This is an optimization exercise on Yosys and OpenROAD, whose aim is small area, not a production implementation. At most, simulation tests tie the RTL to the original design; equivalence was not proved. Not every run is shown, and edits may drop behaviour that the tests do not exercise. No functional check of the RTL was part of run 2. No activity file was given, so power comes from the tool's default toggle rates.

<file path="flow/design.v">
module ALU(
    input [3:0] control,
    input [31:0] alu_num1,
    input [31:0] alu_num2,
    input [5:0]  shamt_e,
    output [31:0] ans,
    output [1:0]zero_m,
    output  over
    );
    function [34:0]ALU_output; 
    input [3:0] control;
    input [31:0] alu_num1;
    input [31:0] alu_num2;
    input [5:0]  shamt_e;
    begin
        ALU_output = 35'b0;
        case(control)
            4'b0001:begin
                ALU_output[31:0] = alu_num1 + alu_num2;
                if (alu_num1[31]==alu_num2[31] && alu_num1[31]!=ALU_output[31]) begin
                        ALU_output[34]=1'b1;
                end
                else begin
                    ALU_output[34]=1'b0;
                end
            end
            4'b0010:begin
                ALU_output[31:0] = alu_num1 - alu_num2; 
                if (alu_num1[31]==alu_num2[31] && alu_num1[31]!=ALU_output[31]) begin
                   ALU_output[34]=1'b1;
                end
                else begin
                    ALU_output[34]=1'b0;
                end
            end
            4'b0011:begin
                ALU_output[31:0] = alu_num1&alu_num2; 
                ALU_output[34]=1'b0;
            end
            4'b0100:begin
                ALU_output[31:0] = alu_num1|alu_num2; 
                ALU_output[34]=1'b0;
            end
            4'b0101:begin
                ALU_output[31:0] = alu_num1^alu_num2; 
                ALU_output[34]=1'b0;
            end
            4'b0110:begin
                ALU_output[31:0] = alu_num2 << 16; 
                ALU_output[34]=1'b0;
            end
            4'b0111:begin
                case({alu_num1[31],alu_num2[31]})
                    2'b00:begin
                        if(alu_num1<alu_num2)begin
                            ALU_output[31:0]=32'b1;
                        end
                        else begin
                            ALU_output[31:0]=32'b0;
                        end
                    end
                    2'b10:begin
                        ALU_output[31:0]=32'b1;
                    end
                    2'b01:begin
                        ALU_output[31:0]=32'b0;
                    end
                    2'b11:begin
                         if(alu_num1<alu_num2)begin
                            ALU_output[31:0]=32'b1;
                        end
                        else begin
                            ALU_output[31:0]=32'b0;
                        end
                    end
                endcase
                ALU_output[34]=1'b0;
            end
            4'b1000:begin
                if({1'b0, alu_num1}<{1'b0,alu_num2}) begin
                    ALU_output[31:0]=32'b01;
                end
                else begin
                    ALU_output[31:0]=32'b0;
                end
                ALU_output[34]=1'b0;
            end
            4'b1001:begin
                ALU_output[31:0]=alu_num2>>shamt_e;
                ALU_output[34]=1'b0;
             end
             4'b1010:begin
                ALU_output[31:0]=alu_num2<<shamt_e;
                ALU_output[34]=1'b0;                
             end
            4'b1011:begin
                ALU_output[31:0]=alu_num1;
                ALU_output[34]=1'b0;  
            end
            4'b1100:begin
                ALU_output[31:0]=alu_num1+4;
                ALU_output[34]=1'b0;      
            end
            4'b0000:begin
                ALU_output[31:0]=32'b0;
                ALU_output[33:32] = 2'b00;
                ALU_output[34]=1'b0;
            end
            default:begin
                ALU_output[31:0]=32'b0;
                ALU_output[34]=1'b0;
            end
            endcase
            if(ALU_output[31:0] > 0) ALU_output[33:32] = 2'b01;
            else if(ALU_output[31:0] == 0) ALU_output[33:32] = 2'b10;
            else if(ALU_output[31:0] < 0) ALU_output[33:32] = 2'b11;
    end
    endfunction
    assign {over,zero_m,ans} = ALU_output(control,alu_num1,alu_num2,shamt_e);
endmodule
`timescale 1ns / 1ps
module D_E(
    input wire clk,
    input wire reset,
    input wire [2:0]branch_d,
    input wire reg_write_d,
    input wire mem_to_reg_d,
    input wire [3:0]mem_write_d,
    input wire [3:0]alu_control_d,
    input wire alu_src_d,
    input wire [4:0]reg_dst_d,
    input wire [31:0]rd1_d,
    input wire [31:0]rd2_d,
    input wire [4:0]rt_d,
    input wire [4:0]rd_d,
    input wire [31:0]sign_imm_d,
    input wire [31:0]PC_plus4_d,
    output reg [2:0]branch_e,
    output reg reg_write_e,
    output reg mem_to_reg_e,
    output reg [3:0]mem_write_e,
    output reg [3:0]alu_control_e,
    output reg alu_src_e,
    output reg [4:0]reg_dst_e,
    output reg [31:0]rd1_e,
    output reg [31:0]rd2_e,
    output reg [4:0]rt_e,
    output reg [4:0]rd_e,
    output reg [31:0]imm_e,
    output reg [31:0]PC_plus4_e,
    input wire [31:0]debug_wb_pc_d,
    output reg [31:0]debug_wb_pc_e,
    input wire [4:0] shamt_d,
    output reg [4:0] shamt_e,
    input wire [25:0] jmp_addr_d,
    output reg [25:0] jmp_addr_e
    );
    always@(posedge clk or posedge reset) begin
        if(reset) begin
            branch_e <= 0;
            reg_write_e <= 0;
            mem_to_reg_e <= 0;
            mem_write_e <= 0;
            alu_control_e <= 0;
            alu_src_e <= 0;
            reg_dst_e <= 0;
            rd1_e <= 0;
            rd2_e <= 0;
            rt_e <= 0;
            rd_e <= 0;
            imm_e <= 0;
            PC_plus4_e <= 0;
            debug_wb_pc_e<=0;
            jmp_addr_e<=0;
            shamt_e<=0;
        end
        else begin
            branch_e <= branch_d;
            reg_write_e <= reg_write_d;
            mem_to_reg_e <= mem_to_reg_d;
            mem_write_e <= mem_write_d;
            alu_control_e <= alu_control_d;
            alu_src_e <= alu_src_d;
            reg_dst_e <= reg_dst_d;
            rd1_e <= rd1_d;
            rd2_e <= rd2_d;
            rt_e <= rt_d;
            rd_e <= rd_d;
            PC_plus4_e <= PC_plus4_d; 
            jmp_addr_e<=jmp_addr_d;
            debug_wb_pc_e<=debug_wb_pc_d;
            shamt_e<=shamt_d;
            imm_e <= sign_imm_d;
        end
    end
endmodule
`timescale 1ns / 1ps
module E_M(
    input wire clk,
    input wire reset,
    input wire [2:0]branch_e,
    input wire reg_write_e,
    input wire mem_to_reg_e,
    input wire [3:0]mem_write_e,
    input wire [1:0]zero_e,
    input wire [31:0]alu_out_e,
    input wire [4:0]write_reg_e,
    input wire [31:0]write_data_e,
    input wire [31:0]PC_branch_e,
    output reg [2:0]branch_m,
    output reg reg_write_m,
    output reg mem_to_reg_m,
    output reg [3:0]mem_write_m,
    output reg [1:0]zero_m,
    output reg [31:0]alu_out_m,
    output reg [4:0]write_reg_m,
    output reg [31:0]write_data_m,
    output reg [31:0]PC_branch_m,
    input wire [31:0]debug_wb_pc_e,
    output reg [31:0]debug_wb_pc_m
    );
    always@(posedge clk or posedge reset) begin
        if(reset) begin
            branch_m <= 0;
            reg_write_m <= 0;
            mem_to_reg_m <= 0;
            mem_write_m <= 0;
            zero_m <= 0;
            alu_out_m <= 0;
            write_reg_m <= 0;
            write_data_m <= 0;
            PC_branch_m <= 0;
            debug_wb_pc_m<=0;
        end
        else begin
            branch_m <= branch_e;
            reg_write_m <= reg_write_e;
            mem_to_reg_m <= mem_to_reg_e;
            mem_write_m <= mem_write_e;
            zero_m <= zero_e;
            alu_out_m <= alu_out_e;
            write_reg_m <= write_reg_e;
            write_data_m <= write_data_e;
            PC_branch_m <= PC_branch_e;
            debug_wb_pc_m<=debug_wb_pc_e;
        end
    end
endmodule
`timescale 1ns / 1ps
module F_D(
    input wire clk,
    input wire reset,
    input wire [31:0]instr,
    input wire [31:0]PC_plus4_f,   
    output reg [4:0]addr1,
    output reg [4:0]addr2,
    output reg [4:0]rt_d,
    output reg [4:0]rd_d,
    output reg [15:0]imm,
    output reg [31:0]PC_plus4_d,
    output reg PC_stall,
    output reg [31:0] instr_d,
    input wire [31:0]debug_wb_pc_f,
    output reg [31:0]debug_wb_pc_d,       
    output reg [4:0] shamt_d,
    output reg [25:0] jmp_addr_d
    );
    reg [3:0]stall;
    always@(posedge clk or posedge reset) begin
        if(reset)begin
            instr_d<=0;
            addr1 <= 0;
            addr2 <= 0;
            rt_d <= 0;
            rd_d <= 0;
            imm <= 0;
            stall <= 0;
            PC_plus4_d <= 0;
            PC_stall <= 0;
            debug_wb_pc_d<=0;
            shamt_d<=0;
            jmp_addr_d<=0;            
        end
        else if(stall > 0)begin
            instr_d<=0;
            addr1 <= 0;
            addr2 <= 0;
            rt_d <= 0;
            rd_d <= 0;
            imm <= 0;
            PC_plus4_d <= 0;
            debug_wb_pc_d<=0;
            shamt_d<=0;
            jmp_addr_d<=0;
           if (stall>1)begin
                PC_stall <= 1;
                end
            else begin
                PC_stall<=0;
            end
            stall <= stall - 1;
        end
        else if(instr[31:26] == 6'b100011||instr[31:26] == 6'b101011) begin 
            instr_d<=instr;
            addr1 <= instr[25:21]; 
            addr2 <= instr[20:16];
            rt_d <= instr[20:16];
            rd_d <= instr[15:11];
            imm <= instr[15:0];
            shamt_d<=instr[10:6];
            jmp_addr_d<=instr[25:0];
            debug_wb_pc_d<=debug_wb_pc_f;
            PC_plus4_d <= PC_plus4_f;
            PC_stall <= 1;
            stall <= 2;
        end
        else if(instr[31:26] == 6'b000100||instr[31:26] == 6'b000101
        ||instr[31:26] == 6'b000001||instr[31:26] == 6'b000010||instr[31:26] ==6'b000011||(instr[31:26]==6'b000000 && instr[5:0]==6'b001000)) begin 
            instr_d<=instr;
            addr1 <= instr[25:21]; 
            addr2 <= instr[20:16];
            rt_d <= instr[20:16];
            rd_d <= instr[15:11];
            imm <= instr[15:0];
            shamt_d<=instr[10:6];
            jmp_addr_d<=instr[25:0];
            debug_wb_pc_d<=debug_wb_pc_f;
            PC_plus4_d <= PC_plus4_f;
            PC_stall <= 1;
            stall <= 3;
        end
        else begin
            instr_d<=instr;
            addr1 <= instr[25:21]; 
            addr2 <= instr[20:16];
            rt_d <= instr[20:16];
            rd_d <= instr[15:11];
            imm <= instr[15:0];
            shamt_d<=instr[10:6];
            jmp_addr_d<=instr[25:0];
            debug_wb_pc_d<=debug_wb_pc_f;
            PC_plus4_d <= PC_plus4_f;
            PC_stall <= 0;
        end
    end
endmodule
`timescale 1ns / 1ps
module M_W(
    input wire clk,
    input wire reset,
    input wire reg_write_m,
    input wire [31:0]result_m,
    input wire [4:0]write_reg_m,
    output reg reg_write_w,
    output reg [31:0]result_w,
    output reg [4:0]write_reg_w,
    input wire [31:0]debug_wb_pc_m,
    output reg [31:0]debug_wb_pc_w
    );
    always@(posedge clk or posedge reset) begin
        if(reset) begin
            reg_write_w <= 0;
            result_w <= 0;
            write_reg_w <= 0;
            debug_wb_pc_w<=0;
        end
        else begin
            reg_write_w <= reg_write_m;
            result_w <= result_m;
            write_reg_w <= write_reg_m;
            debug_wb_pc_w<=debug_wb_pc_m;
        end
    end
endmodule
`timescale 1ns / 1ps
module control(
    input wire [31:0] instr,
    output wire [2:0] branch,
    output wire reg_write,
    output wire mem_to_reg,
    output wire [3:0]mem_write,
    output wire [3:0] alu_control,
    output wire unsign,
    output wire alu_src,
    output wire reg_dst
    );
    wire [12:0] out;      
    wire [5:0] op;
    wire [5:0] func;
    assign op=instr[31:26];
    assign func=instr[5:0];
    assign out = opdec(op, func,instr);    
    function [12:0] opdec(input [5:0] op, input [5:0] func,input [31:0] instr);
    begin
        case(op)
            6'b000000:begin
                case(func)
                    6'b100000: opdec = {1'b0,3'b001, 1'b1, 1'b0, 1'b0, 4'b0001, 1'b0, 1'b0};    
                    6'b100010: opdec = {1'b0,3'b001, 1'b1, 1'b0, 1'b0, 4'b0010, 1'b0, 1'b0};    
                    6'b100100: opdec = {1'b0,3'b001, 1'b1, 1'b0, 1'b0, 4'b0011, 1'b0, 1'b0};    
                    6'b100101: opdec = {1'b0,3'b001, 1'b1, 1'b0, 1'b0, 4'b0100, 1'b0, 1'b0};    
                    6'b100110: opdec = {1'b0,3'b001, 1'b1, 1'b0, 1'b0, 4'b0101, 1'b0, 1'b0};    
                    6'b100001: opdec = {1'b0,3'b001, 1'b1, 1'b0, 1'b0, 4'b0001, 1'b0, 1'b0};  
                    6'b101010: opdec = {1'b0,3'b001, 1'b1, 1'b0, 1'b0, 4'b0111, 1'b0, 1'b0}; 
                    6'b101011: opdec = {1'b0,3'b001, 1'b1, 1'b0, 1'b0, 4'b1000, 1'b0, 1'b0}; 
                    6'b100011: opdec = {1'b0,3'b001, 1'b1, 1'b0, 1'b0, 4'b0010, 1'b0, 1'b0}; 
                    6'b000010: opdec = {1'b0,3'b001, 1'b1, 1'b0, 1'b0, 4'b1001, 1'b0, 1'b0}; 
                    6'b001000: opdec = {1'b0,3'b110, 1'b0, 1'b0, 1'b0, 4'b1011, 1'b0, 1'b0}; 
                    6'b000000: begin
                                if (instr==32'b0) begin
                                opdec = {1'b0,3'b000, 1'b0, 1'b0, 1'b0, 4'b0000, 1'b0, 1'b0};
                                end    
                                else begin
                                opdec = {1'b0,3'b001, 1'b1, 1'b0, 1'b0, 4'b1010, 1'b0, 1'b0}; 
                                end                               
                               end
                    default: opdec = 13'b0;
                endcase
            end
            6'b001000: opdec = {1'b0,3'b001, 1'b1, 1'b0, 1'b0, 4'b0001, 1'b1, 1'b1};    
            6'b001100: opdec = {1'b0,3'b001, 1'b1, 1'b0, 1'b0, 4'b0011, 1'b1, 1'b1};    
            6'b001101: opdec = {1'b1,3'b001, 1'b1, 1'b0, 1'b0, 4'b0100, 1'b1, 1'b1};    
            6'b001110: opdec = {1'b1,3'b001, 1'b1, 1'b0, 1'b0, 4'b0101, 1'b1, 1'b1};    
            6'b001111: opdec = {1'b0,3'b001, 1'b1, 1'b0, 1'b0, 4'b0110, 1'b1, 1'b1};    
            6'b100011: opdec = {1'b0,3'b001, 1'b1, 1'b1, 1'b0, 4'b0001, 1'b1, 1'b1};    
            6'b101011: opdec = {1'b0,3'b001, 1'b0, 1'b0, 1'b1, 4'b0001, 1'b1, 1'b0};    
            6'b000100: opdec = {1'b0,3'b010, 1'b0, 1'b0, 1'b0, 4'b0010, 1'b0, 1'b0};    
            6'b000101: opdec = {1'b0,3'b011, 1'b0, 1'b0, 1'b0, 4'b0010, 1'b0, 1'b0};    
            6'b000001: opdec = {1'b0,3'b100, 1'b0, 1'b0, 1'b0, 4'b0010, 1'b0, 1'b0};    
            6'b001001: opdec = {1'b0,3'b001, 1'b1, 1'b0, 1'b0, 4'b0001, 1'b1, 1'b1}; 
            6'b000011: opdec = {1'b0,3'b111, 1'b1, 1'b0, 1'b0, 4'b1100, 1'b0, 1'b0}; 
            6'b000010: opdec = {3'b101, 1'b0, 1'b0, 1'b0, 4'b0000, 1'b0, 1'b0};    
            default: opdec = 13'b0;
        endcase
    end
    endfunction
    assign unsign=out[12];
    assign branch = out[11:9];
    assign reg_write = out[8];
    assign mem_to_reg = out[7];
    assign mem_write = {out[6],out[6],out[6],out[6]};
    assign alu_control = out[5:2];
    assign alu_src = out[1];
    assign reg_dst = out[0];
endmodule
`timescale 1ns / 1ps
module  judge_is_jmp(
    input   [2:0]branch_m,
    input   [1:0]zero_m,
    output  is_jmp
);
assign is_jmp=judge(branch_m,zero_m);
function judge(input [2:0]branch_m, input [1:0]zero_m);
    case(branch_m)
        3'b001: judge = 1'b0;
        3'b010: begin
                    if (zero_m==2'b10) begin
                        judge=1'b1;
                    end
                    else begin
                        judge=1'b0;
                    end
                end
         3'b011: begin
                    if (zero_m==2'b10) begin
                        judge=1'b0;
                    end
                    else begin
                        judge=1'b1;
                    end
                end
          3'b100: begin
                    if (zero_m==2'b01) begin
                        judge=1'b1;
                    end
                    else if(zero_m==2'b10)begin
                        judge=1'b1;
                    end
                    else begin
                        judge=1'b0;
                    end
                end
           3'b101:begin
                    judge=1'b1;
                  end
           3'b110:begin
                    judge=1'b1;
           end
           3'b111:begin
                    judge=1'b1;
           end
           default: judge=1'b0;         
    endcase
endfunction
endmodule
module mux2_1_32(
    input [31:0]src1,
    input [31:0]src2,
    input select,
    output [31:0]out
);
assign out=choose(src1,src2,select);
function [31:0]choose(input [31:0] src1,input [31:0] src2,input select);
case(select)
    1'b0: choose=src1;
    1'b1: choose=src2;
    default: choose=32'b0;
endcase
endfunction
endmodule
module mux2_1_5(
    input [31:0]src1,
    input [31:0]src2,
    input select,
    output [31:0]out
);
assign out=choose(src1,src2,select);
function [31:0]choose(input [31:0] src1,input [31:0] src2,input select);
case(select)
    1'b0: choose=src1;
    1'b1: choose=src2;
    default: choose=32'b0;
endcase
endfunction
endmodule
module pc_plus4(
    input [31:0] pc,
    input PC_stall,
    output [31:0] out
);
assign out=outs(pc,PC_stall);
function [31:0]outs(input [31:0] pc, input PC_stall);
case(PC_stall)
       1'b0: outs=pc+32'b00100;
       1'b1: outs=pc;
endcase
endfunction
endmodule
module is_stall(
    input [5:0] opcode,
    output [1:0] number_of_stall
);
assign number_of_stall=choose(opcode);
function [1:0]choose(input [5:0] opcode);
case(opcode)
    6'b000010: choose=2'b10;
    6'b000001: choose=2'b10;
    6'b000101: choose=2'b10;
    6'b000100: choose=2'b10;
    6'b100011: choose=2'b01;
    default: choose=2'b00;
endcase
endfunction
endmodule
module pc_plus(
    input [31:0] pc,
    input [25:0] jmp,
    input [31:0] rd1_e,
    input [2:0] branch_e,
    output [31:0] out
);
assign out=outs(pc,jmp,branch_e);
function [31:0]outs(input [31:0] pc, input[25:0] jmp ,input [2:0]branch_e);
case(branch_e)
       3'b101: begin
            outs={pc[31:28],jmp[25:0],2'b0};
       end 
       3'b110:begin
            outs=rd1_e;
       end
       3'b111:begin
            outs={pc[31:28],jmp[25:0],2'b0};
       end
       default:outs=pc+{{14{jmp[15]}},jmp[15:0],2'b0};
endcase
endfunction
endmodule
module PC(
    input [31:0]pc_in,
    input clk,
    input reset,
    output [31:0]pc_out
);
reg [31:0] pc;
assign pc_out=pc;
always@(posedge clk) begin
          if(reset==1'b1) begin
                   pc<=32'hbfc00000;
          end
          else begin
            pc<=pc_in;
          end
     end
endmodule
`timescale 1ns / 1ps
module forwarding_unit(
    input [4:0] addr1,
    input [4:0] addr2,
    input reg_write_e,
    input reg_write_m,
    input [4:0]write_reg_e,
    input [4:0]write_reg_m,
    input [31:0]alu_out_e,
    input [31:0]result_m,
    output [31:0]rd1,
    output [31:0]rd2,
    output choose1,
    output choose2
    );
function [65:0]rd_cal; 
input [4:0] addr1,addr2;
input reg_write_e;
input reg_write_m;
input [4:0]write_reg_e;
input [4:0]write_reg_m;
input [31:0]alu_out_e;
input [31:0]result_m;
begin
    rd_cal[64] = 0;
    rd_cal[65] = 0;
    case({reg_write_e,reg_write_m})
        2'b01: begin
               if(write_reg_m==addr1) begin
                   rd_cal[63:32] = result_m;
                   rd_cal[65] = 1;
               end 
               if(write_reg_m==addr2) begin
                    rd_cal[31:0] = result_m;
                    rd_cal[64] = 1;
               end
        end
        2'b10:begin
               if(write_reg_e==addr1) begin
                   rd_cal[63:32] = alu_out_e;
                   rd_cal[65] = 1;
               end 
               if(write_reg_e==addr2) begin
                    rd_cal[31:0] = alu_out_e;
                    rd_cal[64] = 1;
               end 
        end
        2'b11:begin
            if(write_reg_e==write_reg_m) begin
               if(write_reg_e==addr1) begin
                   rd_cal[63:32] = alu_out_e;
                   rd_cal[65] = 1;
               end 
               if(write_reg_e==addr2) begin
                    rd_cal[31:0] = alu_out_e;
                    rd_cal[64] = 1;
               end
            end
            else begin
               if(write_reg_e==addr1) begin
                   rd_cal[63:32] = alu_out_e;
                   rd_cal[65] = 1;
               end 
               if(write_reg_e==addr2) begin
                    rd_cal[31:0] = alu_out_e;
                    rd_cal[64] = 1;
               end 
              if(write_reg_m==addr1) begin
                   rd_cal[63:32] = result_m;
                   rd_cal[65] = 1;
               end 
               if(write_reg_m==addr2) begin
                    rd_cal[31:0] = result_m;
                    rd_cal[64] = 1;
               end
            end
        end
    endcase
end
endfunction
assign {choose1,choose2,rd1,rd2} = rd_cal(addr1,addr2,reg_write_e,reg_write_m,write_reg_e,write_reg_m,alu_out_e,result_m);
endmodule
module jal_mux_32(
    input [31:0]src1,
    input [31:0]src2,
    input [2:0] select,
    output [31:0]out
);
assign out=choose(src1,src2,select);
function [31:0]choose(input [31:0] src1,input [31:0] src2,input [2:0]select);
case(select)
    3'b111: choose=src1;
    default: choose=src2;
endcase
endfunction
endmodule
module jal_mux_5(
    input [4:0]src1,
    input [4:0]src2,
    input [2:0] select,
    output [4:0]out
);
assign out=choose(src1,src2,select);
function [4:0]choose(input [4:0] src1,input [4:0] src2,input [2:0]select);
case(select)
    3'b111: choose=src1;
    default: choose=src2;
endcase
endfunction
endmodule
module pre_read(
    input [31:0]inst_in,
    input clk,
    output [31:0]inst_out
);
reg [31:0] pc;
assign inst_out=pc;
always@(negedge clk) begin
            pc<=inst_in;
     end
endmodule
`timescale 1ns / 1ps
module regfile(
    input wire clk,
	input wire reset,
	input wire [4:0] addr1,
	input wire [4:0] addr2,
	input wire [4:0] addr3,  
	input wire [31:0] wd,   
	input wire we,
	output wire [31:0] rd1,
	output wire [31:0] rd2
);
	reg [31:0] data[31:0];
	assign rd1 = data[addr1];
	assign rd2 = data[addr2];
	integer i;
	always @(posedge reset or negedge clk)
		if (reset)
			for (i = 0; i < 32; i = i + 1)
				data[i] <= 32'h00000000;
		else if (we)
			data[addr3] <= wd;
endmodule
`timescale 1ns / 1ps
module signextend( 
    input [15:0] imm,
    input unsign,
    output [31:0] imm_out
);
function [31:0] outs(input [15:0] imm,input unsign);
begin
case(unsign)
    1'b0:
        outs = {{16{imm[15]}},imm[15:0]};
    1'b1:
        outs = {16'b0,imm[15:0]};    
endcase
end
endfunction
assign imm_out=outs(imm,unsign);
endmodule
`timescale 1ns / 1ps
module mycpu_top(
    input clk,
    input resetn,
    input int_in, 
    output inst_sram_en,
    output [3:0] inst_sram_wen, 
    output [31:0] inst_sram_addr,
    output [31:0] inst_sram_wdata, 
    input  [31:0] inst_sram_rdata,
    output data_sram_en,
    output [3:0]data_sram_wen,
    output [31:0]data_sram_addr,
    output [31:0]data_sram_wdata,
    input  [31:0]data_sram_rdata,
    output [31:0]debug_wb_pc,
    output [3:0] debug_wb_rf_wen,
    output [4:0] debug_wb_rf_wnum,
    output [31:0]debug_wb_rf_wdata,
    output over
    );
assign inst_sram_wen=4'b0000;
assign inst_sram_wdata=32'b0;
wire [31:0]PC_plus4_f;
wire is_jmp;
wire [31:0]pc_in;
wire [31:0] rom_addr;
wire [31:0] rom_rd;
wire [4:0] ram_addr;
wire [31:0] ram_rd;
wire [31:0] ram_wd;
wire ram_we;
wire [5:0]op;
wire [5:0]func;
wire [4:0] addr1;
wire [4:0] addr2;
wire [4:0] rt_d;
wire [4:0] rd_d;
wire [15:0] imm;
wire[2:0] branch_d;
wire reg_write_d;
wire mem_to_reg_d;
wire [3:0]mem_write_d;
wire [3:0]alu_control_d;
wire alu_src_d;
wire reg_dst_d;
wire unsign_d;
wire [31:0]rd1_src0;
wire [31:0]rd2_src0;
wire [31:0]rd1_src1;
wire [31:0]rd2_src1;
wire rd1_choose;
wire rd2_choose;
wire [31:0]rd1;
wire [31:0]rd2;
wire [31:0] imm_out;
wire [4:0] rt_e;
wire [4:0] rd_e;
wire [4:0] write_data_e;
wire reg_dst_e;
wire [31:0] imm_e;
wire alu_src_e;
wire [31:0] alu_src2;
wire [31:0] alu_src1;
wire [1:0]  zero;
wire [31:0]alu_out_e;
wire [31:0]instr_d;
wire [31:0] PC_plus4_e;
wire [31:0]pc_jmp_out;
wire[2:0] branch_e;
wire reg_write_e;
wire mem_to_reg_e;
wire [3:0]mem_write_e;
wire [3:0]alu_control_e;
wire [31:0]rd1_e;
wire [31:0]rd2_e;
wire [31:0]PC_plus4_d;
wire [4:0]write_reg_e;
wire [31:0]write_reg_e_pre;
wire [31:0] rd1_e_final;
wire [2:0]branch_m;
wire reg_write_m;
wire mem_to_reg_m;
wire [3:0]mem_write_m;
wire [1:0]zero_m;
wire [31:0]alu_out_m;
wire [4:0] write_reg_m;
wire [31:0] write_data_m;
wire [31:0] PC_branch_m;
wire reg_write_w;
wire [31:0] result_w;
wire [4:0]write_reg_w;
wire [31:0]result_m;
wire over_flag;
assign over=over_flag;
wire PC_stall;
wire [31:0]debug_wb_pc_f;
wire [31:0]debug_wb_pc_d;
wire [31:0]debug_wb_pc_e;
wire [31:0]debug_wb_pc_m;
wire [31:0]debug_wb_pc_w;
wire [4:0]shamt_d;
wire [4:0]shamt_e;
wire [25:0] jmp_addr_e;
wire [25:0] jmp_addr_d;
assign debug_wb_rf_wen={reg_write_w,reg_write_w,reg_write_w,reg_write_w};
assign debug_wb_rf_wdata=result_w;
assign debug_wb_rf_wnum=write_reg_w;
assign debug_wb_pc=debug_wb_pc_w;
assign inst_sram_addr={3'b0,pc_in[28:0]};
pre_read cpu_pre_read(
    .inst_in(inst_sram_rdata),
    .clk(clk),
    .inst_out(rom_rd)
);
assign debug_wb_pc_f=rom_addr;
assign inst_sram_en=1'b1;
mux2_1_32 mux_choose_pc(
    .src1(PC_plus4_f),
    .src2(PC_branch_m),
    .select(is_jmp),
    .out(pc_in)
);
PC cpu_pc(
    .clk(clk),
    .reset(~resetn),
    .pc_in(pc_in),
    .pc_out(rom_addr)
);
pc_plus4 pc_plus(
    .pc(rom_addr),
    .out(PC_plus4_f),    
    .PC_stall(PC_stall)
);
F_D f_d(
    .clk(clk),
    .reset(~resetn),
    .instr(rom_rd),
    .PC_plus4_f(PC_plus4_f),
    .instr_d(instr_d),
    .addr1(addr1),
    .addr2(addr2),
    .rt_d(rt_d),
    .rd_d(rd_d),
    .imm(imm),
    .PC_plus4_d(PC_plus4_d),
    .PC_stall(PC_stall),
    .shamt_d(shamt_d),
    .debug_wb_pc_f(debug_wb_pc_f),
    .debug_wb_pc_d(debug_wb_pc_d),
    .jmp_addr_d(jmp_addr_d)
);
control cpu_control(
       .instr(instr_d),
       .branch(branch_d),
       .reg_write(reg_write_d),
       .mem_to_reg(mem_to_reg_d),
       .mem_write(mem_write_d),
       .alu_control(alu_control_d),
       .alu_src(alu_src_d),
       .reg_dst(reg_dst_d),
       .unsign(unsign_d)
);
jal_mux_32 jal_mux_data(
    .src1(debug_wb_pc_e+4),
    .src2(rd1_e),
    .select(branch_e),
    .out(rd1_e_final)
);
jal_mux_5 jal_mux_addr(
    .src1(32'b11111),
    .src2(write_reg_e_pre),
    .select(branch_e),
    .out(write_reg_e)  
);
regfile cpu_regfile(
    .clk(clk),
	.reset(~resetn),
	.addr1(addr1),
	.addr2(addr2),
	.addr3(write_reg_w),  
	.wd(result_w),   
	.we(reg_write_w),
	.rd1(rd1_src0),
	.rd2(rd2_src0)
);
signextend cpu_signextend( 
    .imm(imm),
    .unsign(unsign_d),
    .imm_out(imm_out)
);
forwarding_unit cpu_forwarding_unit(
    .addr1(addr1),
    .addr2(addr2),
    .reg_write_e(reg_write_e),
    .reg_write_m(reg_write_m),
    .write_reg_e(write_reg_e),
    .write_reg_m(write_reg_m),
    .alu_out_e(alu_out_e),
    .result_m(result_m),
    .rd1(rd1_src1),
    .rd2(rd2_src1),
    .choose1(rd1_choose),
    .choose2(rd2_choose)
    );
mux2_1_32 mux_choose_rd1(
    .src1(rd1_src0),
    .src2(rd1_src1),
    .select(rd1_choose),
    .out(rd1)
);
mux2_1_32 mux_choose_rd2(
    .src1(rd2_src0),
    .src2(rd2_src1),
    .select(rd2_choose),
    .out(rd2)
);
mux2_1_5 mux_choose_reg_write(
    .src1(rd_e),
    .src2(rt_e),
    .select(reg_dst_e),
    .out(write_reg_e_pre)
);
mux2_1_32 mux_choose_alu_src(
    .src1(rd2_e),
    .src2(imm_e),
    .select(alu_src_e),
    .out(alu_src2)
);
ALU cpu_alu(
    .control(alu_control_e),
    .alu_num1(rd1_e_final),
    .alu_num2(alu_src2),
    .shamt_e({1'b0,shamt_e}),
    .ans(alu_out_e),
    .zero_m(zero),
    .over(over_flag)
    );
pc_plus pc_plus_jmp(
    .pc(PC_plus4_e),
    .branch_e(branch_e),
    .rd1_e(rd1_e),
    .jmp(jmp_addr_e),
    .out(pc_jmp_out)
);
assign data_sram_wen=mem_write_m;
assign data_sram_wdata=write_data_m;
assign ram_rd=data_sram_rdata;
assign data_sram_en=1'b1;
mux2_1_32 mux_choos_ram_addr(
    .src1({3'b0,alu_out_e[28:0]}),
    .src2({3'b0,alu_out_m[28:0]}),
    .select(mem_write_m),
    .out(data_sram_addr)
);
judge_is_jmp  cpu_judge_is_jmp(
   .branch_m(branch_m),
    .zero_m(zero_m),
    .is_jmp(is_jmp)
);
mux2_1_32 mux_choose_result_src(
    .src1(alu_out_m),
    .src2(ram_rd),
    .select(mem_to_reg_m),
    .out(result_m)
);
D_E d_e(
    .clk(clk),
    .reset(~resetn),
    .branch_d(branch_d), 
    .reg_write_d(reg_write_d),
    .mem_to_reg_d(mem_to_reg_d),
    .mem_write_d(mem_write_d),
    .alu_control_d(alu_control_d), 
    .alu_src_d(alu_src_d),
    .reg_dst_d(reg_dst_d), 
    .rd1_d(rd1), 
    .rd2_d(rd2), 
    .rt_d(rt_d), 
    .rd_d(rd_d), 
    .sign_imm_d(imm_out), 
    .PC_plus4_d(PC_plus4_d), 
    .branch_e(branch_e), 
    .reg_write_e(reg_write_e),
    .mem_to_reg_e(mem_to_reg_e),
    .mem_write_e(mem_write_e),
    .alu_control_e(alu_control_e), 
    .alu_src_e(alu_src_e),
    .reg_dst_e(reg_dst_e), 
    .rd1_e(rd1_e), 
    .rd2_e(rd2_e), 
    .rt_e(rt_e), 
    .rd_e(rd_e), 
    .imm_e(imm_e), 
    .PC_plus4_e(PC_plus4_e), 
    .debug_wb_pc_d(debug_wb_pc_d),
    .debug_wb_pc_e(debug_wb_pc_e),
    .shamt_d(shamt_d),
    .shamt_e(shamt_e),
    .jmp_addr_e(jmp_addr_e),
    .jmp_addr_d(jmp_addr_d)
    );
E_M e_m(
     .clk(clk),
     .reset(~resetn),
     .branch_e(branch_e), 
     .reg_write_e(reg_write_e),
     .mem_to_reg_e(mem_to_reg_e),
     .mem_write_e(mem_write_e),
     .zero_e(zero), 
     .alu_out_e(alu_out_e), 
     .write_reg_e(write_reg_e), 
     .write_data_e(rd2_e), 
     .PC_branch_e(pc_jmp_out), 
     .branch_m(branch_m), 
     .reg_write_m(reg_write_m),
     .mem_to_reg_m(mem_to_reg_m),
     .mem_write_m(mem_write_m),
     .zero_m(zero_m), 
     .alu_out_m(alu_out_m), 
     .write_reg_m(write_reg_m), 
     .write_data_m(write_data_m), 
     .PC_branch_m(PC_branch_m), 
     .debug_wb_pc_e(debug_wb_pc_e),
    .debug_wb_pc_m(debug_wb_pc_m)
    );
M_W m_w(
     .clk(clk),
     .reset(~resetn),
     .reg_write_m(reg_write_m),
     .result_m(result_m), 
     .write_reg_m(write_reg_m), 
     .reg_write_w(reg_write_w),
     .result_w(result_w), 
     .write_reg_w(write_reg_w), 
     .debug_wb_pc_m(debug_wb_pc_m),
    .debug_wb_pc_w(debug_wb_pc_w)
    );
endmodule
</file>
<file path="flow/run.sh">
#!/bin/bash
# synth_recipe.tcl (not shown) runs the flow's synth.tcl, then flattens the netlist and writes it again
# the make line also repeats each setting of config.mk as NAME=value (left out here)
make -C /OpenROAD-flow-scripts/flow DESIGN_CONFIG=/design/flow/config.mk WORK_HOME=/design/flow/orfs CLKGATE_MAP_FILE= SYNTH_SCRIPT=/design/flow/synth_recipe.tcl finish
</file>
<file path="flow/config.mk">
export PLATFORM = sky130hd
export DESIGN_NAME = mycpu_top
export DESIGN_NICKNAME = mycpu_top
export VERILOG_FILES = /design/flow/design.v
export SDC_FILE = /design/flow/constraint.sdc
export NUM_CORES = 4
export LEC_CHECK = 0
export CAP_MARGIN = 20
export CORE_MARGIN = 2
export CORE_UTILIZATION = 30
export SLEW_MARGIN = 20
</file>
<file path="flow/constraint.sdc">
create_clock -name core_clock -period 11.0 [get_ports {clk}]
set_input_delay 2.2000 -clock core_clock [delete_from_list [all_inputs] [get_ports {clk}]]
set_output_delay 2.2000 -clock core_clock [all_outputs]
set_load 0.01 [all_outputs]
</file>
==> summary.txt, run 1 <==
Routing
  – Metal3 WL: 58,180 um
  – DRT Pass-1 Iters: 11
  – Drc violations: 0
  – Vias/cell: 6.491
  – DR iter-0 viols: 12,001
  – DR WL/cell: 36.71 um
  – Detail Route Antenna Nets: 0

Clock tree
  – Root buf cell: clkbuf_16
  – Insertion delay to the later sink of the worst-skew pair: 910 ps
  – Cts repair resizes: 0
  – CTS Buffer Depth: 3
  – # clock sinks: around 1,600
  – CTS tree: done
  – Post-CTS setup buffers: 0
  – Hold Buf Count CTS: 0
  – TritonCTS Buffers: 168
  – Htree depth: 4
  – Clk pin slew, worst setup/hold paths: 60 ps

Pwr
  – Static leakage: between 40 and 50 nW
  – Sequential power: 8.58 mW
  – Seq pwr share: 32.7%
  – P_clk: around 6.2 mW
  – Combinational power share: 43.6%
  – Power Dens Cells: 271.9 nW/um^2
  – Comb power: 11.4 mW
  – Top power group: combinational logic
  – P_sw: 11.94 mW
  – Int Power: 14.30 mW
  – Clock power share: a little under a quarter
  – Peak VDD IR: 0.2066 mV
  – Switching Share: 45.50%

Synthesis
  – Most frequent cell after synthesis: mux2_2
  – Netlist Area Pre-Place: ~83,000 sq um
  – Post-synthesis mux area share: 17.32%
  – Synth Area in Compound Gates: 18.31%
  – Main area contributors after synthesis: dfrtn_1 31%, mux2_2 15%, dfrtp_1 14%
  – Number of synthesized flops with an enable pin: 0
  – Post-Synth XOR/XNOR Area: 1.333%
  – Distinct cells, synth: 118
  – Synth top cells by count: 1,092 x mux2_2, 1,024 x dfrtn_1, 518 x clkbuf_1
  – Post-synth top area share: 30.77%
  – Yosys Warn Count: 25
  – Synthesized area per cell: 10.94 sq um
  – Count of state elements after synthesis: 1,563
  – Adder-cell area share of the yosys netlist: 2.195%
  – Largest family of logic cells by synthesized area: compound AO/OA/AOI/OAI gates
  – Post-Synth Simple-Gate Area: under 10%
  – Post-synth ARST share: 95.91%
  – Seq/Total Area, Yosys: 46.59%
  – Cell taking the most area after synthesis: dfrtn_1
  – Syn Inst Count: 7,612
  – Most used DFF post-synth: dfrtn_1

STA
  – TNS Setup: 0 ps
  – RSZ-0062 raised after global routing: false
  – Tcrit/Tclk final: a little over nine tenths
  – Hold Vio Cnt, Final: 0
  – Final worst path period need: 10,550 ps
  – Worst Skew: 179.4 ps
  – Pins Over Slew Limit: 0
  – Worst slew pin tran: 1339 ps
  – Worst slew margin: 10.76%
  – Max Clk Rate: 0.09481 GHz
  – Final setup fails: 0

Layout
  – Nets: 7,841
  – Logic inverters: 160
  – Max FFs per register: 1,024
  – Final-layout non-clock buffer area share: about 4.8%
  – Register area: 38,820 sq um
  – Commonest non-fill, non-tap cell in the layout: mux2_2
  – Most frequent cells in the layout: 1,092 x mux2_2, 1,024 x dfrtn_1, 460 x dfrtp_1
  – Max-area cell class: multi-input combinational cells
  – Non-CTS buffers: 507
  – Area Growth Syn to Fin: 15.90%
  – Non-Filler Instances: between 10,000 and 15,000
  – Fillers: between 20,000 and 30,000
  – Layout cell share with drive strength beyond 1: 24.14%
  – Multi-input gate area: 41,590 sq um
  – Layout clock buffer count: 251
  – Count of multi-input gates: around 5,200
  – Num sequential: 1,563
  – Largest Register: cpu_regfile.data
  – ClkCell Share: between 6 and 7%
  – Multi-input gate share of total cell area: a little over two fifths
  – Seq/total area: 40.22%
  – Ant diodes: 24

Worst hold path
  – Hold crit path type: flop to flop

Worst setup path
  – Critical path data arrival time: 8350 ps
  – Worst setup SP type: flop
  – CP max FO: 11
  – CP required: around 9000 ps
  – Crit-path max cell delay: 1040 ps
  – Crit-path slowest cell: a32oi_1
  – Worst setup EP type: output pin
  – Buf/Inv on CP: 5
  – Cell class contributing the biggest share of worst-path delay: compound AO/OA/AOI/OAI gates
  – Crit Path Class: flop to output pin
  – CP cell instances: and4_1, a21oi_1, o21ai_0, o21ai_0, inv_1, ha_1, a211o_1, o22ai_1, a32oi_1, o31a_1, a311oi_1, nor4_1, buf_4, o21ai_0, o31a_1, mux2i_1, a211oi_1, buf_4, inv_1, mux2_2, clkdlybuf4s50_1
  – Most used cell, CP: o21ai_0

Floorplan
  – CORE AREA: between 200,000 and 300,000 sq um
  – Row count: 193
  – Die ar.: 281,800 sq um
  – Starting density of the core: a little under a third
  – I/O pins: between 200 and 300
  – Tap cells: 3,705
  – Die Y: approximately 530 um
  – Die X: roughly 530 um

Place
  – Placed insts: between 10,000 and 15,000
  – RePlAce Congestion: 1.009
  – Count of buffers from port buffering: 233
  – Hpwl dp: roughly 270,000 um

Global route
  – Vias in the first global route: 71,113
  – Grt met3 use: 11.94%
  – Largest net degree at the start of global routing: 200
  – Initial antenna violation count: 48
  – Met2 usage: roughly 42%
  – Global-route wire length before repair: roughly 580,000 um
  – Gr busiest metal: met2
  – Grt ovf: 0

Status
  – Status: no timing/DRC/antenna violations

Flow run
  – Max Cap Viol: 0
==> run 1: per-stage QoR <==
step | util [%] | total power [mW] | instance area, sq um | hold WS, ps | setup slack, ps
after floorplan | - | 13.92 | 83430 | 331.2 | 3096
after global placement | 32.64 | 19.41 | 90170 | 331.2 | 1641
after detailed placement | 32.65 | 19.51 | 90200 | 334.7 | 1692
after CTS | 34.89 | 25.71 | 96390 | 309.1 | 749.3
after global routing | 34.92 | 26.98 | 96460 | 304.0 | 297.9
final | 34.94 | 26.24 | 96510 | 308.7 | 452.9
==> run 1: path summary, 6_finish.rpt <==
check,from,endpoint,slack [ps],cells after the start
worst max-delay path,d_e.debug_wb_pc_e[4],data_sram_addr[28],450,21
worst min register to register,f_d.PC_plus4_d[16],d_e.PC_plus4_e[16],310,0
min in group asynchronous,resetn,m_w.result_w[21],1920,2
worst max register to register,m_w.reg_write_w,cpu_regfile.data[19][9],1860,5
worst min-delay path,f_d.PC_plus4_d[16],d_e.PC_plus4_e[16],310,0
max in group asynchronous,resetn,cpu_regfile.data[31][13],2960,2
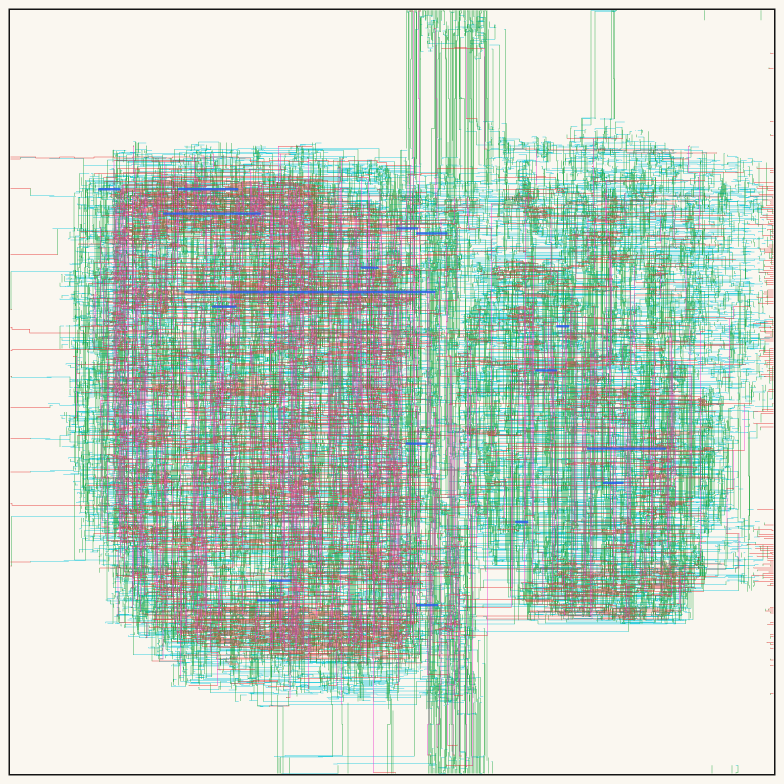
Figure 1: run 1, wiring by layer.
- M1: cyan (wire length 150 mm)
- M5: blue (wire length 504 um)
- M2: green (wire length 176 mm)
- M4: magenta (wire length 37.6 mm)
- M3: red (wire length 58.2 mm)

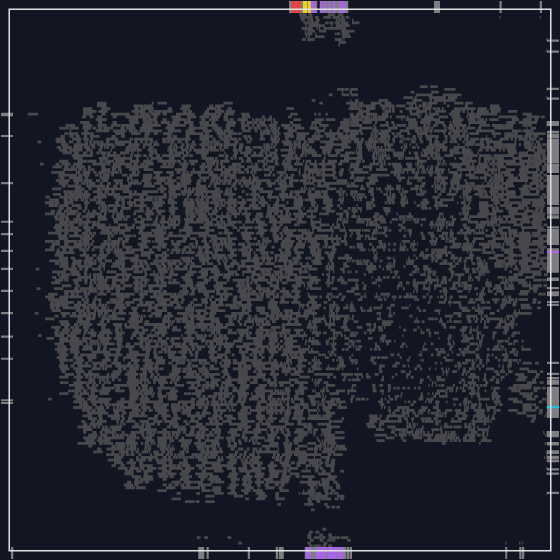
Figure 2: run 1, I/O pins on the die edge.
Pins as bars across the die edge, other pins in gray.
- `debug_wb_rf_wen`: yellow (pins 4; direction output; edge top)
- `data_sram_en`: cyan (pins 1; direction output; edge right)
- `data_sram_rdata`: purple (pins 32; direction input; edge 21 bottom, 10 top, 1 right)
- `debug_wb_rf_wnum`: red (pins 5; direction output; edge top)

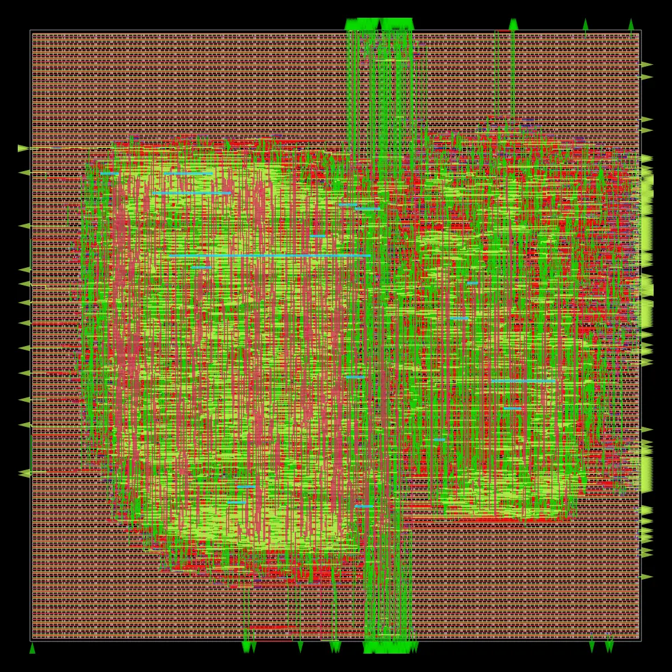
Figure 3: run 1, signal routing as the flow saved it.
gr usage total: 29.03%
highest routing layer actually used: met5
routed length on met2: 175,900 um
drt total wl: 422,300 um
Metal-1 WL: 150,100 um

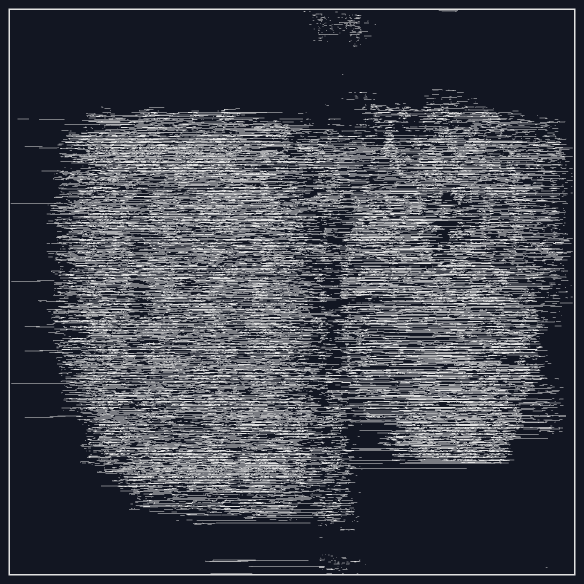
Figure 4: run 1, signal wires on met1.
- main direction: horizontal
- longest straight run: 139 um
- share of all routed wire: 36%
met1 usage: 34.41%
Via Count: 74,676

Figure 5. Where the registers sit (run 1).
Bar = 200 um.
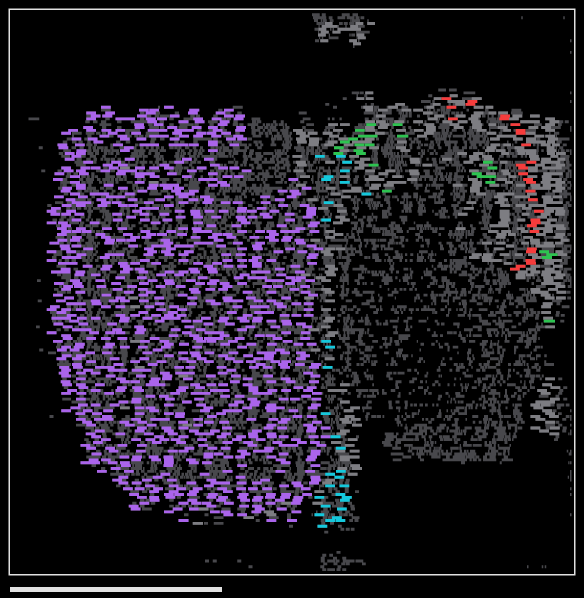

--- run 2 (changed files replaced; the others as in run 1) ---
==> flow/design.v <==
`timescale 1ns / 1ps
module mycpu_top(
    input clk,
    input resetn,
    input int_in, 
    output inst_sram_en,
    output [3:0] inst_sram_wen,
    output [31:0] inst_sram_addr,
    output [31:0] inst_sram_wdata,
    input  [31:0] inst_sram_rdata,
    output data_sram_en,
    output [3:0]data_sram_wen,
    output [31:0]data_sram_addr,
    output [31:0]data_sram_wdata,
    input  [31:0]data_sram_rdata,
    output [31:0]debug_wb_pc,
    output [3:0] debug_wb_rf_wen,
    output [4:0] debug_wb_rf_wnum,
    output [31:0]debug_wb_rf_wdata,
    output over
    );
wire rst = ~resetn;
assign inst_sram_en    = 1'b1;
assign inst_sram_wen   = 4'b0000;
assign inst_sram_wdata = 32'b0;
assign data_sram_en    = 1'b1;
reg  [31:0] pc;
reg  [1:0]  stall;           
reg         isj_m;           
reg  [31:0] rd1_e;           
wire        pc_stall = |stall;
wire [31:0] pc_plus4 = pc + 32'd4;
wire [31:0] pc_in = isj_m ? rd1_e : (pc_stall ? pc : pc_plus4);
assign inst_sram_addr = {3'b0, pc_in[28:0]};
always @(posedge clk)
    if (rst) pc <= 32'hbfc00000;
    else     pc <= pc_in;
reg [31:0] ir_d;
reg        v_d;
wire [5:0] op_f = inst_sram_rdata[31:26];
wire memop_f = (op_f == 6'b100011) | (op_f == 6'b101011);
wire br_f    = (op_f == 6'b000100) | (op_f == 6'b000101) | (op_f == 6'b000001) |
               (op_f == 6'b000010) | (op_f == 6'b000011) |
               ((op_f == 6'b000000) & (inst_sram_rdata[5:0] == 6'b001000));
always @(posedge clk or posedge rst)
    if (rst) begin
        ir_d <= 32'b0; v_d <= 1'b0; stall <= 2'd0;
    end else if (pc_stall) begin
        ir_d <= 32'b0; v_d <= 1'b0; stall <= stall - 2'd1;
    end else begin
        ir_d <= inst_sram_rdata; v_d <= 1'b1;
        stall <= memop_f ? 2'd2 : br_f ? 2'd3 : 2'd0;
    end
reg          rw_w;
reg  [4:0]   wr_w;
reg  [31:0]  result_w;
reg  [1023:0] rf;
reg  [31:0]  rf_v;           
genvar gi;
generate for (gi = 0; gi < 32; gi = gi + 1) begin : g_rf
    always @(negedge clk)
        if (rw_w && wr_w == gi) rf[gi*32 +: 32] <= result_w;
end endgenerate
always @(negedge clk or posedge rst)
    if (rst) rf_v <= 32'b0;
    else if (rw_w) rf_v[wr_w] <= 1'b1;
wire [4:0] a1 = ir_d[25:21];
wire [4:0] a2 = ir_d[20:16];
reg  ph_p, ph_n;
always @(posedge clk) ph_p <= ~ph_p;
always @(negedge clk) ph_n <= ph_p;
wire ph_hi = ph_p ^ ph_n;
wire [4:0]  ra  = ph_hi ? a2 : a1;
wire [31:0] sel = (32'b1 << ra) & rf_v;
reg  [31:0] rfr;
integer k;
always @* begin
    rfr = 32'b0;
    for (k = 0; k < 32; k = k + 1)
        rfr = rfr | ({32{sel[k]}} & rf[k*32 +: 32]);
end
reg  [31:0] rt_val;
always @(negedge clk)
    rt_val <= (rw_w && wr_w == a2) ? result_w : rfr;
wire        rw_e;
wire [4:0]  wr_e;
wire [31:0] alu_out_e;
reg         rw_m;
reg  [4:0]  wr_m;
wire [31:0] result_m;
wire [31:0] rd1 = (rw_e && wr_e == a1) ? alu_out_e :
                  (rw_m && wr_m == a1) ? result_m : rfr;
wire [31:0] rd2 = (rw_e && wr_e == a2) ? alu_out_e :
                  (rw_m && wr_m == a2) ? result_m : rt_val;
reg [31:0] ir_e;
reg        v_e;
reg [31:0] rd2_e;
wire       br_e;
wire [31:0] tgt_e;
always @(posedge clk or posedge rst)
    if (rst) begin
        ir_e <= 32'b0; v_e <= 1'b0; rd2_e <= 32'b0;
    end else begin
        ir_e <= ir_d; v_e <= v_d; rd2_e <= rd2;
    end
always @(posedge clk)
    rd1_e <= br_e ? tgt_e : rd1;
wire [5:0] op = ir_e[31:26];
wire [5:0] fn = ir_e[5:0];
wire rtype = (op == 6'b000000);
wire r_add  = rtype & ((fn == 6'b100000) | (fn == 6'b100001));
wire r_sub  = rtype & ((fn == 6'b100010) | (fn == 6'b100011));
wire r_and  = rtype & (fn == 6'b100100);
wire r_or   = rtype & (fn == 6'b100101);
wire r_xor  = rtype & (fn == 6'b100110);
wire r_slt  = rtype & (fn == 6'b101010);
wire r_sltu = rtype & (fn == 6'b101011);
wire r_srl  = rtype & (fn == 6'b000010);
wire r_jr   = rtype & (fn == 6'b001000);
wire r_sll  = rtype & (fn == 6'b000000) & (ir_e[25:6] != 20'b0);
wire i_addi = (op == 6'b001000) | (op == 6'b001001);
wire i_andi = (op == 6'b001100);
wire i_ori  = (op == 6'b001101);
wire i_xori = (op == 6'b001110);
wire i_lui  = (op == 6'b001111);
wire i_lw   = (op == 6'b100011);
wire i_sw   = (op == 6'b101011);
wire i_beq  = (op == 6'b000100);
wire i_bne  = (op == 6'b000101);
wire i_bgez = (op == 6'b000001);
wire i_j    = (op == 6'b000010);
wire i_jal  = (op == 6'b000011);
wire c_add = r_add | i_addi | i_lw | i_sw;
wire c_sub = r_sub | i_beq | i_bne | i_bgez;
wire c_and = r_and | i_andi;
wire c_or  = r_or  | i_ori;
wire c_xor = r_xor | i_xori;
wire reg_dst = i_addi | i_andi | i_ori | i_xori | i_lui | i_lw;
wire alu_src = reg_dst | i_sw;
wire unsign  = i_ori | i_xori;
assign br_e  = i_beq | i_bne | i_bgez | i_j | i_jal | r_jr;
wire   stl_e = br_e | i_lw | i_sw;    
assign rw_e = r_add | r_sub | r_and | r_or | r_xor | r_slt | r_sltu | r_srl | r_sll |
              reg_dst | i_jal;
assign wr_e = i_jal ? 5'd31 : reg_dst ? ir_e[20:16] : ir_e[15:11];
wire [31:0] imm  = {{16{~unsign & ir_e[15]}}, ir_e[15:0]};
wire [31:0] num1 = rd1_e;
wire [31:0] num2 = alu_src ? imm : rd2_e;
wire        sub_mode = c_sub | r_slt | r_sltu;
wire [32:0] sum = {1'b0, num1} + {1'b0, sub_mode ? ~num2 : num2} + {32'b0, sub_mode};
wire        ltu = ~sum[32];
wire        slt = (num1[31] ^ num2[31]) ? num1[31] : ltu;
wire [4:0]  sh  = ir_e[10:6];
assign over = (c_add | c_sub) & (num1[31] == num2[31]) & (num1[31] != sum[31]);
assign alu_out_e =
      ({32{c_add | c_sub}} & sum[31:0])
    | ({32{c_and}}  & (num1 & num2))
    | ({32{c_or}}   & (num1 | num2))
    | ({32{c_xor}}  & (num1 ^ num2))
    | ({32{i_lui}}  & {ir_e[15:0], 16'b0})
    | ({32{r_slt}}  & {31'b0, slt})
    | ({32{r_sltu}} & {31'b0, ltu})
    | ({32{r_srl}}  & (num2 >> sh))
    | ({32{r_sll}}  & (num2 << sh))
    | ({32{r_jr}}   & num1)
    | ({32{i_jal}}  & pc_plus4);
wire zero = (alu_out_e == 32'b0);
wire isj_e = (i_beq & zero) | (i_bne & ~zero) | i_bgez | i_j | i_jal | r_jr;
assign tgt_e = r_jr ? rd1_e :
               (i_j | i_jal) ? {pc[31:28], ir_e[25:0], 2'b00} :
               pc + {{14{ir_e[15]}}, ir_e[15:0], 2'b00};
reg [31:0] alu_out_m, wdata_m;
reg        m2r_m, mw_m, v_m, stl_m;
always @(posedge clk or posedge rst)
    if (rst) begin
        wdata_m <= 32'b0; mw_m <= 1'b0; rw_m <= 1'b0; isj_m <= 1'b0;
    end else begin
        wdata_m <= rd2_e; mw_m <= i_sw; rw_m <= rw_e; isj_m <= isj_e;
    end
always @(posedge clk) begin
    alu_out_m <= alu_out_e; m2r_m <= i_lw; wr_m <= wr_e;
    v_m <= v_e; stl_m <= stl_e;
end
assign data_sram_wen   = {4{mw_m}};
assign data_sram_wdata = wdata_m;
assign data_sram_addr  = {3'b0, mw_m ? alu_out_m[28:0] : alu_out_e[28:0]};
assign result_m = m2r_m ? data_sram_rdata : alu_out_m;
wire [1:0]  back_m = stl_m ? 2'd1 : stl_e ? 2'd2 : 2'd3;
wire [31:0] pc_m   = {pc[31:2] - {28'b0, back_m}, pc[1:0]};
reg [31:0] pc_w;
always @(posedge clk or posedge rst)
    if (rst) begin
        rw_w <= 1'b0; wr_w <= 5'b0; result_w <= 32'b0; pc_w <= 32'b0;
    end else begin
        rw_w <= rw_m; wr_w <= wr_m; result_w <= result_m; pc_w <= v_m ? pc_m : 32'b0;
    end
assign debug_wb_pc       = pc_w;
assign debug_wb_rf_wen   = {4{rw_w}};
assign debug_wb_rf_wnum  = wr_w;
assign debug_wb_rf_wdata = result_w;
endmodule
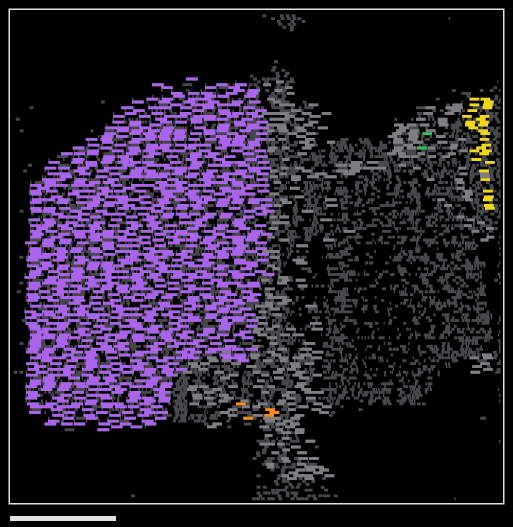
Figure 6: run 2, where the registers sit.
Bar = 100 um.
- `wr_w`: orange (sequential cells 5; where bottom middle)
- `rf`: purple (sequential cells 1,024)
- `stall`: green (sequential cells 2)
- `pc_w`: yellow (sequential cells 32; where top right)
- not colored: 336
register area: 39,800 sq um
sequential power: 7.42 mW
Seq/total area: 50.33%

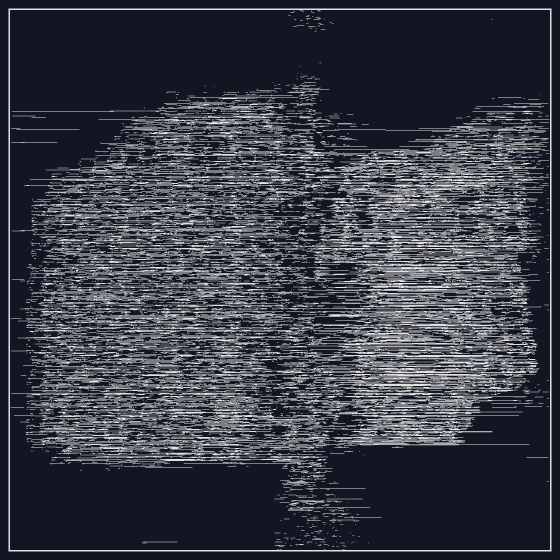
Figure 7: run 2, signal wires on met1.
- share of all routed wire: 37%
- main direction: horizontal
- nets with wire on the layer: 6,121

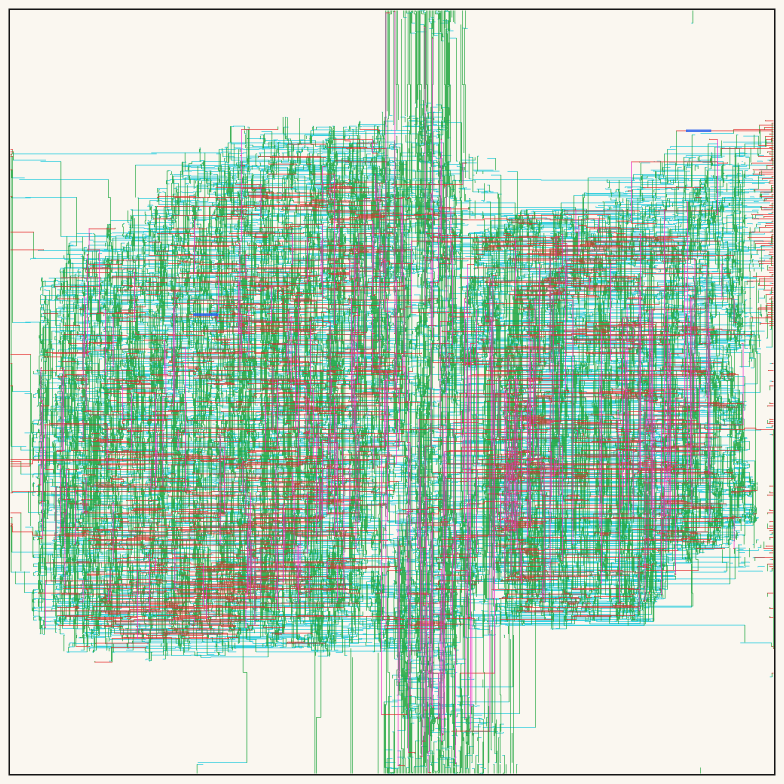
Figure 8: run 2, wiring by layer.
- M3: red (wire length 31.3 mm)
- M5: blue (wire length 27.6 um)
- M1: cyan (wire length 104 mm)
- M2: green (wire length 131 mm)
- M4: magenta (wire length 17,300 um)

==> run 2 against run 1 <==
Against the previous run:
- final cell count fell by 20%
- critical endpoint is now rd1_e[0]
- non-clock buffer count shrank 69
- critical path type is now flop to flop
- clock power is 4.3% higher
- still clean on timing, DRC and antenna
- global-route usage is 3.9 points lower
- combinational power is 65% lower
- power shrank 32%
- highest routed layer unchanged
==> summary.txt, run 2 <==
Layout
  – Non-CTS buffers: 438
  – Final-layout non-clock buffer area share: 5.219%
  – Fillers: between 20,000 and 25,000
  – Max-area cell class: sequential cells
  – Nets: between 6,000 and 7,000
  – Max FFs per register: around 1,000
  – ClkCell Share: between 10% and 20%
  – Commonest non-fill, non-tap cell in the layout: inv_1
  – Area Growth Syn to Fin: 23.24%
  – Largest Register: rf
  – Most frequent cells in the layout: 1,198 x inv_1, 1,056 x edfxtp_1, 343 x a22oi_1
  – Multi-input gate area: 22,450 sq um

Synthesis
  – Most frequent cell after synthesis: edfxtp_1
  – Post-Synth Simple-Gate Area: about 9%
  – Syn Inst Count: ~5,000
  – Yosys Warn Count: 1
  – Synthesized area per cell: about 13 sq um
  – Post-synth ARST share: 16.94%
  – Number of synthesized flops with an enable pin: 1,056
  – Most used DFF post-synth: edfxtp_1
  – Post-Synth XOR/XNOR Area: 2.387%
  – Seq/Total Area, Yosys: around three fifths
  – Post-synthesis mux area share: between 5 and 6%
  – Count of state elements after synthesis: about 1,400
  – Cell taking the most area after synthesis: edfxtp_1
  – Distinct cells, synth: 100
  – Post-synth top area share: 49.42%

Routing
  – DRT Pass-1 Iters: 8
  – Detail Route Antenna Nets: 0
  – DR WL/cell: 30.83 um
  – DR iter-0 viols: 7,408
  – Drt total wl: roughly 280,000 um
  – Via Count: 52,177

Pwr
  – Static leakage: 32.74 nW
  – Power Dens Cells: between 200 and 250 nW/um^2
  – Peak VDD IR: between 0.15 and 0.2 mV

Worst setup path
  – Worst setup EP type: flop
  – Reg-to-Reg Start: ph_n
  – Worst r2r dst: rd1_e[0]
  – Buf/Inv on CP: 0
  – Crit path depth: 12
  – Worst setup SP type: flop
  – CP cell instances: xor2_2, mux2i_1, and2_1, and3_2, a22o_1, a221oi_1, nand3_1, or4_1, mux2i_1, nor2_1, a211oi_1, nor3_1
  – R2R cell count: 12
  – Cell class contributing the biggest share of worst-path delay: simple AND/OR/NAND/NOR gates
  – Crit Path Class: flop to flop
  – Worst setup path start: ph_n
  – CP required: 11,510 ps
  – CP max FO: 20

Clock tree
  – CTS tree: done
  – CTS Buffer Depth: 3
  – # clock sinks: 1,399
  – TritonCTS Buffers: roughly 150
  – Clk pin slew, worst setup/hold paths: 60 ps
  – Post-CTS setup buffers: 0
  – Htree depth: 4

Place
  – Count of buffers from port buffering: 233
  – RePlAce Congestion: 1.012
  – Post-place setup slack: 789.4 ps

Global route
  – Gr busiest metal: met2
  – Grt met3 use: 7.336%
  – Largest net degree at the start of global routing: 71
  – Vias in the first global route: 51,405

STA
  – Post-route worst setup slack: 687.6 ps
  – Hold Vio Cnt, Final: 0
  – Final setup fails: 0
  – TNS Setup: 0 ps
  – Pins Over Slew Limit: 0
  – Worst Skew: ~97 ps

Flow run
  – Max Cap Viol: 0

Floorplan
  – Die Y: about 470 um
  – Die X: approximately 470 um
  – Row count: 169
  – Tap cells: 2,821
  – CORE AREA: roughly 210,000 sq um
  – Die ar.: 217,600 sq um

Worst hold path
  – HP Start: ir_d[6]
  – Worst Hold End: ir_e[6]
  – Hold path cells: 0

Status
  – Status: no timing/DRC/antenna violations
run 2: cell types whose count changed after synthesis, sizes merged, moves of 121 or more:
cell / before / now
a22o: 276 / 109
dfrtp: 475 / 205
dfrtn: 1024 / 32
a221oi: 292 / 128
nor2: 423 / 240
a21oi: 294 / 173
clkbuf: 519 / 307
edfxtp: 0 / 1056
mux2: 1093 / 170
run 2: worst register-to-register path, stage by stage (launching register included):
cell	delay [ps]
dfxtp_1	350
xor2_2	500
mux2i_1	350
and2_1	260
and3_2	610
a22o_1	410
a221oi_1	270
nand3_1	120
or4_1	720
mux2i_1	290
nor2_1	80
a211oi_1	510
nor3_1	90
run 2: metrics by stage:
stage | cells | utilization [%] | instance area (sq um)
after CTS | 9181 | 37.21 | 78990
after detailed placement | 7858 | 33.10 | 70280
after floorplan | 5038 | - | 64320
after global routing | 9186 | 37.24 | 79050
final | 9194 | 37.25 | 79070
after global placement | 7852 | 33.04 | 70150
run 2: report_power, final:
| part | internal [mW] | switching, mW | leakage, nW |
|---|---|---|---|
| Clock | 3.26 | 3.22 | 8.01 |
| Sequential | 6.49 | 0.934 | 13.7 |
| Combinational | 1.47 | 2.48 | 11.0 |
Figure 9. I/O pins on the die edge (run 2).
Pins as bars across the die edge, other pins in gray.
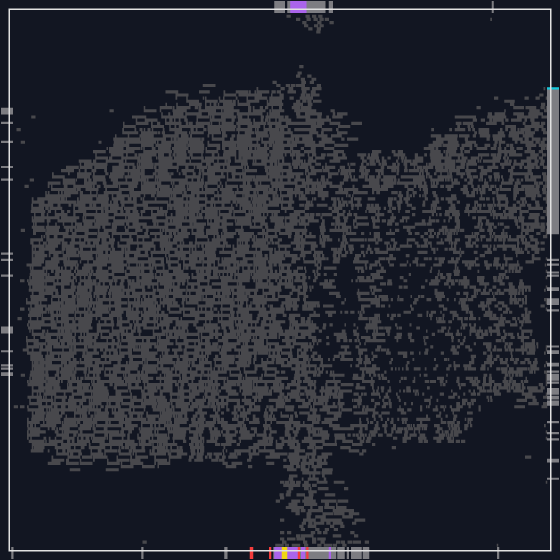

## Run 3: files that changed since run 2, shown whole
==> flow/design.v <==
`timescale 1ns / 1ps
module mycpu_top(
    input clk,
    input resetn,
    input int_in, 
    output inst_sram_en,
    output [3:0] inst_sram_wen,
    output [31:0] inst_sram_addr,
    output [31:0] inst_sram_wdata,
    input  [31:0] inst_sram_rdata,
    output data_sram_en,
    output [3:0]data_sram_wen,
    output [31:0]data_sram_addr,
    output [31:0]data_sram_wdata,
    input  [31:0]data_sram_rdata,
    output [31:0]debug_wb_pc,
    output [3:0] debug_wb_rf_wen,
    output [4:0] debug_wb_rf_wnum,
    output [31:0]debug_wb_rf_wdata,
    output over
    );
wire rst = ~resetn;
function [29:0] inc30(input [29:0] a);
    integer i, j;
    reg [5:0] bc;
    reg c;
    begin
        bc[0] = 1'b1;
        for (j = 1; j < 6; j = j + 1)
            bc[j] = bc[j-1] & (&a[5*(j-1) +: 5]);
        for (i = 0; i < 30; i = i + 1) begin
            c = bc[i/5];
            for (j = 5 * (i / 5); j < i; j = j + 1)
                c = c & a[j];
            inc30[i] = a[i] ^ c;
        end
    end
endfunction
function [29:0] addsx(input [29:0] a, input [15:0] b);
    integer i;
    reg c, s;
    begin
        c = 1'b0;
        for (i = 0; i < 16; i = i + 1) begin
            addsx[i] = a[i] ^ b[i] ^ c;
            c = (a[i] & b[i]) | (a[i] & c) | (b[i] & c);
        end
        s = b[15];
        c = c ^ s;
        for (i = 16; i < 30; i = i + 1) begin
            addsx[i] = a[i] ^ c;
            c = (a[i] ^ s) & c;
        end
    end
endfunction
function [29:0] add30(input [29:0] a, input [29:0] b);
    integer i;
    reg c;
    begin
        c = 1'b0;
        for (i = 0; i < 30; i = i + 1) begin
            add30[i] = a[i] ^ b[i] ^ c;
            c = (a[i] & b[i]) | (a[i] & c) | (b[i] & c);
        end
    end
endfunction
assign inst_sram_en    = 1'b1;
assign inst_sram_wen   = 4'b0000;
assign inst_sram_wdata = 32'b0;
assign data_sram_en    = 1'b1;
reg  [31:0] pc;
reg  [1:0]  stall;           
reg         isj_m;           
reg  [31:0] rd1_e;           
wire        pc_stall = |stall;
wire [31:0] pc_plus4 = {inc30(pc[31:2]), pc[1:0]};
wire [31:0] pc_in = isj_m ? rd1_e : (pc_stall ? pc : pc_plus4);
assign inst_sram_addr = {3'b0, pc_in[28:0]};
always @(posedge clk)
    if (rst) pc <= 32'hbfc00000;
    else     pc <= pc_in;
reg [31:0] ir_d;
reg        v_d;
wire [5:0] op_f = inst_sram_rdata[31:26];
wire memop_f = (op_f == 6'b100011) | (op_f == 6'b101011);
wire br_f    = (op_f == 6'b000100) | (op_f == 6'b000101) | (op_f == 6'b000001) |
               (op_f == 6'b000010) | (op_f == 6'b000011) |
               ((op_f == 6'b000000) & (inst_sram_rdata[5:0] == 6'b001000));
always @(posedge clk or posedge rst)
    if (rst) begin
        ir_d <= 32'b0; v_d <= 1'b0; stall <= 2'd0;
    end else if (pc_stall) begin
        ir_d <= 32'b0; v_d <= 1'b0; stall <= stall - 2'd1;
    end else begin
        ir_d <= inst_sram_rdata; v_d <= 1'b1;
        stall <= memop_f ? 2'd2 : br_f ? 2'd3 : 2'd0;
    end
reg          rw_w;
reg  [4:0]   wr_w;
reg  [31:0]  result_w;
reg  [1023:0] rf;
reg  [31:0]  rf_v;           
wire [31:0] we = rw_w ? (32'b1 << wr_w) : 32'b0;    
genvar gi;
generate for (gi = 0; gi < 32; gi = gi + 1) begin : g_rf
    always @(posedge clk)
        if (we[gi]) rf[gi*32 +: 32] <= result_w;
end endgenerate
always @(posedge clk or posedge rst)
    if (rst) rf_v <= 32'b0;
    else rf_v <= rf_v | we;
wire [4:0] a1 = ir_d[25:21];
wire [4:0] a2 = ir_d[20:16];
wire        rw_e;
wire [4:0]  wr_e;
wire [31:0] alu_out_e;
reg         rw_m;
reg  [4:0]  wr_m;
wire [31:0] result_m;
reg  ph_p, ph_n;
always @(posedge clk) ph_p <= ~ph_p;
always @(negedge clk) ph_n <= ph_p;
wire ph_hi = ph_p ^ ph_n;
wire [4:0]  ra  = ph_hi ? a2 : a1;
wire fw  = rw_w & (wr_w == ra);                         
wire [31:0] sel = (32'b1 << ra) & rf_v & ~we;
reg  [31:0] rfr;
integer k;
always @* begin
    rfr = {32{fw}} & result_w;
    for (k = 0; k < 32; k = k + 1)
        rfr = rfr | ({32{sel[k]}} & rf[k*32 +: 32]);
end
reg  [31:0] rt_val;
always @(negedge clk)
    rt_val <= rfr;
wire [31:0] rd1 = (rw_e && wr_e == a1) ? alu_out_e :
                  (rw_m && wr_m == a1) ? result_m : rfr;
wire [31:0] rd2 = (rw_e && wr_e == a2) ? alu_out_e :
                  (rw_m && wr_m == a2) ? result_m : rt_val;
reg [31:0] ir_e;
reg        v_e;
reg [31:0] rd2_e;
wire       br_e;
wire [31:0] tgt_e;
always @(posedge clk or posedge rst)
    if (rst) begin
        ir_e <= 32'b0; v_e <= 1'b0; rd2_e <= 32'b0;
    end else begin
        ir_e <= ir_d; v_e <= v_d; rd2_e <= rd2;
    end
always @(posedge clk)
    rd1_e <= br_e ? tgt_e : rd1;
wire [5:0] op = ir_e[31:26];
wire [5:0] fn = ir_e[5:0];
wire rtype = (op == 6'b000000);
wire r_add  = rtype & ((fn == 6'b100000) | (fn == 6'b100001));
wire r_sub  = rtype & ((fn == 6'b100010) | (fn == 6'b100011));
wire r_and  = rtype & (fn == 6'b100100);
wire r_or   = rtype & (fn == 6'b100101);
wire r_xor  = rtype & (fn == 6'b100110);
wire r_slt  = rtype & (fn == 6'b101010);
wire r_sltu = rtype & (fn == 6'b101011);
wire r_srl  = rtype & (fn == 6'b000010);
wire r_jr   = rtype & (fn == 6'b001000);
wire r_sll  = rtype & (fn == 6'b000000) & (ir_e[25:6] != 20'b0);
wire i_addi = (op == 6'b001000) | (op == 6'b001001);
wire i_andi = (op == 6'b001100);
wire i_ori  = (op == 6'b001101);
wire i_xori = (op == 6'b001110);
wire i_lui  = (op == 6'b001111);
wire i_lw   = (op == 6'b100011);
wire i_sw   = (op == 6'b101011);
wire i_beq  = (op == 6'b000100);
wire i_bne  = (op == 6'b000101);
wire i_bgez = (op == 6'b000001);
wire i_j    = (op == 6'b000010);
wire i_jal  = (op == 6'b000011);
wire c_add = r_add | i_addi | i_lw | i_sw;
wire c_sub = r_sub | i_beq | i_bne | i_bgez;
wire c_and = r_and | i_andi;
wire c_or  = r_or  | i_ori;
wire c_xor = r_xor | i_xori;
wire reg_dst = i_addi | i_andi | i_ori | i_xori | i_lui | i_lw;
wire alu_src = reg_dst | i_sw;
wire unsign  = i_ori | i_xori;
assign br_e  = i_beq | i_bne | i_bgez | i_j | i_jal | r_jr;
wire   stl_e = br_e | i_lw | i_sw;    
assign rw_e = r_add | r_sub | r_and | r_or | r_xor | r_slt | r_sltu | r_srl | r_sll |
              reg_dst | i_jal;
assign wr_e = i_jal ? 5'd31 : reg_dst ? ir_e[20:16] : ir_e[15:11];
wire [31:0] imm  = {{16{~unsign & ir_e[15]}}, ir_e[15:0]};
wire [31:0] num1 = rd1_e;
wire [31:0] num2 = alu_src ? imm : rd2_e;
wire        sub_mode = c_sub | r_slt | r_sltu;
wire [32:0] sum;
bk_add32 alu_add(.a(num1), .b(sub_mode ? ~num2 : num2), .cin(sub_mode), .s(sum));
wire        ltu = ~sum[32];
wire        slt = (num1[31] ^ num2[31]) ? num1[31] : ltu;
wire [4:0]  sh  = ir_e[10:6];
function [31:0] rev(input [31:0] x);
    integer i;
    for (i = 0; i < 32; i = i + 1) rev[i] = x[31-i];
endfunction
wire [31:0] shr = (r_sll ? rev(num2) : num2) >> sh;
assign over = (c_add | c_sub) & (num1[31] == num2[31]) & (num1[31] != sum[31]);
assign alu_out_e =
      ({32{c_add | c_sub}} & sum[31:0])
    | ({32{c_and}}  & (num1 & num2))
    | ({32{c_or}}   & (num1 | num2))
    | ({32{c_xor}}  & (num1 ^ num2))
    | ({32{i_lui}}  & {ir_e[15:0], 16'b0})
    | ({32{r_slt}}  & {31'b0, slt})
    | ({32{r_sltu}} & {31'b0, ltu})
    | ({32{r_srl}}  & shr)
    | ({32{r_sll}}  & rev(shr))
    | ({32{r_jr}}   & num1)
    | ({32{i_jal}}  & pc_plus4);
wire zero = (alu_out_e == 32'b0);
wire isj_e = (i_beq & zero) | (i_bne & ~zero) | i_bgez | i_j | i_jal | r_jr;
assign tgt_e = r_jr ? rd1_e :
               (i_j | i_jal) ? {pc[31:28], ir_e[25:0], 2'b00} :
               {addsx(pc[31:2], ir_e[15:0]), pc[1:0]};
reg [31:0] alu_out_m, wdata_m;
reg        m2r_m, mw_m, v_m, stl_m;
always @(posedge clk or posedge rst)
    if (rst) begin
        wdata_m <= 32'b0; mw_m <= 1'b0; rw_m <= 1'b0; isj_m <= 1'b0;
    end else begin
        wdata_m <= rd2_e; mw_m <= i_sw; rw_m <= rw_e; isj_m <= isj_e;
    end
always @(posedge clk) begin
    alu_out_m <= alu_out_e; m2r_m <= i_lw; wr_m <= wr_e;
    v_m <= v_e; stl_m <= stl_e;
end
assign data_sram_wen   = {4{mw_m}};
assign data_sram_wdata = wdata_m;
assign data_sram_addr  = {3'b0, mw_m ? alu_out_m[28:0] : alu_out_e[28:0]};
assign result_m = m2r_m ? data_sram_rdata : alu_out_m;
wire [1:0]  back_m = stl_m ? 2'd1 : stl_e ? 2'd2 : 2'd3;
wire [31:0] pc_m   = {add30(pc[31:2], {28'h fffffff, ~back_m + 2'd1}), pc[1:0]};
reg [31:0] pc_w;
always @(posedge clk or posedge rst)
    if (rst) begin
        rw_w <= 1'b0; wr_w <= 5'b0; result_w <= 32'b0; pc_w <= 32'b0;
    end else begin
        rw_w <= rw_m; wr_w <= wr_m; result_w <= result_m; pc_w <= v_m ? pc_m : 32'b0;
    end
assign debug_wb_pc       = pc_w;
assign debug_wb_rf_wen   = {4{rw_w}};
assign debug_wb_rf_wnum  = wr_w;
assign debug_wb_rf_wdata = result_w;
endmodule
module bk_add32(
    input  [31:0] a,
    input  [31:0] b,
    input         cin,
    output [32:0] s
);
    reg [31:0] g, pp, p;
    integer l, i;
    always @* begin
        p  = a ^ b;
        g  = a & b;
        pp = p;
        g[0] = g[0] | (p[0] & cin);
        for (l = 1; l < 32; l = l * 2)
            for (i = 2 * l - 1; i < 32; i = i + 2 * l) begin
                g[i]  = g[i] | (pp[i] & g[i - l]);
                pp[i] = pp[i] & pp[i - l];
            end
        for (l = 8; l >= 1; l = l / 2)
            for (i = 3 * l - 1; i < 32; i = i + 2 * l) begin
                g[i]  = g[i] | (pp[i] & g[i - l]);
                pp[i] = pp[i] & pp[i - l];
            end
    end
    assign s = {g[31], p ^ {g[30:0], cin}};
endmodule
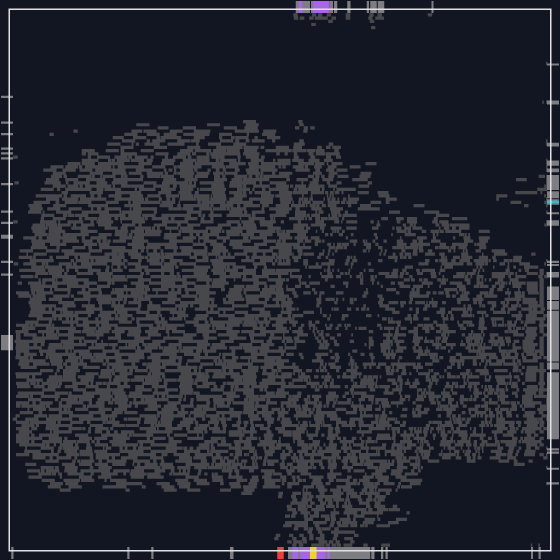
Figure 10: run 3, I/O pins on the die edge.
Pins as bars across the die edge, other pins in gray.
- `debug_wb_rf_wen`: yellow (pins 4; direction output; edge bottom)
- `data_sram_rdata`: purple (pins 32; direction input; edge 19 bottom, 13 top)
- `debug_wb_rf_wnum`: red (pins 5; direction output; edge bottom)
- `data_sram_en`: cyan (pins 1; direction output; edge right)
Die X: 454.2 um
count of buffers from port buffering: 233

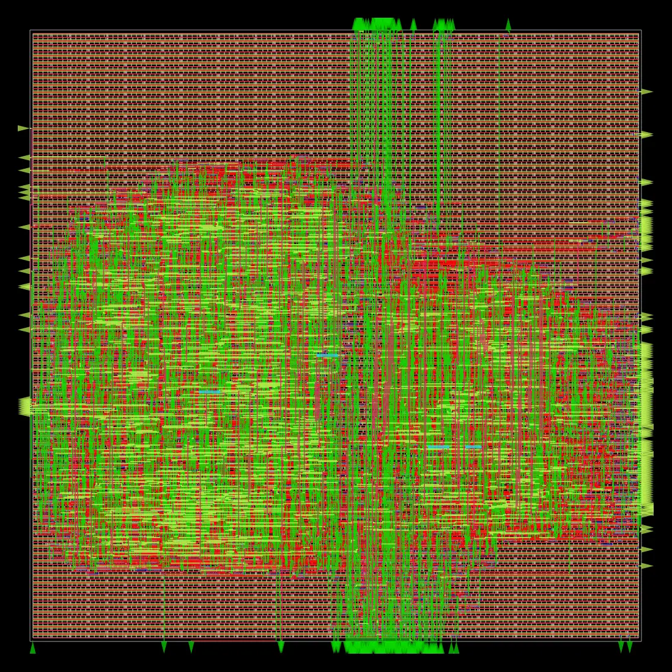
Figure 11: run 3, signal routing as the flow saved it.
drt total wl: 242,800 um
metal3 WL: 25,280 um

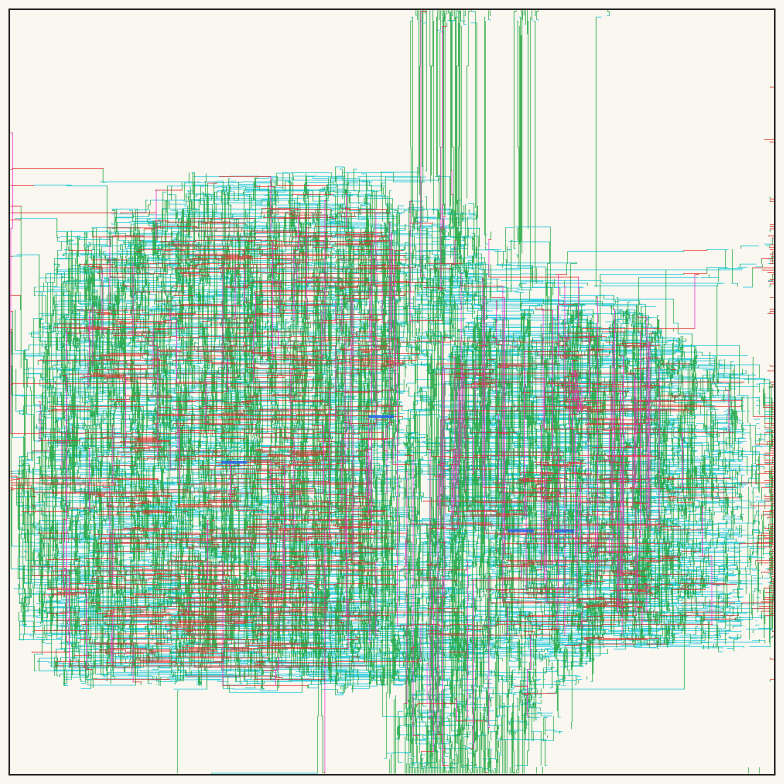
Figure 12: run 3, wiring by layer.
- M2: green (wire length 115 mm)
- M1: cyan (wire length 91.9 mm)
- M3: red (wire length 25.3 mm)
- M5: blue (wire length 51.5 um)
- M4: magenta (wire length 10,900 um)

==> run 3 against run 2 <==
Against the previous run:
- die area is 5.2% lower
- count of clock-buffer cells in the layout rose by 15
- routed wire length is 14% lower
- power decreased by 14%
- clock skew decreased by 42 ps
- core utilization decreased by 1.3 points
- largest cell class unchanged
==> summary.txt, run 3 <==
Status
  – Status: no timing/DRC/antenna violations

Pwr
  – Static leakage: ~26 nW
  – Total Power: between 15 and 20 mW
  – Comb power: 3.54 mW
  – Seq pwr share: 44.9%
  – Peak VDD IR: 0.1767 mV
  – Sequential power: 6.88 mW
  – Top power group: sequential cells
  – Clock power share: 32.0%
  – P_clk: 4.91 mW
  – P_sw: ~4.9 mW
  – Switching Share: between 30% and 40%
  – Power Dens Cells: around 210 nW/um^2

Routing
  – Drc violations: 0
  – Detail Route Antenna Nets: 0
  – Vias/cell: 5.652
  – Via Count: 42,115
  – DR WL/cell: 32.59 um
  – DR iter-0 viols: 6,144

STA
  – Hold Vio Cnt, Final: 0
  – Worst slew margin: 16.79%
  – Worst hold margin: ~340 ps
  – Post-route worst setup slack: 238.3 ps
  – Tcrit/Tclk final: 97.83%
  – Worst slew pin tran: 1248 ps
  – RSZ-0062 raised after global routing: false
  – TNS Setup: 0 ps
  – Max Clk Rate: 0.09292 GHz
  – Final setup fails: 0

Synthesis
  – Post-Synth XOR/XNOR Area: ~1.6%
  – Post-synth ARST share: between 15 and 20%
  – Most used DFF post-synth: edfxtp_1
  – Netlist Area Pre-Place: between 60,000 and 70,000 sq um
  – Synth Area in Compound Gates: 12.78%
  – Count of state elements after synthesis: 1,399
  – Largest family of logic cells by synthesized area: compound AO/OA/AOI/OAI gates
  – Post-Synth Simple-Gate Area: between 7 and 8%
  – Synth top cells by count: 1,056 x edfxtp_1, 395 x a22oi_1, 237 x dfrtp_1
  – Most frequent cell after synthesis: edfxtp_1
  – Cell taking the most area after synthesis: edfxtp_1
  – Seq/Total Area, Yosys: around two thirds

Place
  – Placed insts: around 7,000
  – Hpwl dp: around 150,000 um
  – Placed cell area: 67,690 sq um

Floorplan
  – CORE AREA: 201,900 sq um
  – Row count: 165
  – Starting density of the core: ~30%

Layout
  – Layout cell share with drive strength beyond 1: 15.56%
  – Nets: roughly 4,900
  – Max FFs per register: a little over 1,000
  – Final core utilization: 35.90%
  – Fillers: 19,415
  – Non-Filler Instances: about 7,500

Worst setup path
  – Worst setup SP type: flop
  – Crit Path Class: flop to output pin
  – Worst setup EP type: output pin
  – CP max FO: 9
  – Buf/Inv on CP: 5
  – Crit-path slowest cell: nor4_4
  – Critical path data arrival time: 8560 ps
  – FF-to-FF setup slack: 600 ps
  – Cell class contributing the biggest share of worst-path delay: compound AO/OA/AOI/OAI gates

Global route
  – Gr usage total: 22.93%
  – Global-route wire length before repair: 330,400 um
  – Grt ovf: 0

Clock tree
  – Cts repair resizes: 0
  – Htree depth: 4
  – # clock sinks: 1,399
  – Hold Buf Count CTS: 0
  – Insertion delay to the later sink of the worst-skew pair: ~800 ps

Worst hold path
  – Hold crit path type: flop to flop
-- run 3: changes by cell type after synthesis, sizes merged, moves of 52 or more --
cell / delta
nand2: -67
nor2: -101
o21ai: -67
a21oi: -86
a22oi: +52
clkbuf: -85
mux2: -76
-- run 3: path summary, 6_finish.rpt --
check	start	end	cells past startpoint
max in group asynchronous	resetn	rf_v[5]	2
min in group asynchronous	resetn	pc_w[15]	1
setup / recovery	ir_e[28]	data_sram_addr[27]	28
setup reg to reg	ph_n	rd1_e[19]	14
hold / removal	v_e	v_m	0
hold reg to reg	v_e	v_m	0
-- run 3: cell type report --
class	instances	area, sq um	area share [%]
timing repair buffer	475	4454	6.145
sequential	1399	39770	54.86
clock buffer	180	3824	5.275
antenna	3	7.507	0.01036
tap	2672	3343	4.612
multi-input combinational	2467	19600	27.04
clock inverter	113	955.9	1.319
inverter	142	533.0	0.7353
-- run 3: metal layers --
layer	GRT usage [%]	vias up	wire length (um)
met4	9.530	8	10890
met3	4.719	467	25280
li1	-	17344	-
met5	0	-	51
met2	37.41	2679	114600
met1	29.61	21617	91940
Figure 13. Signal wires on met1 (run 3).
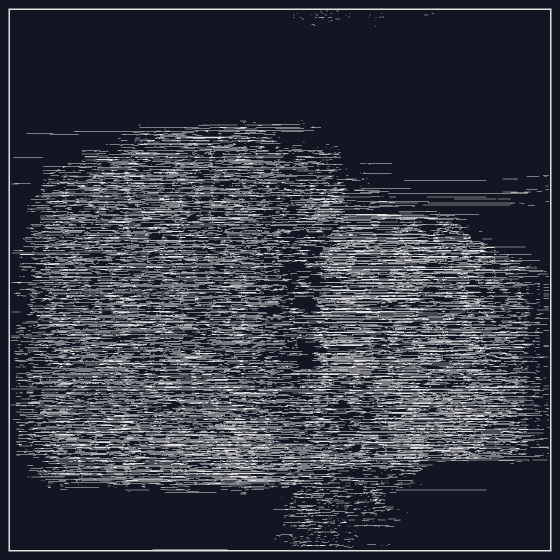

==> inputs of run 4 (changes only) <==
--- a/flow/design.v
+++ b/flow/design.v
@@ -139,6 +139,15 @@
 wire [31:0] rd2 = (rw_e && wr_e == a2) ? alu_out_e :
                   (rw_m && wr_m == a2) ? result_m : rt_val;
 reg [31:0] ir_e;
+reg        alu_src, sub_mode;    
+wire [5:0] op_d = ir_d[31:26];
+wire [5:0] fn_d = ir_d[5:0];
+wire alu_src_d = (op_d == 6'b001000) | (op_d == 6'b001001) | (op_d == 6'b001100) |
+                 (op_d == 6'b001101) | (op_d == 6'b001110) | (op_d == 6'b001111) |
+                 (op_d == 6'b100011) | (op_d == 6'b101011);
+wire sub_d = (op_d == 6'b000100) | (op_d == 6'b000101) | (op_d == 6'b000001) |
+             ((op_d == 6'b000000) & ((fn_d == 6'b100010) | (fn_d == 6'b100011) |
+                                     (fn_d == 6'b101010) | (fn_d == 6'b101011)));
 reg        v_e;
 reg [31:0] rd2_e;
 wire       br_e;
@@ -146,8 +155,10 @@
 always @(posedge clk or posedge rst)
     if (rst) begin
         ir_e <= 32'b0; v_e <= 1'b0; rd2_e <= 32'b0;
+        alu_src <= 1'b0; sub_mode <= 1'b0;
     end else begin
         ir_e <= ir_d; v_e <= v_d; rd2_e <= rd2;
+        alu_src <= alu_src_d; sub_mode <= sub_d;
     end
 always @(posedge clk)
     rd1_e <= br_e ? tgt_e : rd1;
@@ -182,7 +193,6 @@
 wire c_or  = r_or  | i_ori;
 wire c_xor = r_xor | i_xori;
 wire reg_dst = i_addi | i_andi | i_ori | i_xori | i_lui | i_lw;
-wire alu_src = reg_dst | i_sw;
 wire unsign  = i_ori | i_xori;
 assign br_e  = i_beq | i_bne | i_bgez | i_j | i_jal | r_jr;
 wire   stl_e = br_e | i_lw | i_sw;    
@@ -192,7 +202,6 @@
 wire [31:0] imm  = {{16{~unsign & ir_e[15]}}, ir_e[15:0]};
 wire [31:0] num1 = rd1_e;
 wire [31:0] num2 = alu_src ? imm : rd2_e;
-wire        sub_mode = c_sub | r_slt | r_sltu;
 wire [32:0] sum;
 bk_add32 alu_add(.a(num1), .b(sub_mode ? ~num2 : num2), .cin(sub_mode), .s(sum));
 wire        ltu = ~sum[32];
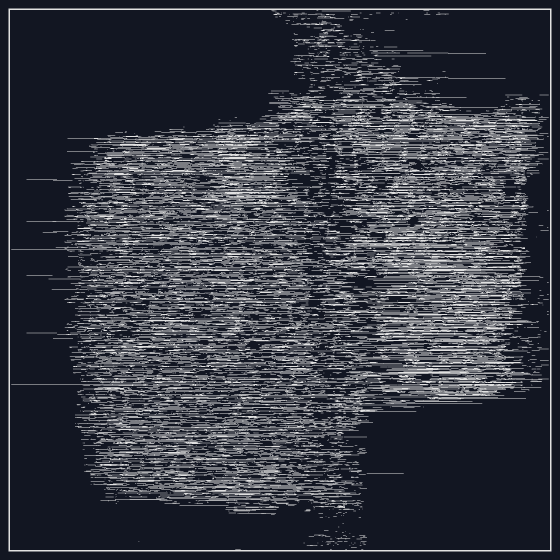
Figure 14: run 4, signal wires on met1.
- wire length on this layer: 95.8 mm
- longest straight run: 148 um
- nets with wire on the layer: 4,684
- share of all routed wire: 37%
- main direction: horizontal
Via Count: 44,445
met1 usage: 29.46%
drt total wl: 259,700 um

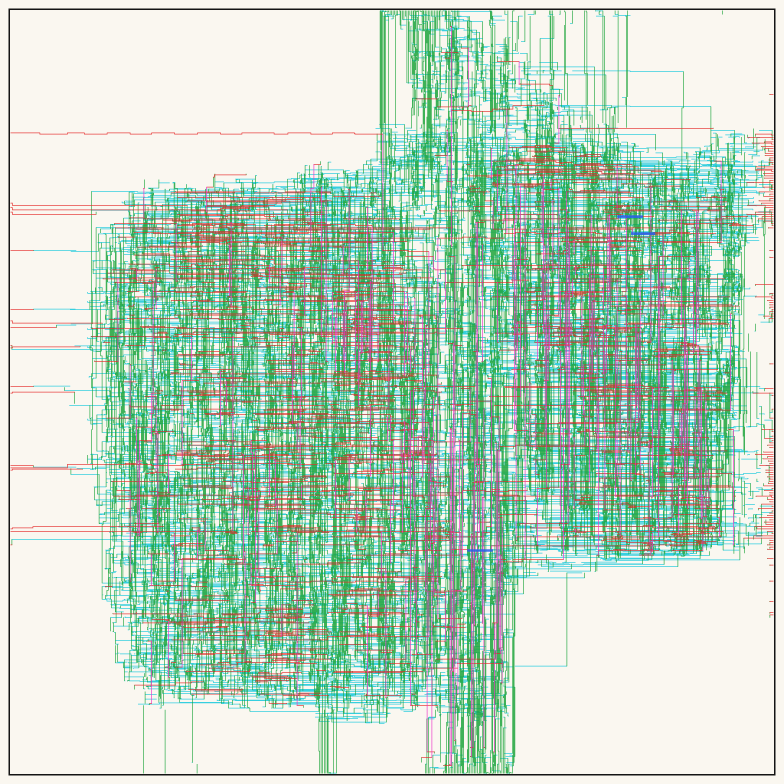
Figure 15: run 4, wiring by layer.
- M2: green (wire length 123 mm)
- M4: magenta (wire length 14,800 um)
- M3: red (wire length 26.3 mm)
- M1: cyan (wire length 95.8 mm)
- M5: blue (wire length 40.5 um)
gr usage total: 23.97%
DR WL/cell: 34.25 um

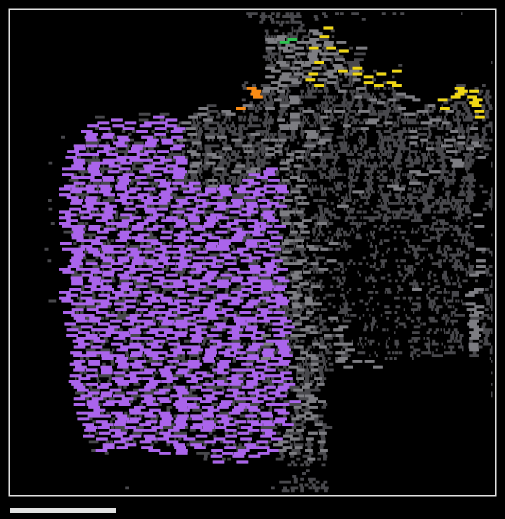
Figure 16: run 4, where the registers sit.
Bar = 100 um.
- `wr_w`: orange (sequential cells 5; where top middle)
- `rf`: purple (sequential cells 1,024)
- `stall`: green (sequential cells 2)
- `pc_w`: yellow (sequential cells 32; where top right)

==> run 4 against run 3 <==
Against the previous run:
- routed wire length increased by 7.0%
- die area increased by 2.2%
- register-to-register slack improved by 450 ps
- critical path depth decreased by 15
- hold slack improved by 5.2 ps
- clock skew decreased by 1.1 ps
- global-route usage increased by 1.0 points
- sequential cell count increased by 2
- setup slack improved by 810 ps
- sequential power about the same
==> summary.txt, run 4 <==
STA
  – Hold Vio Cnt, Final: 0
  – Worst slew pin tran: about 1300 ps
  – RSZ-0062 raised after global routing: false
  – Worst hold margin: 342.9 ps
  – TNS Setup: 0 ps
  – Pins Over Slew Limit: 0
  – Post-route worst setup slack: 1052 ps
  – Worst Skew: 53.28 ps

Global route
  – Gr busiest metal: met2
  – Initial antenna violation count: 9
  – Grt met3 use: 5.609%
  – Global-route wire length before repair: 353,100 um
  – Met2 usage: 39.35%
  – Largest net degree at the start of global routing: between 80 and 90

Clock tree
  – Post-CTS setup buffers: 0
  – Hold Buf Count CTS: 0
  – Htree depth: 4
  – Cts repair resizes: 0
  – TritonCTS Buffers: 148
  – Insertion delay to the later sink of the worst-skew pair: 810 ps
  – Clk pin slew, worst setup/hold paths: 60 ps

Synthesis
  – Distinct cells, synth: 95
  – Yosys Warn Count: 2
  – Seq/Total Area, Yosys: 64.08%
  – Most frequent cell after synthesis: edfxtp_1
  – Post-synthesis mux area share: roughly 5.6%
  – Post-synth ARST share: 17.06%
  – Post-synth top area share: 51.04%
  – Syn Inst Count: 4,455
  – Count of state elements after synthesis: 1,401
  – Post-Synth XOR/XNOR Area: 1.523%
  – Adder-cell area share of the yosys netlist: just under 4%
  – Most used DFF post-synth: edfxtp_1
  – Post-Synth Simple-Gate Area: 6.853%
  – Synth Area in Compound Gates: 14.29%
  – Cell taking the most area after synthesis: edfxtp_1
  – Largest family of logic cells by synthesized area: compound AO/OA/AOI/OAI gates
  – Number of synthesized flops with an enable pin: 1,056

Pwr
  – Switching Share: 32.33%
  – Comb power: around 3.6 mW
  – P_clk: 5.08 mW
  – Power Dens Cells: roughly 210 nW/um^2
  – Int Power: 10.51 mW
  – Sequential power: ~6.9 mW
  – Top power group: sequential cells
  – Static leakage: 26.75 nW
  – Combinational power share: 23.0%
  – Clock power share: 32.7%
  – P_sw: 5.022 mW
  – Peak VDD IR: 0.2007 mV

Worst hold path
  – HP Start: v_e
  – Hold path cells: 0
  – Hold crit path type: flop to flop

Worst setup path
  – Worst r2r dst: rd1_e[3]
  – FF-to-FF setup slack: 1050 ps
  – Crit path depth: 13
  – Worst setup EP type: flop
  – CP cell instances: xor2_1, buf_4, mux2_2, nor4_2, buf_12, a22o_1, a221oi_1, nand4_1, a211o_1, mux2i_1, a21oi_1, mux2i_1, o21ai_0
  – Crit Path Class: flop to flop
  – CP max FO: 25
  – Crit-path max cell delay: 920 ps
  – Buf/Inv on CP: 2
  – Critical path data arrival time: 10,600 ps
  – Reg-to-Reg Start: ph_n
  – Worst setup path start: ph_n
  – CP required: 11,650 ps
  – Worst setup SP type: flop
  – Cell class contributing the biggest share of worst-path delay: compound AO/OA/AOI/OAI gates

Floorplan
  – I/O pins: 279
  – Starting density of the core: between 30 and 40%
  – Die ar.: 210,700 sq um
  – Die X: 459.1 um
  – CORE AREA: between 200,000 and 250,000 sq um
  – Row count: 167

Layout
  – Largest Register: rf
  – Most frequent cells in the layout: 1,056 x edfxtp_1, 278 x a221oi_1, 271 x a22o_1
  – Fillers: 19,763
  – Register area: approximately 40,000 sq um
  – Max FFs per register: 1,024
  – Commonest non-fill, non-tap cell in the layout: edfxtp_1
  – Nets: between 5,000 and 6,000
  – Final core utilization: 35.70%
  – Layout cell share with drive strength beyond 1: ~15%

Status
  – Status: no timing/DRC/antenna violations

Routing
  – Vias/cell: around 6
  – Drc violations: 0
  – DRT Pass-1 Iters: 6
  – Detail Route Antenna Nets: 0

Flow run
  – Max Cap Viol: 0
==> run 4: changes by cell type in the layout (fill, tap and decap cells not counted), moves of 32 or more <==
cell,delta
a21oi_1,+32
a221oi_1,+178
a22o_1,+188
a22oi_1,-377
buf_4,-32
mux2_2,+50
nor4_2,+35
==> run 4: kinds of logic after synthesis <==
family	after synthesis
xor+xnor	108
compound gates	1150
flops	1401
other cells	2
simple gates	817
fa+ha+maj	178
mux	307
buf+inv	492
==> run 4: stage by stage <==
step / power, mW / area (sq um) / instances
6_report: 15.54 / 73690 / 7583
2_1_floorplan: 8.567 / 62280 / 4497
3_5_place_dp: 10.47 / 68650 / 7279
4_1_cts: 15.50 / 73660 / 7576
3_3_place_gp: 10.43 / 68650 / 7279
5_1_grt: 16.02 / 73680 / 7577
==> run 4: layout make-up <==
class / count / share of cell area, %
flip-flops and latches: 1401 / 54.04
multi-input cells: 2604 / 28.14
repair buffers: 445 / 5.773
clock buffers: 194 / 5.455
well taps: 2704 / 4.591
clock inverters: 104 / 1.340
inverters: 125 / 0.6367
diodes: 6 / 0.02037
==> run 4: per-layer routing <==
layer  up-vias  wire [um]
li1      18018          -
met4         6      14810
met2      2842     122800
met5         -         40
met1     22975      95800
met3       604      26320
Figure 17. I/O pins on the die edge (run 4).
Pins as bars across the die edge, other pins in gray.
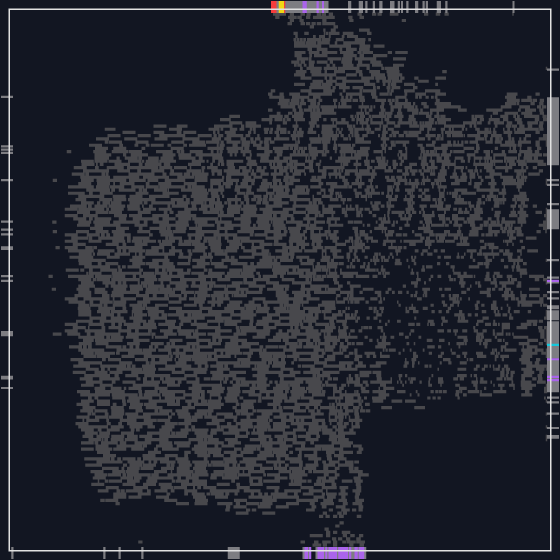

==> inputs of run 5 (changes only) <==
--- a/flow/design.v
+++ b/flow/design.v
@@ -99,16 +99,13 @@
 reg  [4:0]   wr_w;
 reg  [31:0]  result_w;
 reg  [1023:0] rf;
-reg  [31:0]  rf_v;           
 wire [31:0] we = rw_w ? (32'b1 << wr_w) : 32'b0;    
+wire [31:0] wd = rst ? 32'b0 : result_w;
 genvar gi;
 generate for (gi = 0; gi < 32; gi = gi + 1) begin : g_rf
     always @(posedge clk)
-        if (we[gi]) rf[gi*32 +: 32] <= result_w;
+        if (we[gi] | rst) rf[gi*32 +: 32] <= wd;
 end endgenerate
-always @(posedge clk or posedge rst)
-    if (rst) rf_v <= 32'b0;
-    else rf_v <= rf_v | we;
 wire [4:0] a1 = ir_d[25:21];
 wire [4:0] a2 = ir_d[20:16];
 wire        rw_e;
@@ -123,7 +120,7 @@
 wire ph_hi = ph_p ^ ph_n;
 wire [4:0]  ra  = ph_hi ? a2 : a1;
 wire fw  = rw_w & (wr_w == ra);                         
-wire [31:0] sel = (32'b1 << ra) & rf_v & ~we;
+wire [31:0] sel = (32'b1 << ra) & ~we;
 reg  [31:0] rfr;
 integer k;
 always @* begin
@@ -213,17 +210,20 @@
 endfunction
 wire [31:0] shr = (r_sll ? rev(num2) : num2) >> sh;
 assign over = (c_add | c_sub) & (num1[31] == num2[31]) & (num1[31] != sum[31]);
+wire [3:0] lu_tt = {c_and | c_or | r_jr, c_or | c_xor | r_jr, c_or | c_xor, 1'b0};
+reg  [31:0] lu;
+integer b;
+always @*
+    for (b = 0; b < 32; b = b + 1)
+        lu[b] = lu_tt[{num1[b], num2[b]}];
 assign alu_out_e =
       ({32{c_add | c_sub}} & sum[31:0])
-    | ({32{c_and}}  & (num1 & num2))
-    | ({32{c_or}}   & (num1 | num2))
-    | ({32{c_xor}}  & (num1 ^ num2))
+    | lu
     | ({32{i_lui}}  & {ir_e[15:0], 16'b0})
     | ({32{r_slt}}  & {31'b0, slt})
     | ({32{r_sltu}} & {31'b0, ltu})
     | ({32{r_srl}}  & shr)
     | ({32{r_sll}}  & rev(shr))
-    | ({32{r_jr}}   & num1)
     | ({32{i_jal}}  & pc_plus4);
 wire zero = (alu_out_e == 32'b0);
 wire isj_e = (i_beq & zero) | (i_bne & ~zero) | i_bgez | i_j | i_jal | r_jr;
--- a/flow/config.mk
+++ b/flow/config.mk
@@ -8,4 +8,6 @@
 export CAP_MARGIN = 20
 export CORE_MARGIN = 2
 export CORE_UTILIZATION = 30
+export CTS_CLUSTER_DIAMETER = 60
+export CTS_CLUSTER_SIZE = 30
 export SLEW_MARGIN = 20
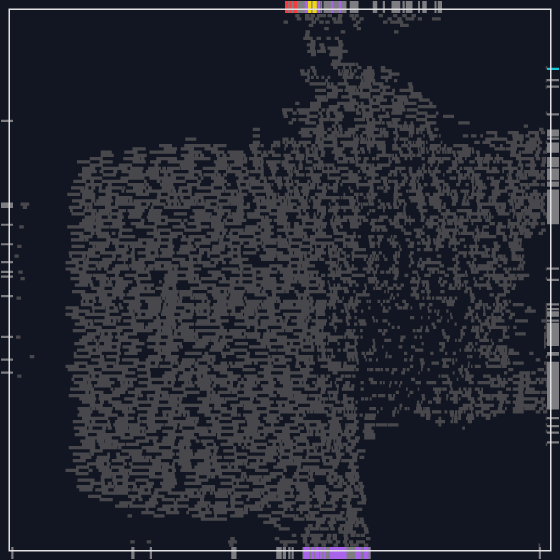
Figure 18: run 5, I/O pins on the die edge.
Pins as bars across the die edge, other pins in gray.
- `debug_wb_rf_wen`: yellow (pins 4; direction output; edge top)
- `data_sram_en`: cyan (pins 1; direction output; edge right)
- `debug_wb_rf_wnum`: red (pins 5; direction output; edge top)
- `data_sram_rdata`: purple (pins 32; direction input; edge 26 bottom, 6 top)
Die Y: 452.1 um
Die X: 452.1 um

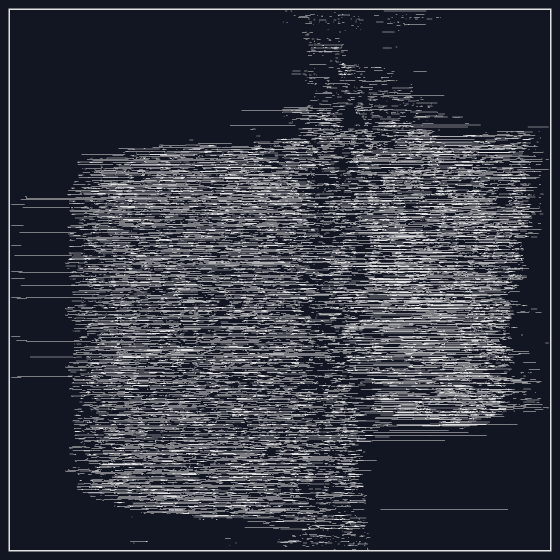
Figure 19: run 5, signal wires on met1.
- share of all routed wire: 37%
- wire length on this layer: 91.9 mm
- longest straight run: 122 um
- main direction: horizontal

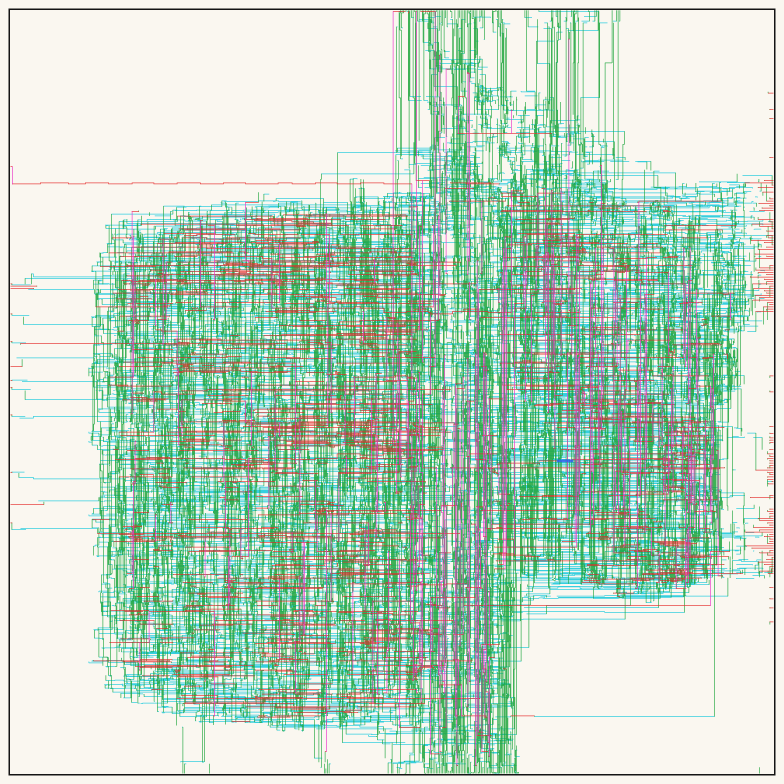
Figure 20: run 5, wiring by layer.
- M1: cyan (wire length 91.9 mm)
- M5: blue (wire length 8.30 um)
- M2: green (wire length 117 mm)
- M3: red (wire length 24.0 mm)
- M4: magenta (wire length 15,700 um)

==> run 5 against run 4 <==
Against the previous run:
- still clean
- final area fell by 5.0%
- setup slack got worse by 120 ps
- sequential share of layout area rose by 1.7 points
- first-iteration DRC count rose by 0.23%
- critical path type unchanged
- largest cell class unchanged
==> summary.txt, run 5 <==
Clock tree
  – Htree depth: 3
  – Root buf cell: clkbuf_16
  – Hold Buf Count CTS: 0
  – TritonCTS Buffers: 89
  – CTS tree: done
  – # clock sinks: 1,369
  – Insertion delay to the later sink of the worst-skew pair: 790 ps
  – Clk pin slew, worst setup/hold paths: 90 ps
  – Post-CTS setup buffers: 0
  – CTS Buffer Depth: 3
  – Cts repair resizes: 0

Synthesis
  – Distinct cells, synth: 93
  – Number of synthesized flops with an enable pin: 1,056
  – Synth top cells by count: 1,056 x edfxtp_1, 234 x a221oi_1, 217 x a22o_1
  – Post-synth ARST share: 15.12%
  – Post-synthesis mux area share: 6.380%
  – Syn Inst Count: 4,293
  – Synthesized area per cell: 14.03 sq um
  – Count of state elements after synthesis: 1,369
  – Post-Synth XOR/XNOR Area: 1.585%
  – Largest family of logic cells by synthesized area: compound AO/OA/AOI/OAI gates
  – Cell taking the most area after synthesis: edfxtp_1
  – Netlist Area Pre-Place: 60,250 sq um
  – Most used DFF post-synth: edfxtp_1
  – Post-synth top area share: 52.63%
  – Adder-cell area share of the yosys netlist: 2.754%
  – Seq/Total Area, Yosys: 64.75%
  – Yosys Warn Count: 2
  – Synth Area in Compound Gates: 14.11%
  – Post-Synth Simple-Gate Area: 7.115%
  – Most frequent cell after synthesis: edfxtp_1
  – Main area contributors after synthesis: edfxtp_1 53%, dfrtp_1 8.6%, dfxtp_1 3.5%

STA
  – TNS Setup: 0 ps
  – Pins Over Slew Limit: 0
  – RSZ-0062 raised after global routing: false
  – Worst slew pin tran: 1139 ps
  – Final setup fails: 0
  – Post-route worst setup slack: around 940 ps
  – Hold Vio Cnt, Final: 0
  – Worst slew margin: approximately 22%
  – Worst Skew: 97.32 ps

Worst setup path
  – Worst setup SP type: flop
  – Crit Path Class: flop to flop
  – Worst setup path start: ph_n
  – Critical path data arrival time: 10,510 ps
  – CP endpoint: rd1_e[25]
  – Reg-to-Reg Start: ph_n
  – Worst setup EP type: flop
  – CP required: 11,450 ps
  – CP max FO: 32
  – R2R cell count: 14
  – FF-to-FF setup slack: between 900 and 1000 ps
  – Worst r2r dst: rd1_e[25]

Layout
  – Final-layout non-clock buffer area share: between 5 and 6%
  – Non-CTS buffers: roughly 400
  – Seq/total area: between 50% and 60%
  – Nets: 4,685
  – Max-area cell class: sequential cells
  – Final core utilization: 35.06%
  – Layout cell share with drive strength beyond 1: a little over an eighth
  – Count of multi-input gates: 2,536
  – Multi-input gate area: 19,980 sq um
  – Num sequential: ~1,400
  – Final instance area: about 70,000 sq um
  – ClkCell Share: ~5%
  – Non-Filler Instances: between 7,000 and 8,000
  – Layout clock buffer count: 92
  – Commonest non-fill, non-tap cell in the layout: edfxtp_1
  – Largest Register: rf
  – Ant diodes: 3
  – Fillers: around 19,000
  – Logic inverters: 74
  – Most frequent cells in the layout: 1,056 x edfxtp_1, 234 x a221oi_1, 232 x clkdlybuf4s50_1
  – Multi-input gate share of total cell area: 28.54%
  – Area Growth Syn to Fin: 16.17%
  – Max FFs per register: 1,024
  – Register area: 39,020 sq um

Global route
  – Largest net degree at the start of global routing: 100
  – Met1 usage: 29.29%
  – Met2 usage: 38.56%
  – Grt met3 use: 4.267%
  – Vias in the first global route: 40,727
  – Gr busiest metal: met2
  – Global-route wire length before repair: 336,700 um
  – Gr usage total: 23.49%
  – Grt ovf: 0
  – Initial antenna violation count: 6

Place
  – Post-place setup slack: roughly 1100 ps
  – Placed insts: between 7,000 and 8,000
  – RePlAce Congestion: 0.9842
  – Count of buffers from port buffering: 233
  – Placed cell area: 66,490 sq um
  – Hpwl dp: 151,000 um

Routing
  – Metal-1 WL: 91,850 um
  – Highest routing layer actually used: met5
  – Drt total wl: 248,500 um
  – Routed length on met2: 117,000 um
  – DR WL/cell: 34.32 um
  – Vias/cell: 5.871
  – Detail Route Antenna Nets: 0
  – Drc violations: 0
  – Via Count: 42,509
  – Metal3 WL: 23,960 um
  – DRT Pass-1 Iters: 6
  – DR iter-0 viols: approximately 5,800

Floorplan
  – Tap cells: 2,656
  – CORE AREA: 199,700 sq um
  – I/O pins: about 280
  – Starting density of the core: 30.18%
  – Die ar.: 204,400 sq um
  – Row count: 164

Pwr
  – Static leakage: ~25 nW
  – Peak VDD IR: 0.1482 mV
  – Power Dens Cells: between 200 and 250 nW/um^2

Flow run
  – Max Cap Viol: 0

Status
  – Status: no timing/DRC/antenna violations

Worst hold path
  – Hold crit path type: flop to flop
-- run 5: critical path: stages (launching register included) --
cell	delay [ps]
dfxtp_1	300
xnor2_1	140
buf_4	200
mux2_2	360
nand2_1	450
nor3_2	100
buf_4	420
a22o_1	350
a221oi_1	200
nand4_1	120
a211o_1	440
mux2i_1	200
nor2_1	50
a21oi_1	730
o21ai_0	160
-- run 5: power by group --
group          switching (mW)  leakage [nW]  total [mW]  internal (mW)
combinational            2.89          9.29        4.57           1.68
clock                    2.12          1.80        3.90           1.79
sequential              0.731          14.4        7.36           6.63
total                    5.74          25.5        15.8           10.1
-- run 5: how the worst min path moves through the flow --
| stage | startpoint | endpoint | slack [ps] | cells past startpoint |
|---|---|---|---|---|
| floorplan | v_e | v_m | 320 | 0 |
| global placement | v_e | v_m | 320 | 0 |
| detailed placement | v_e | v_m | 340 | 0 |
| CTS | ir_d[7] | ir_e[7] | 330 | 0 |
| global route | ir_d[7] | ir_e[7] | 340 | 0 |
| finish | ir_d[7] | ir_e[7] | 330 | 0 |
-- run 5: metrics by stage --
step	hold slack, ps	power, mW
floorplan	324.2	9.453
global placement	324.3	11.86
detailed placement	336.5	11.92
CTS	329.8	15.77
global route	338.0	16.34
finish	327.8	15.84
Figure 21. Signal routing as the flow saved it (run 5).
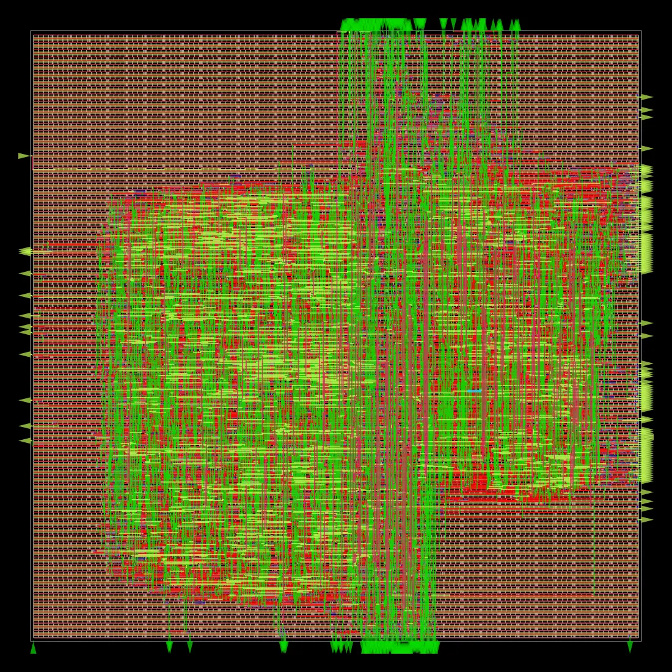

==> inputs of run 6 (changes only) <==
==> flow/flow/run.sh (new file) <==
#!/bin/bash
# Standard ORFS layout (standard.sh, unchanged synthesis), with two
# knobs the flow settings do not reach:
#  - port buffers use the smallest buffer cell instead of clkdlybuf4s50_1;
#  - clock tree sink clusters of up to 30 flops within 60 um, no dummy loads.
set -euo pipefail
export BUFFER_PORTS_ARGS="-buffer_cell sky130_fd_sc_hd__buf_1"
export CTS_ARGS="-sink_clustering_enable -repair_clock_nets -sink_clustering_size 30 -sink_clustering_max_diameter 60 -dont_use_dummy_load"
bash standard.sh > standard_flow.log 2>&1
==> flow/standard.sh (new file) <==
#!/bin/bash
# synth_recipe.tcl (not shown) runs the flow's synth.tcl, then flattens the netlist and writes it again
# the make line also repeats each setting of config.mk as NAME=value (left out here)
make -C /OpenROAD-flow-scripts/flow DESIGN_CONFIG=/design/flow/config.mk WORK_HOME=/design/flow/orfs CLKGATE_MAP_FILE= SYNTH_SCRIPT=/design/flow/synth_recipe.tcl "${@:-finish}"
--- a/flow/config.mk
+++ b/flow/config.mk
@@ -8,6 +8,4 @@
 export CAP_MARGIN = 20
 export CORE_MARGIN = 2
 export CORE_UTILIZATION = 30
-export CTS_CLUSTER_DIAMETER = 60
-export CTS_CLUSTER_SIZE = 30
 export SLEW_MARGIN = 20
removed: flow/run.sh
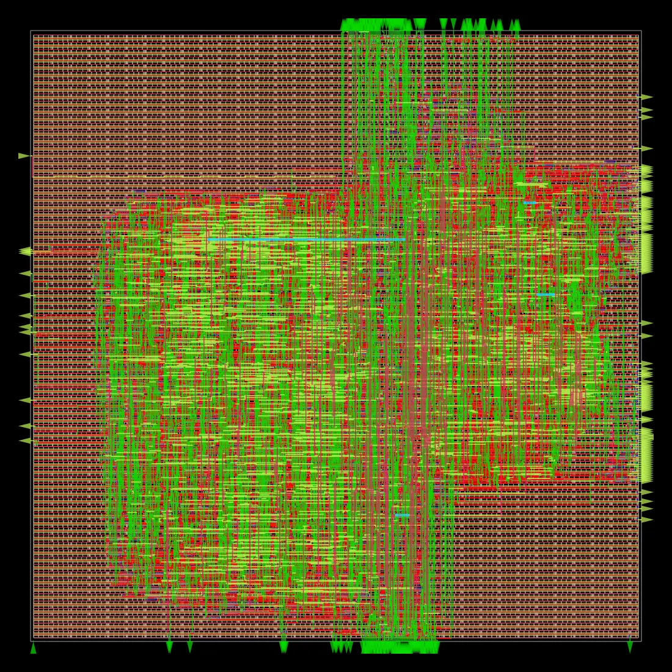
Figure 22: run 6, signal routing as the flow saved it.
metal3 WL: 24,880 um
drt total wl: 248,600 um

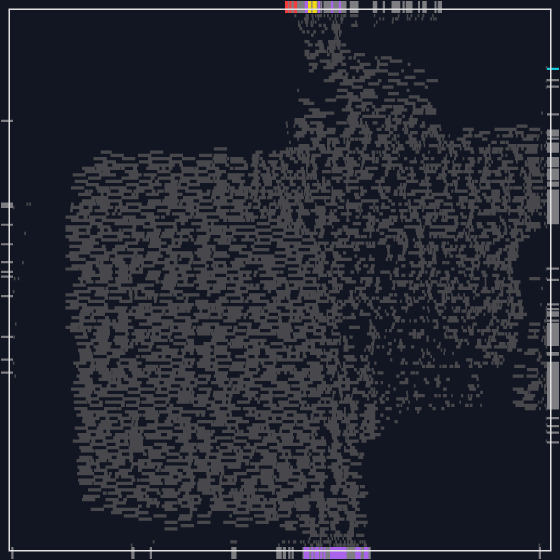
Figure 23: run 6, I/O pins on the die edge.
Pins as bars across the die edge, other pins in gray.
- `debug_wb_rf_wnum`: red (pins 5; direction output; edge top)
- `debug_wb_rf_wen`: yellow (pins 4; direction output; edge top)
- `data_sram_en`: cyan (pins 1; direction output; edge right)
- `data_sram_rdata`: purple (pins 32; direction input; edge 26 bottom, 6 top)
- all pins by edge: 109 right, 80 top, 77 bottom, 13 left

==> run 6 against run 5 <==
Against the previous run:
- final area decreased by 3.6%
- critical path depth increased by 1
- final cell count decreased by 0.81%
- hold slack improved by 19 ps
- sequential cell count unchanged
- sequential power about the same
- setup slack got worse by 11 ps
- non-clock buffer count increased by 14
- clock power decreased by 18%
- largest cell class unchanged
- largest power group unchanged
- highest routed layer unchanged
==> summary.txt, run 6 <==
Global route
  – Gr busiest metal: met2
  – Initial antenna violation count: 10
  – Gr usage total: about a quarter
  – Grt met3 use: 4.705%
  – Largest net degree at the start of global routing: 80
  – Grt ovf: 0
  – Global-route wire length before repair: about 330,000 um
  – Vias in the first global route: 39,944
  – Met1 usage: 28.97%
  – Met2 usage: 38.33%

Place
  – RePlAce Congestion: between 0.9 and 1
  – Count of buffers from port buffering: 233
  – Placed cell area: approximately 65,000 sq um
  – Post-place setup slack: 1074 ps
  – Hpwl dp: 152,400 um

Flow run
  – Max Cap Viol: 0

Pwr
  – Seq pwr share: 49.5%
  – Switching Share: 35.71%
  – Sequential power: roughly 7.3 mW
  – P_sw: 5.283 mW
  – Static leakage: between 20 and 25 nW
  – Combinational power share: 29.0%
  – P_clk: 3.18 mW
  – Power Dens Cells: ~220 nW/um^2
  – Top power group: sequential cells
  – Int Power: 9.512 mW
  – Peak VDD IR: 0.09898 mV
  – Comb power: 4.29 mW
  – Clock power share: 21.5%

Floorplan
  – Starting density of the core: between 30 and 40%
  – Die X: 452.1 um
  – Row count: 164
  – I/O pins: 279
  – CORE AREA: 199,700 sq um
  – Die ar.: 204,400 sq um
  – Die Y: 452.1 um

Clock tree
  – Clk pin slew, worst setup/hold paths: ~70 ps
  – CTS Buffer Depth: 3
  – Htree depth: 3
  – Post-CTS setup buffers: 0
  – CTS tree: done
  – Root buf cell: clkbuf_16
  – Hold Buf Count CTS: 0
  – Insertion delay to the later sink of the worst-skew pair: 810 ps
  – Cts repair resizes: 0
  – TritonCTS Buffers: 92
  – # clock sinks: 1,369

Routing
  – Drc violations: 0
  – Routed length on met2: 116,800 um
  – Vias/cell: 5.893
  – DR iter-0 viols: 6,465
  – Detail Route Antenna Nets: 0
  – DRT Pass-1 Iters: 7
  – Metal-1 WL: between 90,000 and 100,000 um
  – DR WL/cell: 34.61 um
  – Highest routing layer actually used: met5
  – Via Count: 42,317

Worst setup path
  – Cell class contributing the biggest share of worst-path delay: compound AO/OA/AOI/OAI gates
  – CP required: 11,370 ps
  – R2R cell count: 15
  – Worst setup EP type: flop
  – Buf/Inv on CP: 3
  – Crit-path max cell delay: 520 ps
  – Crit-path slowest cell: a21oi_1
  – CP max FO: 23
  – Critical path data arrival time: 10,440 ps
  – FF-to-FF setup slack: between 900 and 1000 ps
  – Worst setup SP type: flop
  – Most used cell, CP: buf_4
  – Crit path depth: 15
  – Reg-to-Reg Start: ph_n
  – Crit Path Class: flop to flop
  – Worst setup path start: ph_n
  – CP endpoint: rd1_e[0]
  – CP cell instances: xnor2_1, buf_4, mux2_2, nand2_1, nor3_2, buf_4, buf_4, a22o_1, a221oi_1, nand4_1, a2111o_1, mux2i_1, nor2_1, a21oi_1, o21ai_0
  – Worst r2r dst: rd1_e[0]

Synthesis
  – Adder-cell area share of the yosys netlist: 2.754%
  – Post-Synth Simple-Gate Area: 7.115%
  – Cell taking the most area after synthesis: edfxtp_1
  – Main area contributors after synthesis: edfxtp_1 53%, dfrtp_1 8.6%, dfxtp_1 3.5%
  – Yosys Warn Count: 2
  – Synth Area in Compound Gates: 14.11%
  – Synthesized area per cell: 14.03 sq um
  – Most used DFF post-synth: edfxtp_1
  – Post-synth top area share: a little over half
  – Largest family of logic cells by synthesized area: compound AO/OA/AOI/OAI gates
  – Most frequent cell after synthesis: edfxtp_1
  – Post-Synth XOR/XNOR Area: 1.585%
  – Syn Inst Count: 4,293
  – Count of state elements after synthesis: 1,369
  – Seq/Total Area, Yosys: 64.75%
  – Netlist Area Pre-Place: ~60,000 sq um
  – Distinct cells, synth: 93
  – Post-synth ARST share: 15.12%
  – Number of synthesized flops with an enable pin: roughly 1,100
  – Post-synthesis mux area share: 6.380%
  – Synth top cells by count: 1,056 x edfxtp_1, 234 x a221oi_1, 217 x a22o_1

STA
  – Pins Over Slew Limit: 0
  – Worst slew pin tran: 1284 ps
  – Worst Skew: around 170 ps
  – Worst hold margin: 346.3 ps
  – Worst slew margin: 13.05%
  – Post-route worst setup slack: just over 900 ps
  – Final setup fails: 0
  – Hold Vio Cnt, Final: 0
  – TNS Setup: 0 ps
  – RSZ-0062 raised after global routing: false

Layout
  – Most frequent cells in the layout: 1,056 x edfxtp_1, 234 x a221oi_1, 232 x buf_1
  – Largest Register: rf
  – Final core utilization: ~34%
  – Max FFs per register: 1,024
  – Fillers: around 19,000
  – Layout cell share with drive strength beyond 1: approximately 12%
  – Final instance area: 67,460 sq um
  – Commonest non-fill, non-tap cell in the layout: edfxtp_1
  – Area Growth Syn to Fin: 11.98%
  – Nets: 4,702

Status
  – Status: no timing/DRC/antenna violations

Worst hold path
  – Hold path cells: 0
  – HP Start: ir_d[9]
  – Worst Hold End: ir_e[9]
  – Hold crit path type: flop to flop
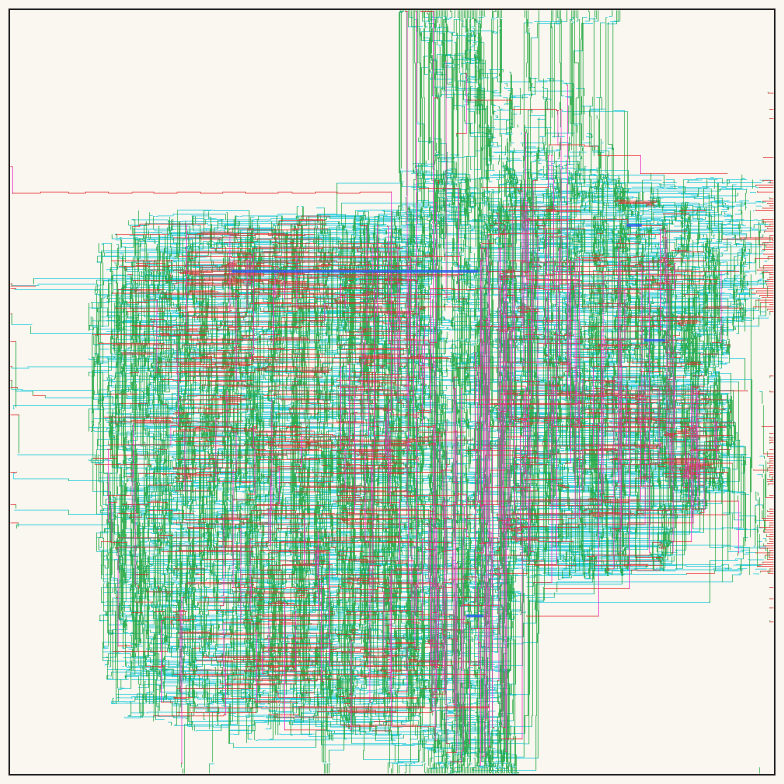
Figure 24: run 6, wiring by layer.
- M3: red (wire length 24.9 mm)
- M4: magenta (wire length 16,200 um)
- M1: cyan (wire length 90.5 mm)
- M5: blue (wire length 171 um)
- M2: green (wire length 117 mm)

run 6: cell families after synthesis:
kind of cell	after synthesis
muxes	342
AOI/OAI and AO/OA	1119
adders and majority gates	114
buffers and inverters	430
and+or+nand+nor	808
DFF	1369
other	2
xor gates and xnor gates	109
run 6: final cells by class:
type	instances	area, sq um	area share, %
inverter	74	277.8	0.4117
sequential	1369	39020	57.84
antenna	6	15.01	0.02226
clock buffer	92	2302	3.412
timing repair buffer	415	2420	3.587
clock inverter	33	123.9	0.1836
multi-input combinational	2536	19980	29.61
tap	2656	3323	4.926
run 6: through the flow:
step	std cells	power [mW]
final	7181	14.80
after CTS	7174	14.72
after floorplan	4335	9.453
after global routing	7176	15.29
after detailed placement	7050	11.61
after global placement	7050	11.56
run 6: worst reg2reg max path, cell delays in order, from the launching register on:
cell and delay (ps):
dfxtp_1 300, xnor2_1 150, buf_4 200, mux2_2 360
nand2_1 410, nor3_2 110, buf_4 340, buf_4 320
a22o_1 250, a221oi_1 240, nand4_1 130, a2111o_1 380
mux2i_1 260, nor2_1 80, a21oi_1 520, o21ai_0 150
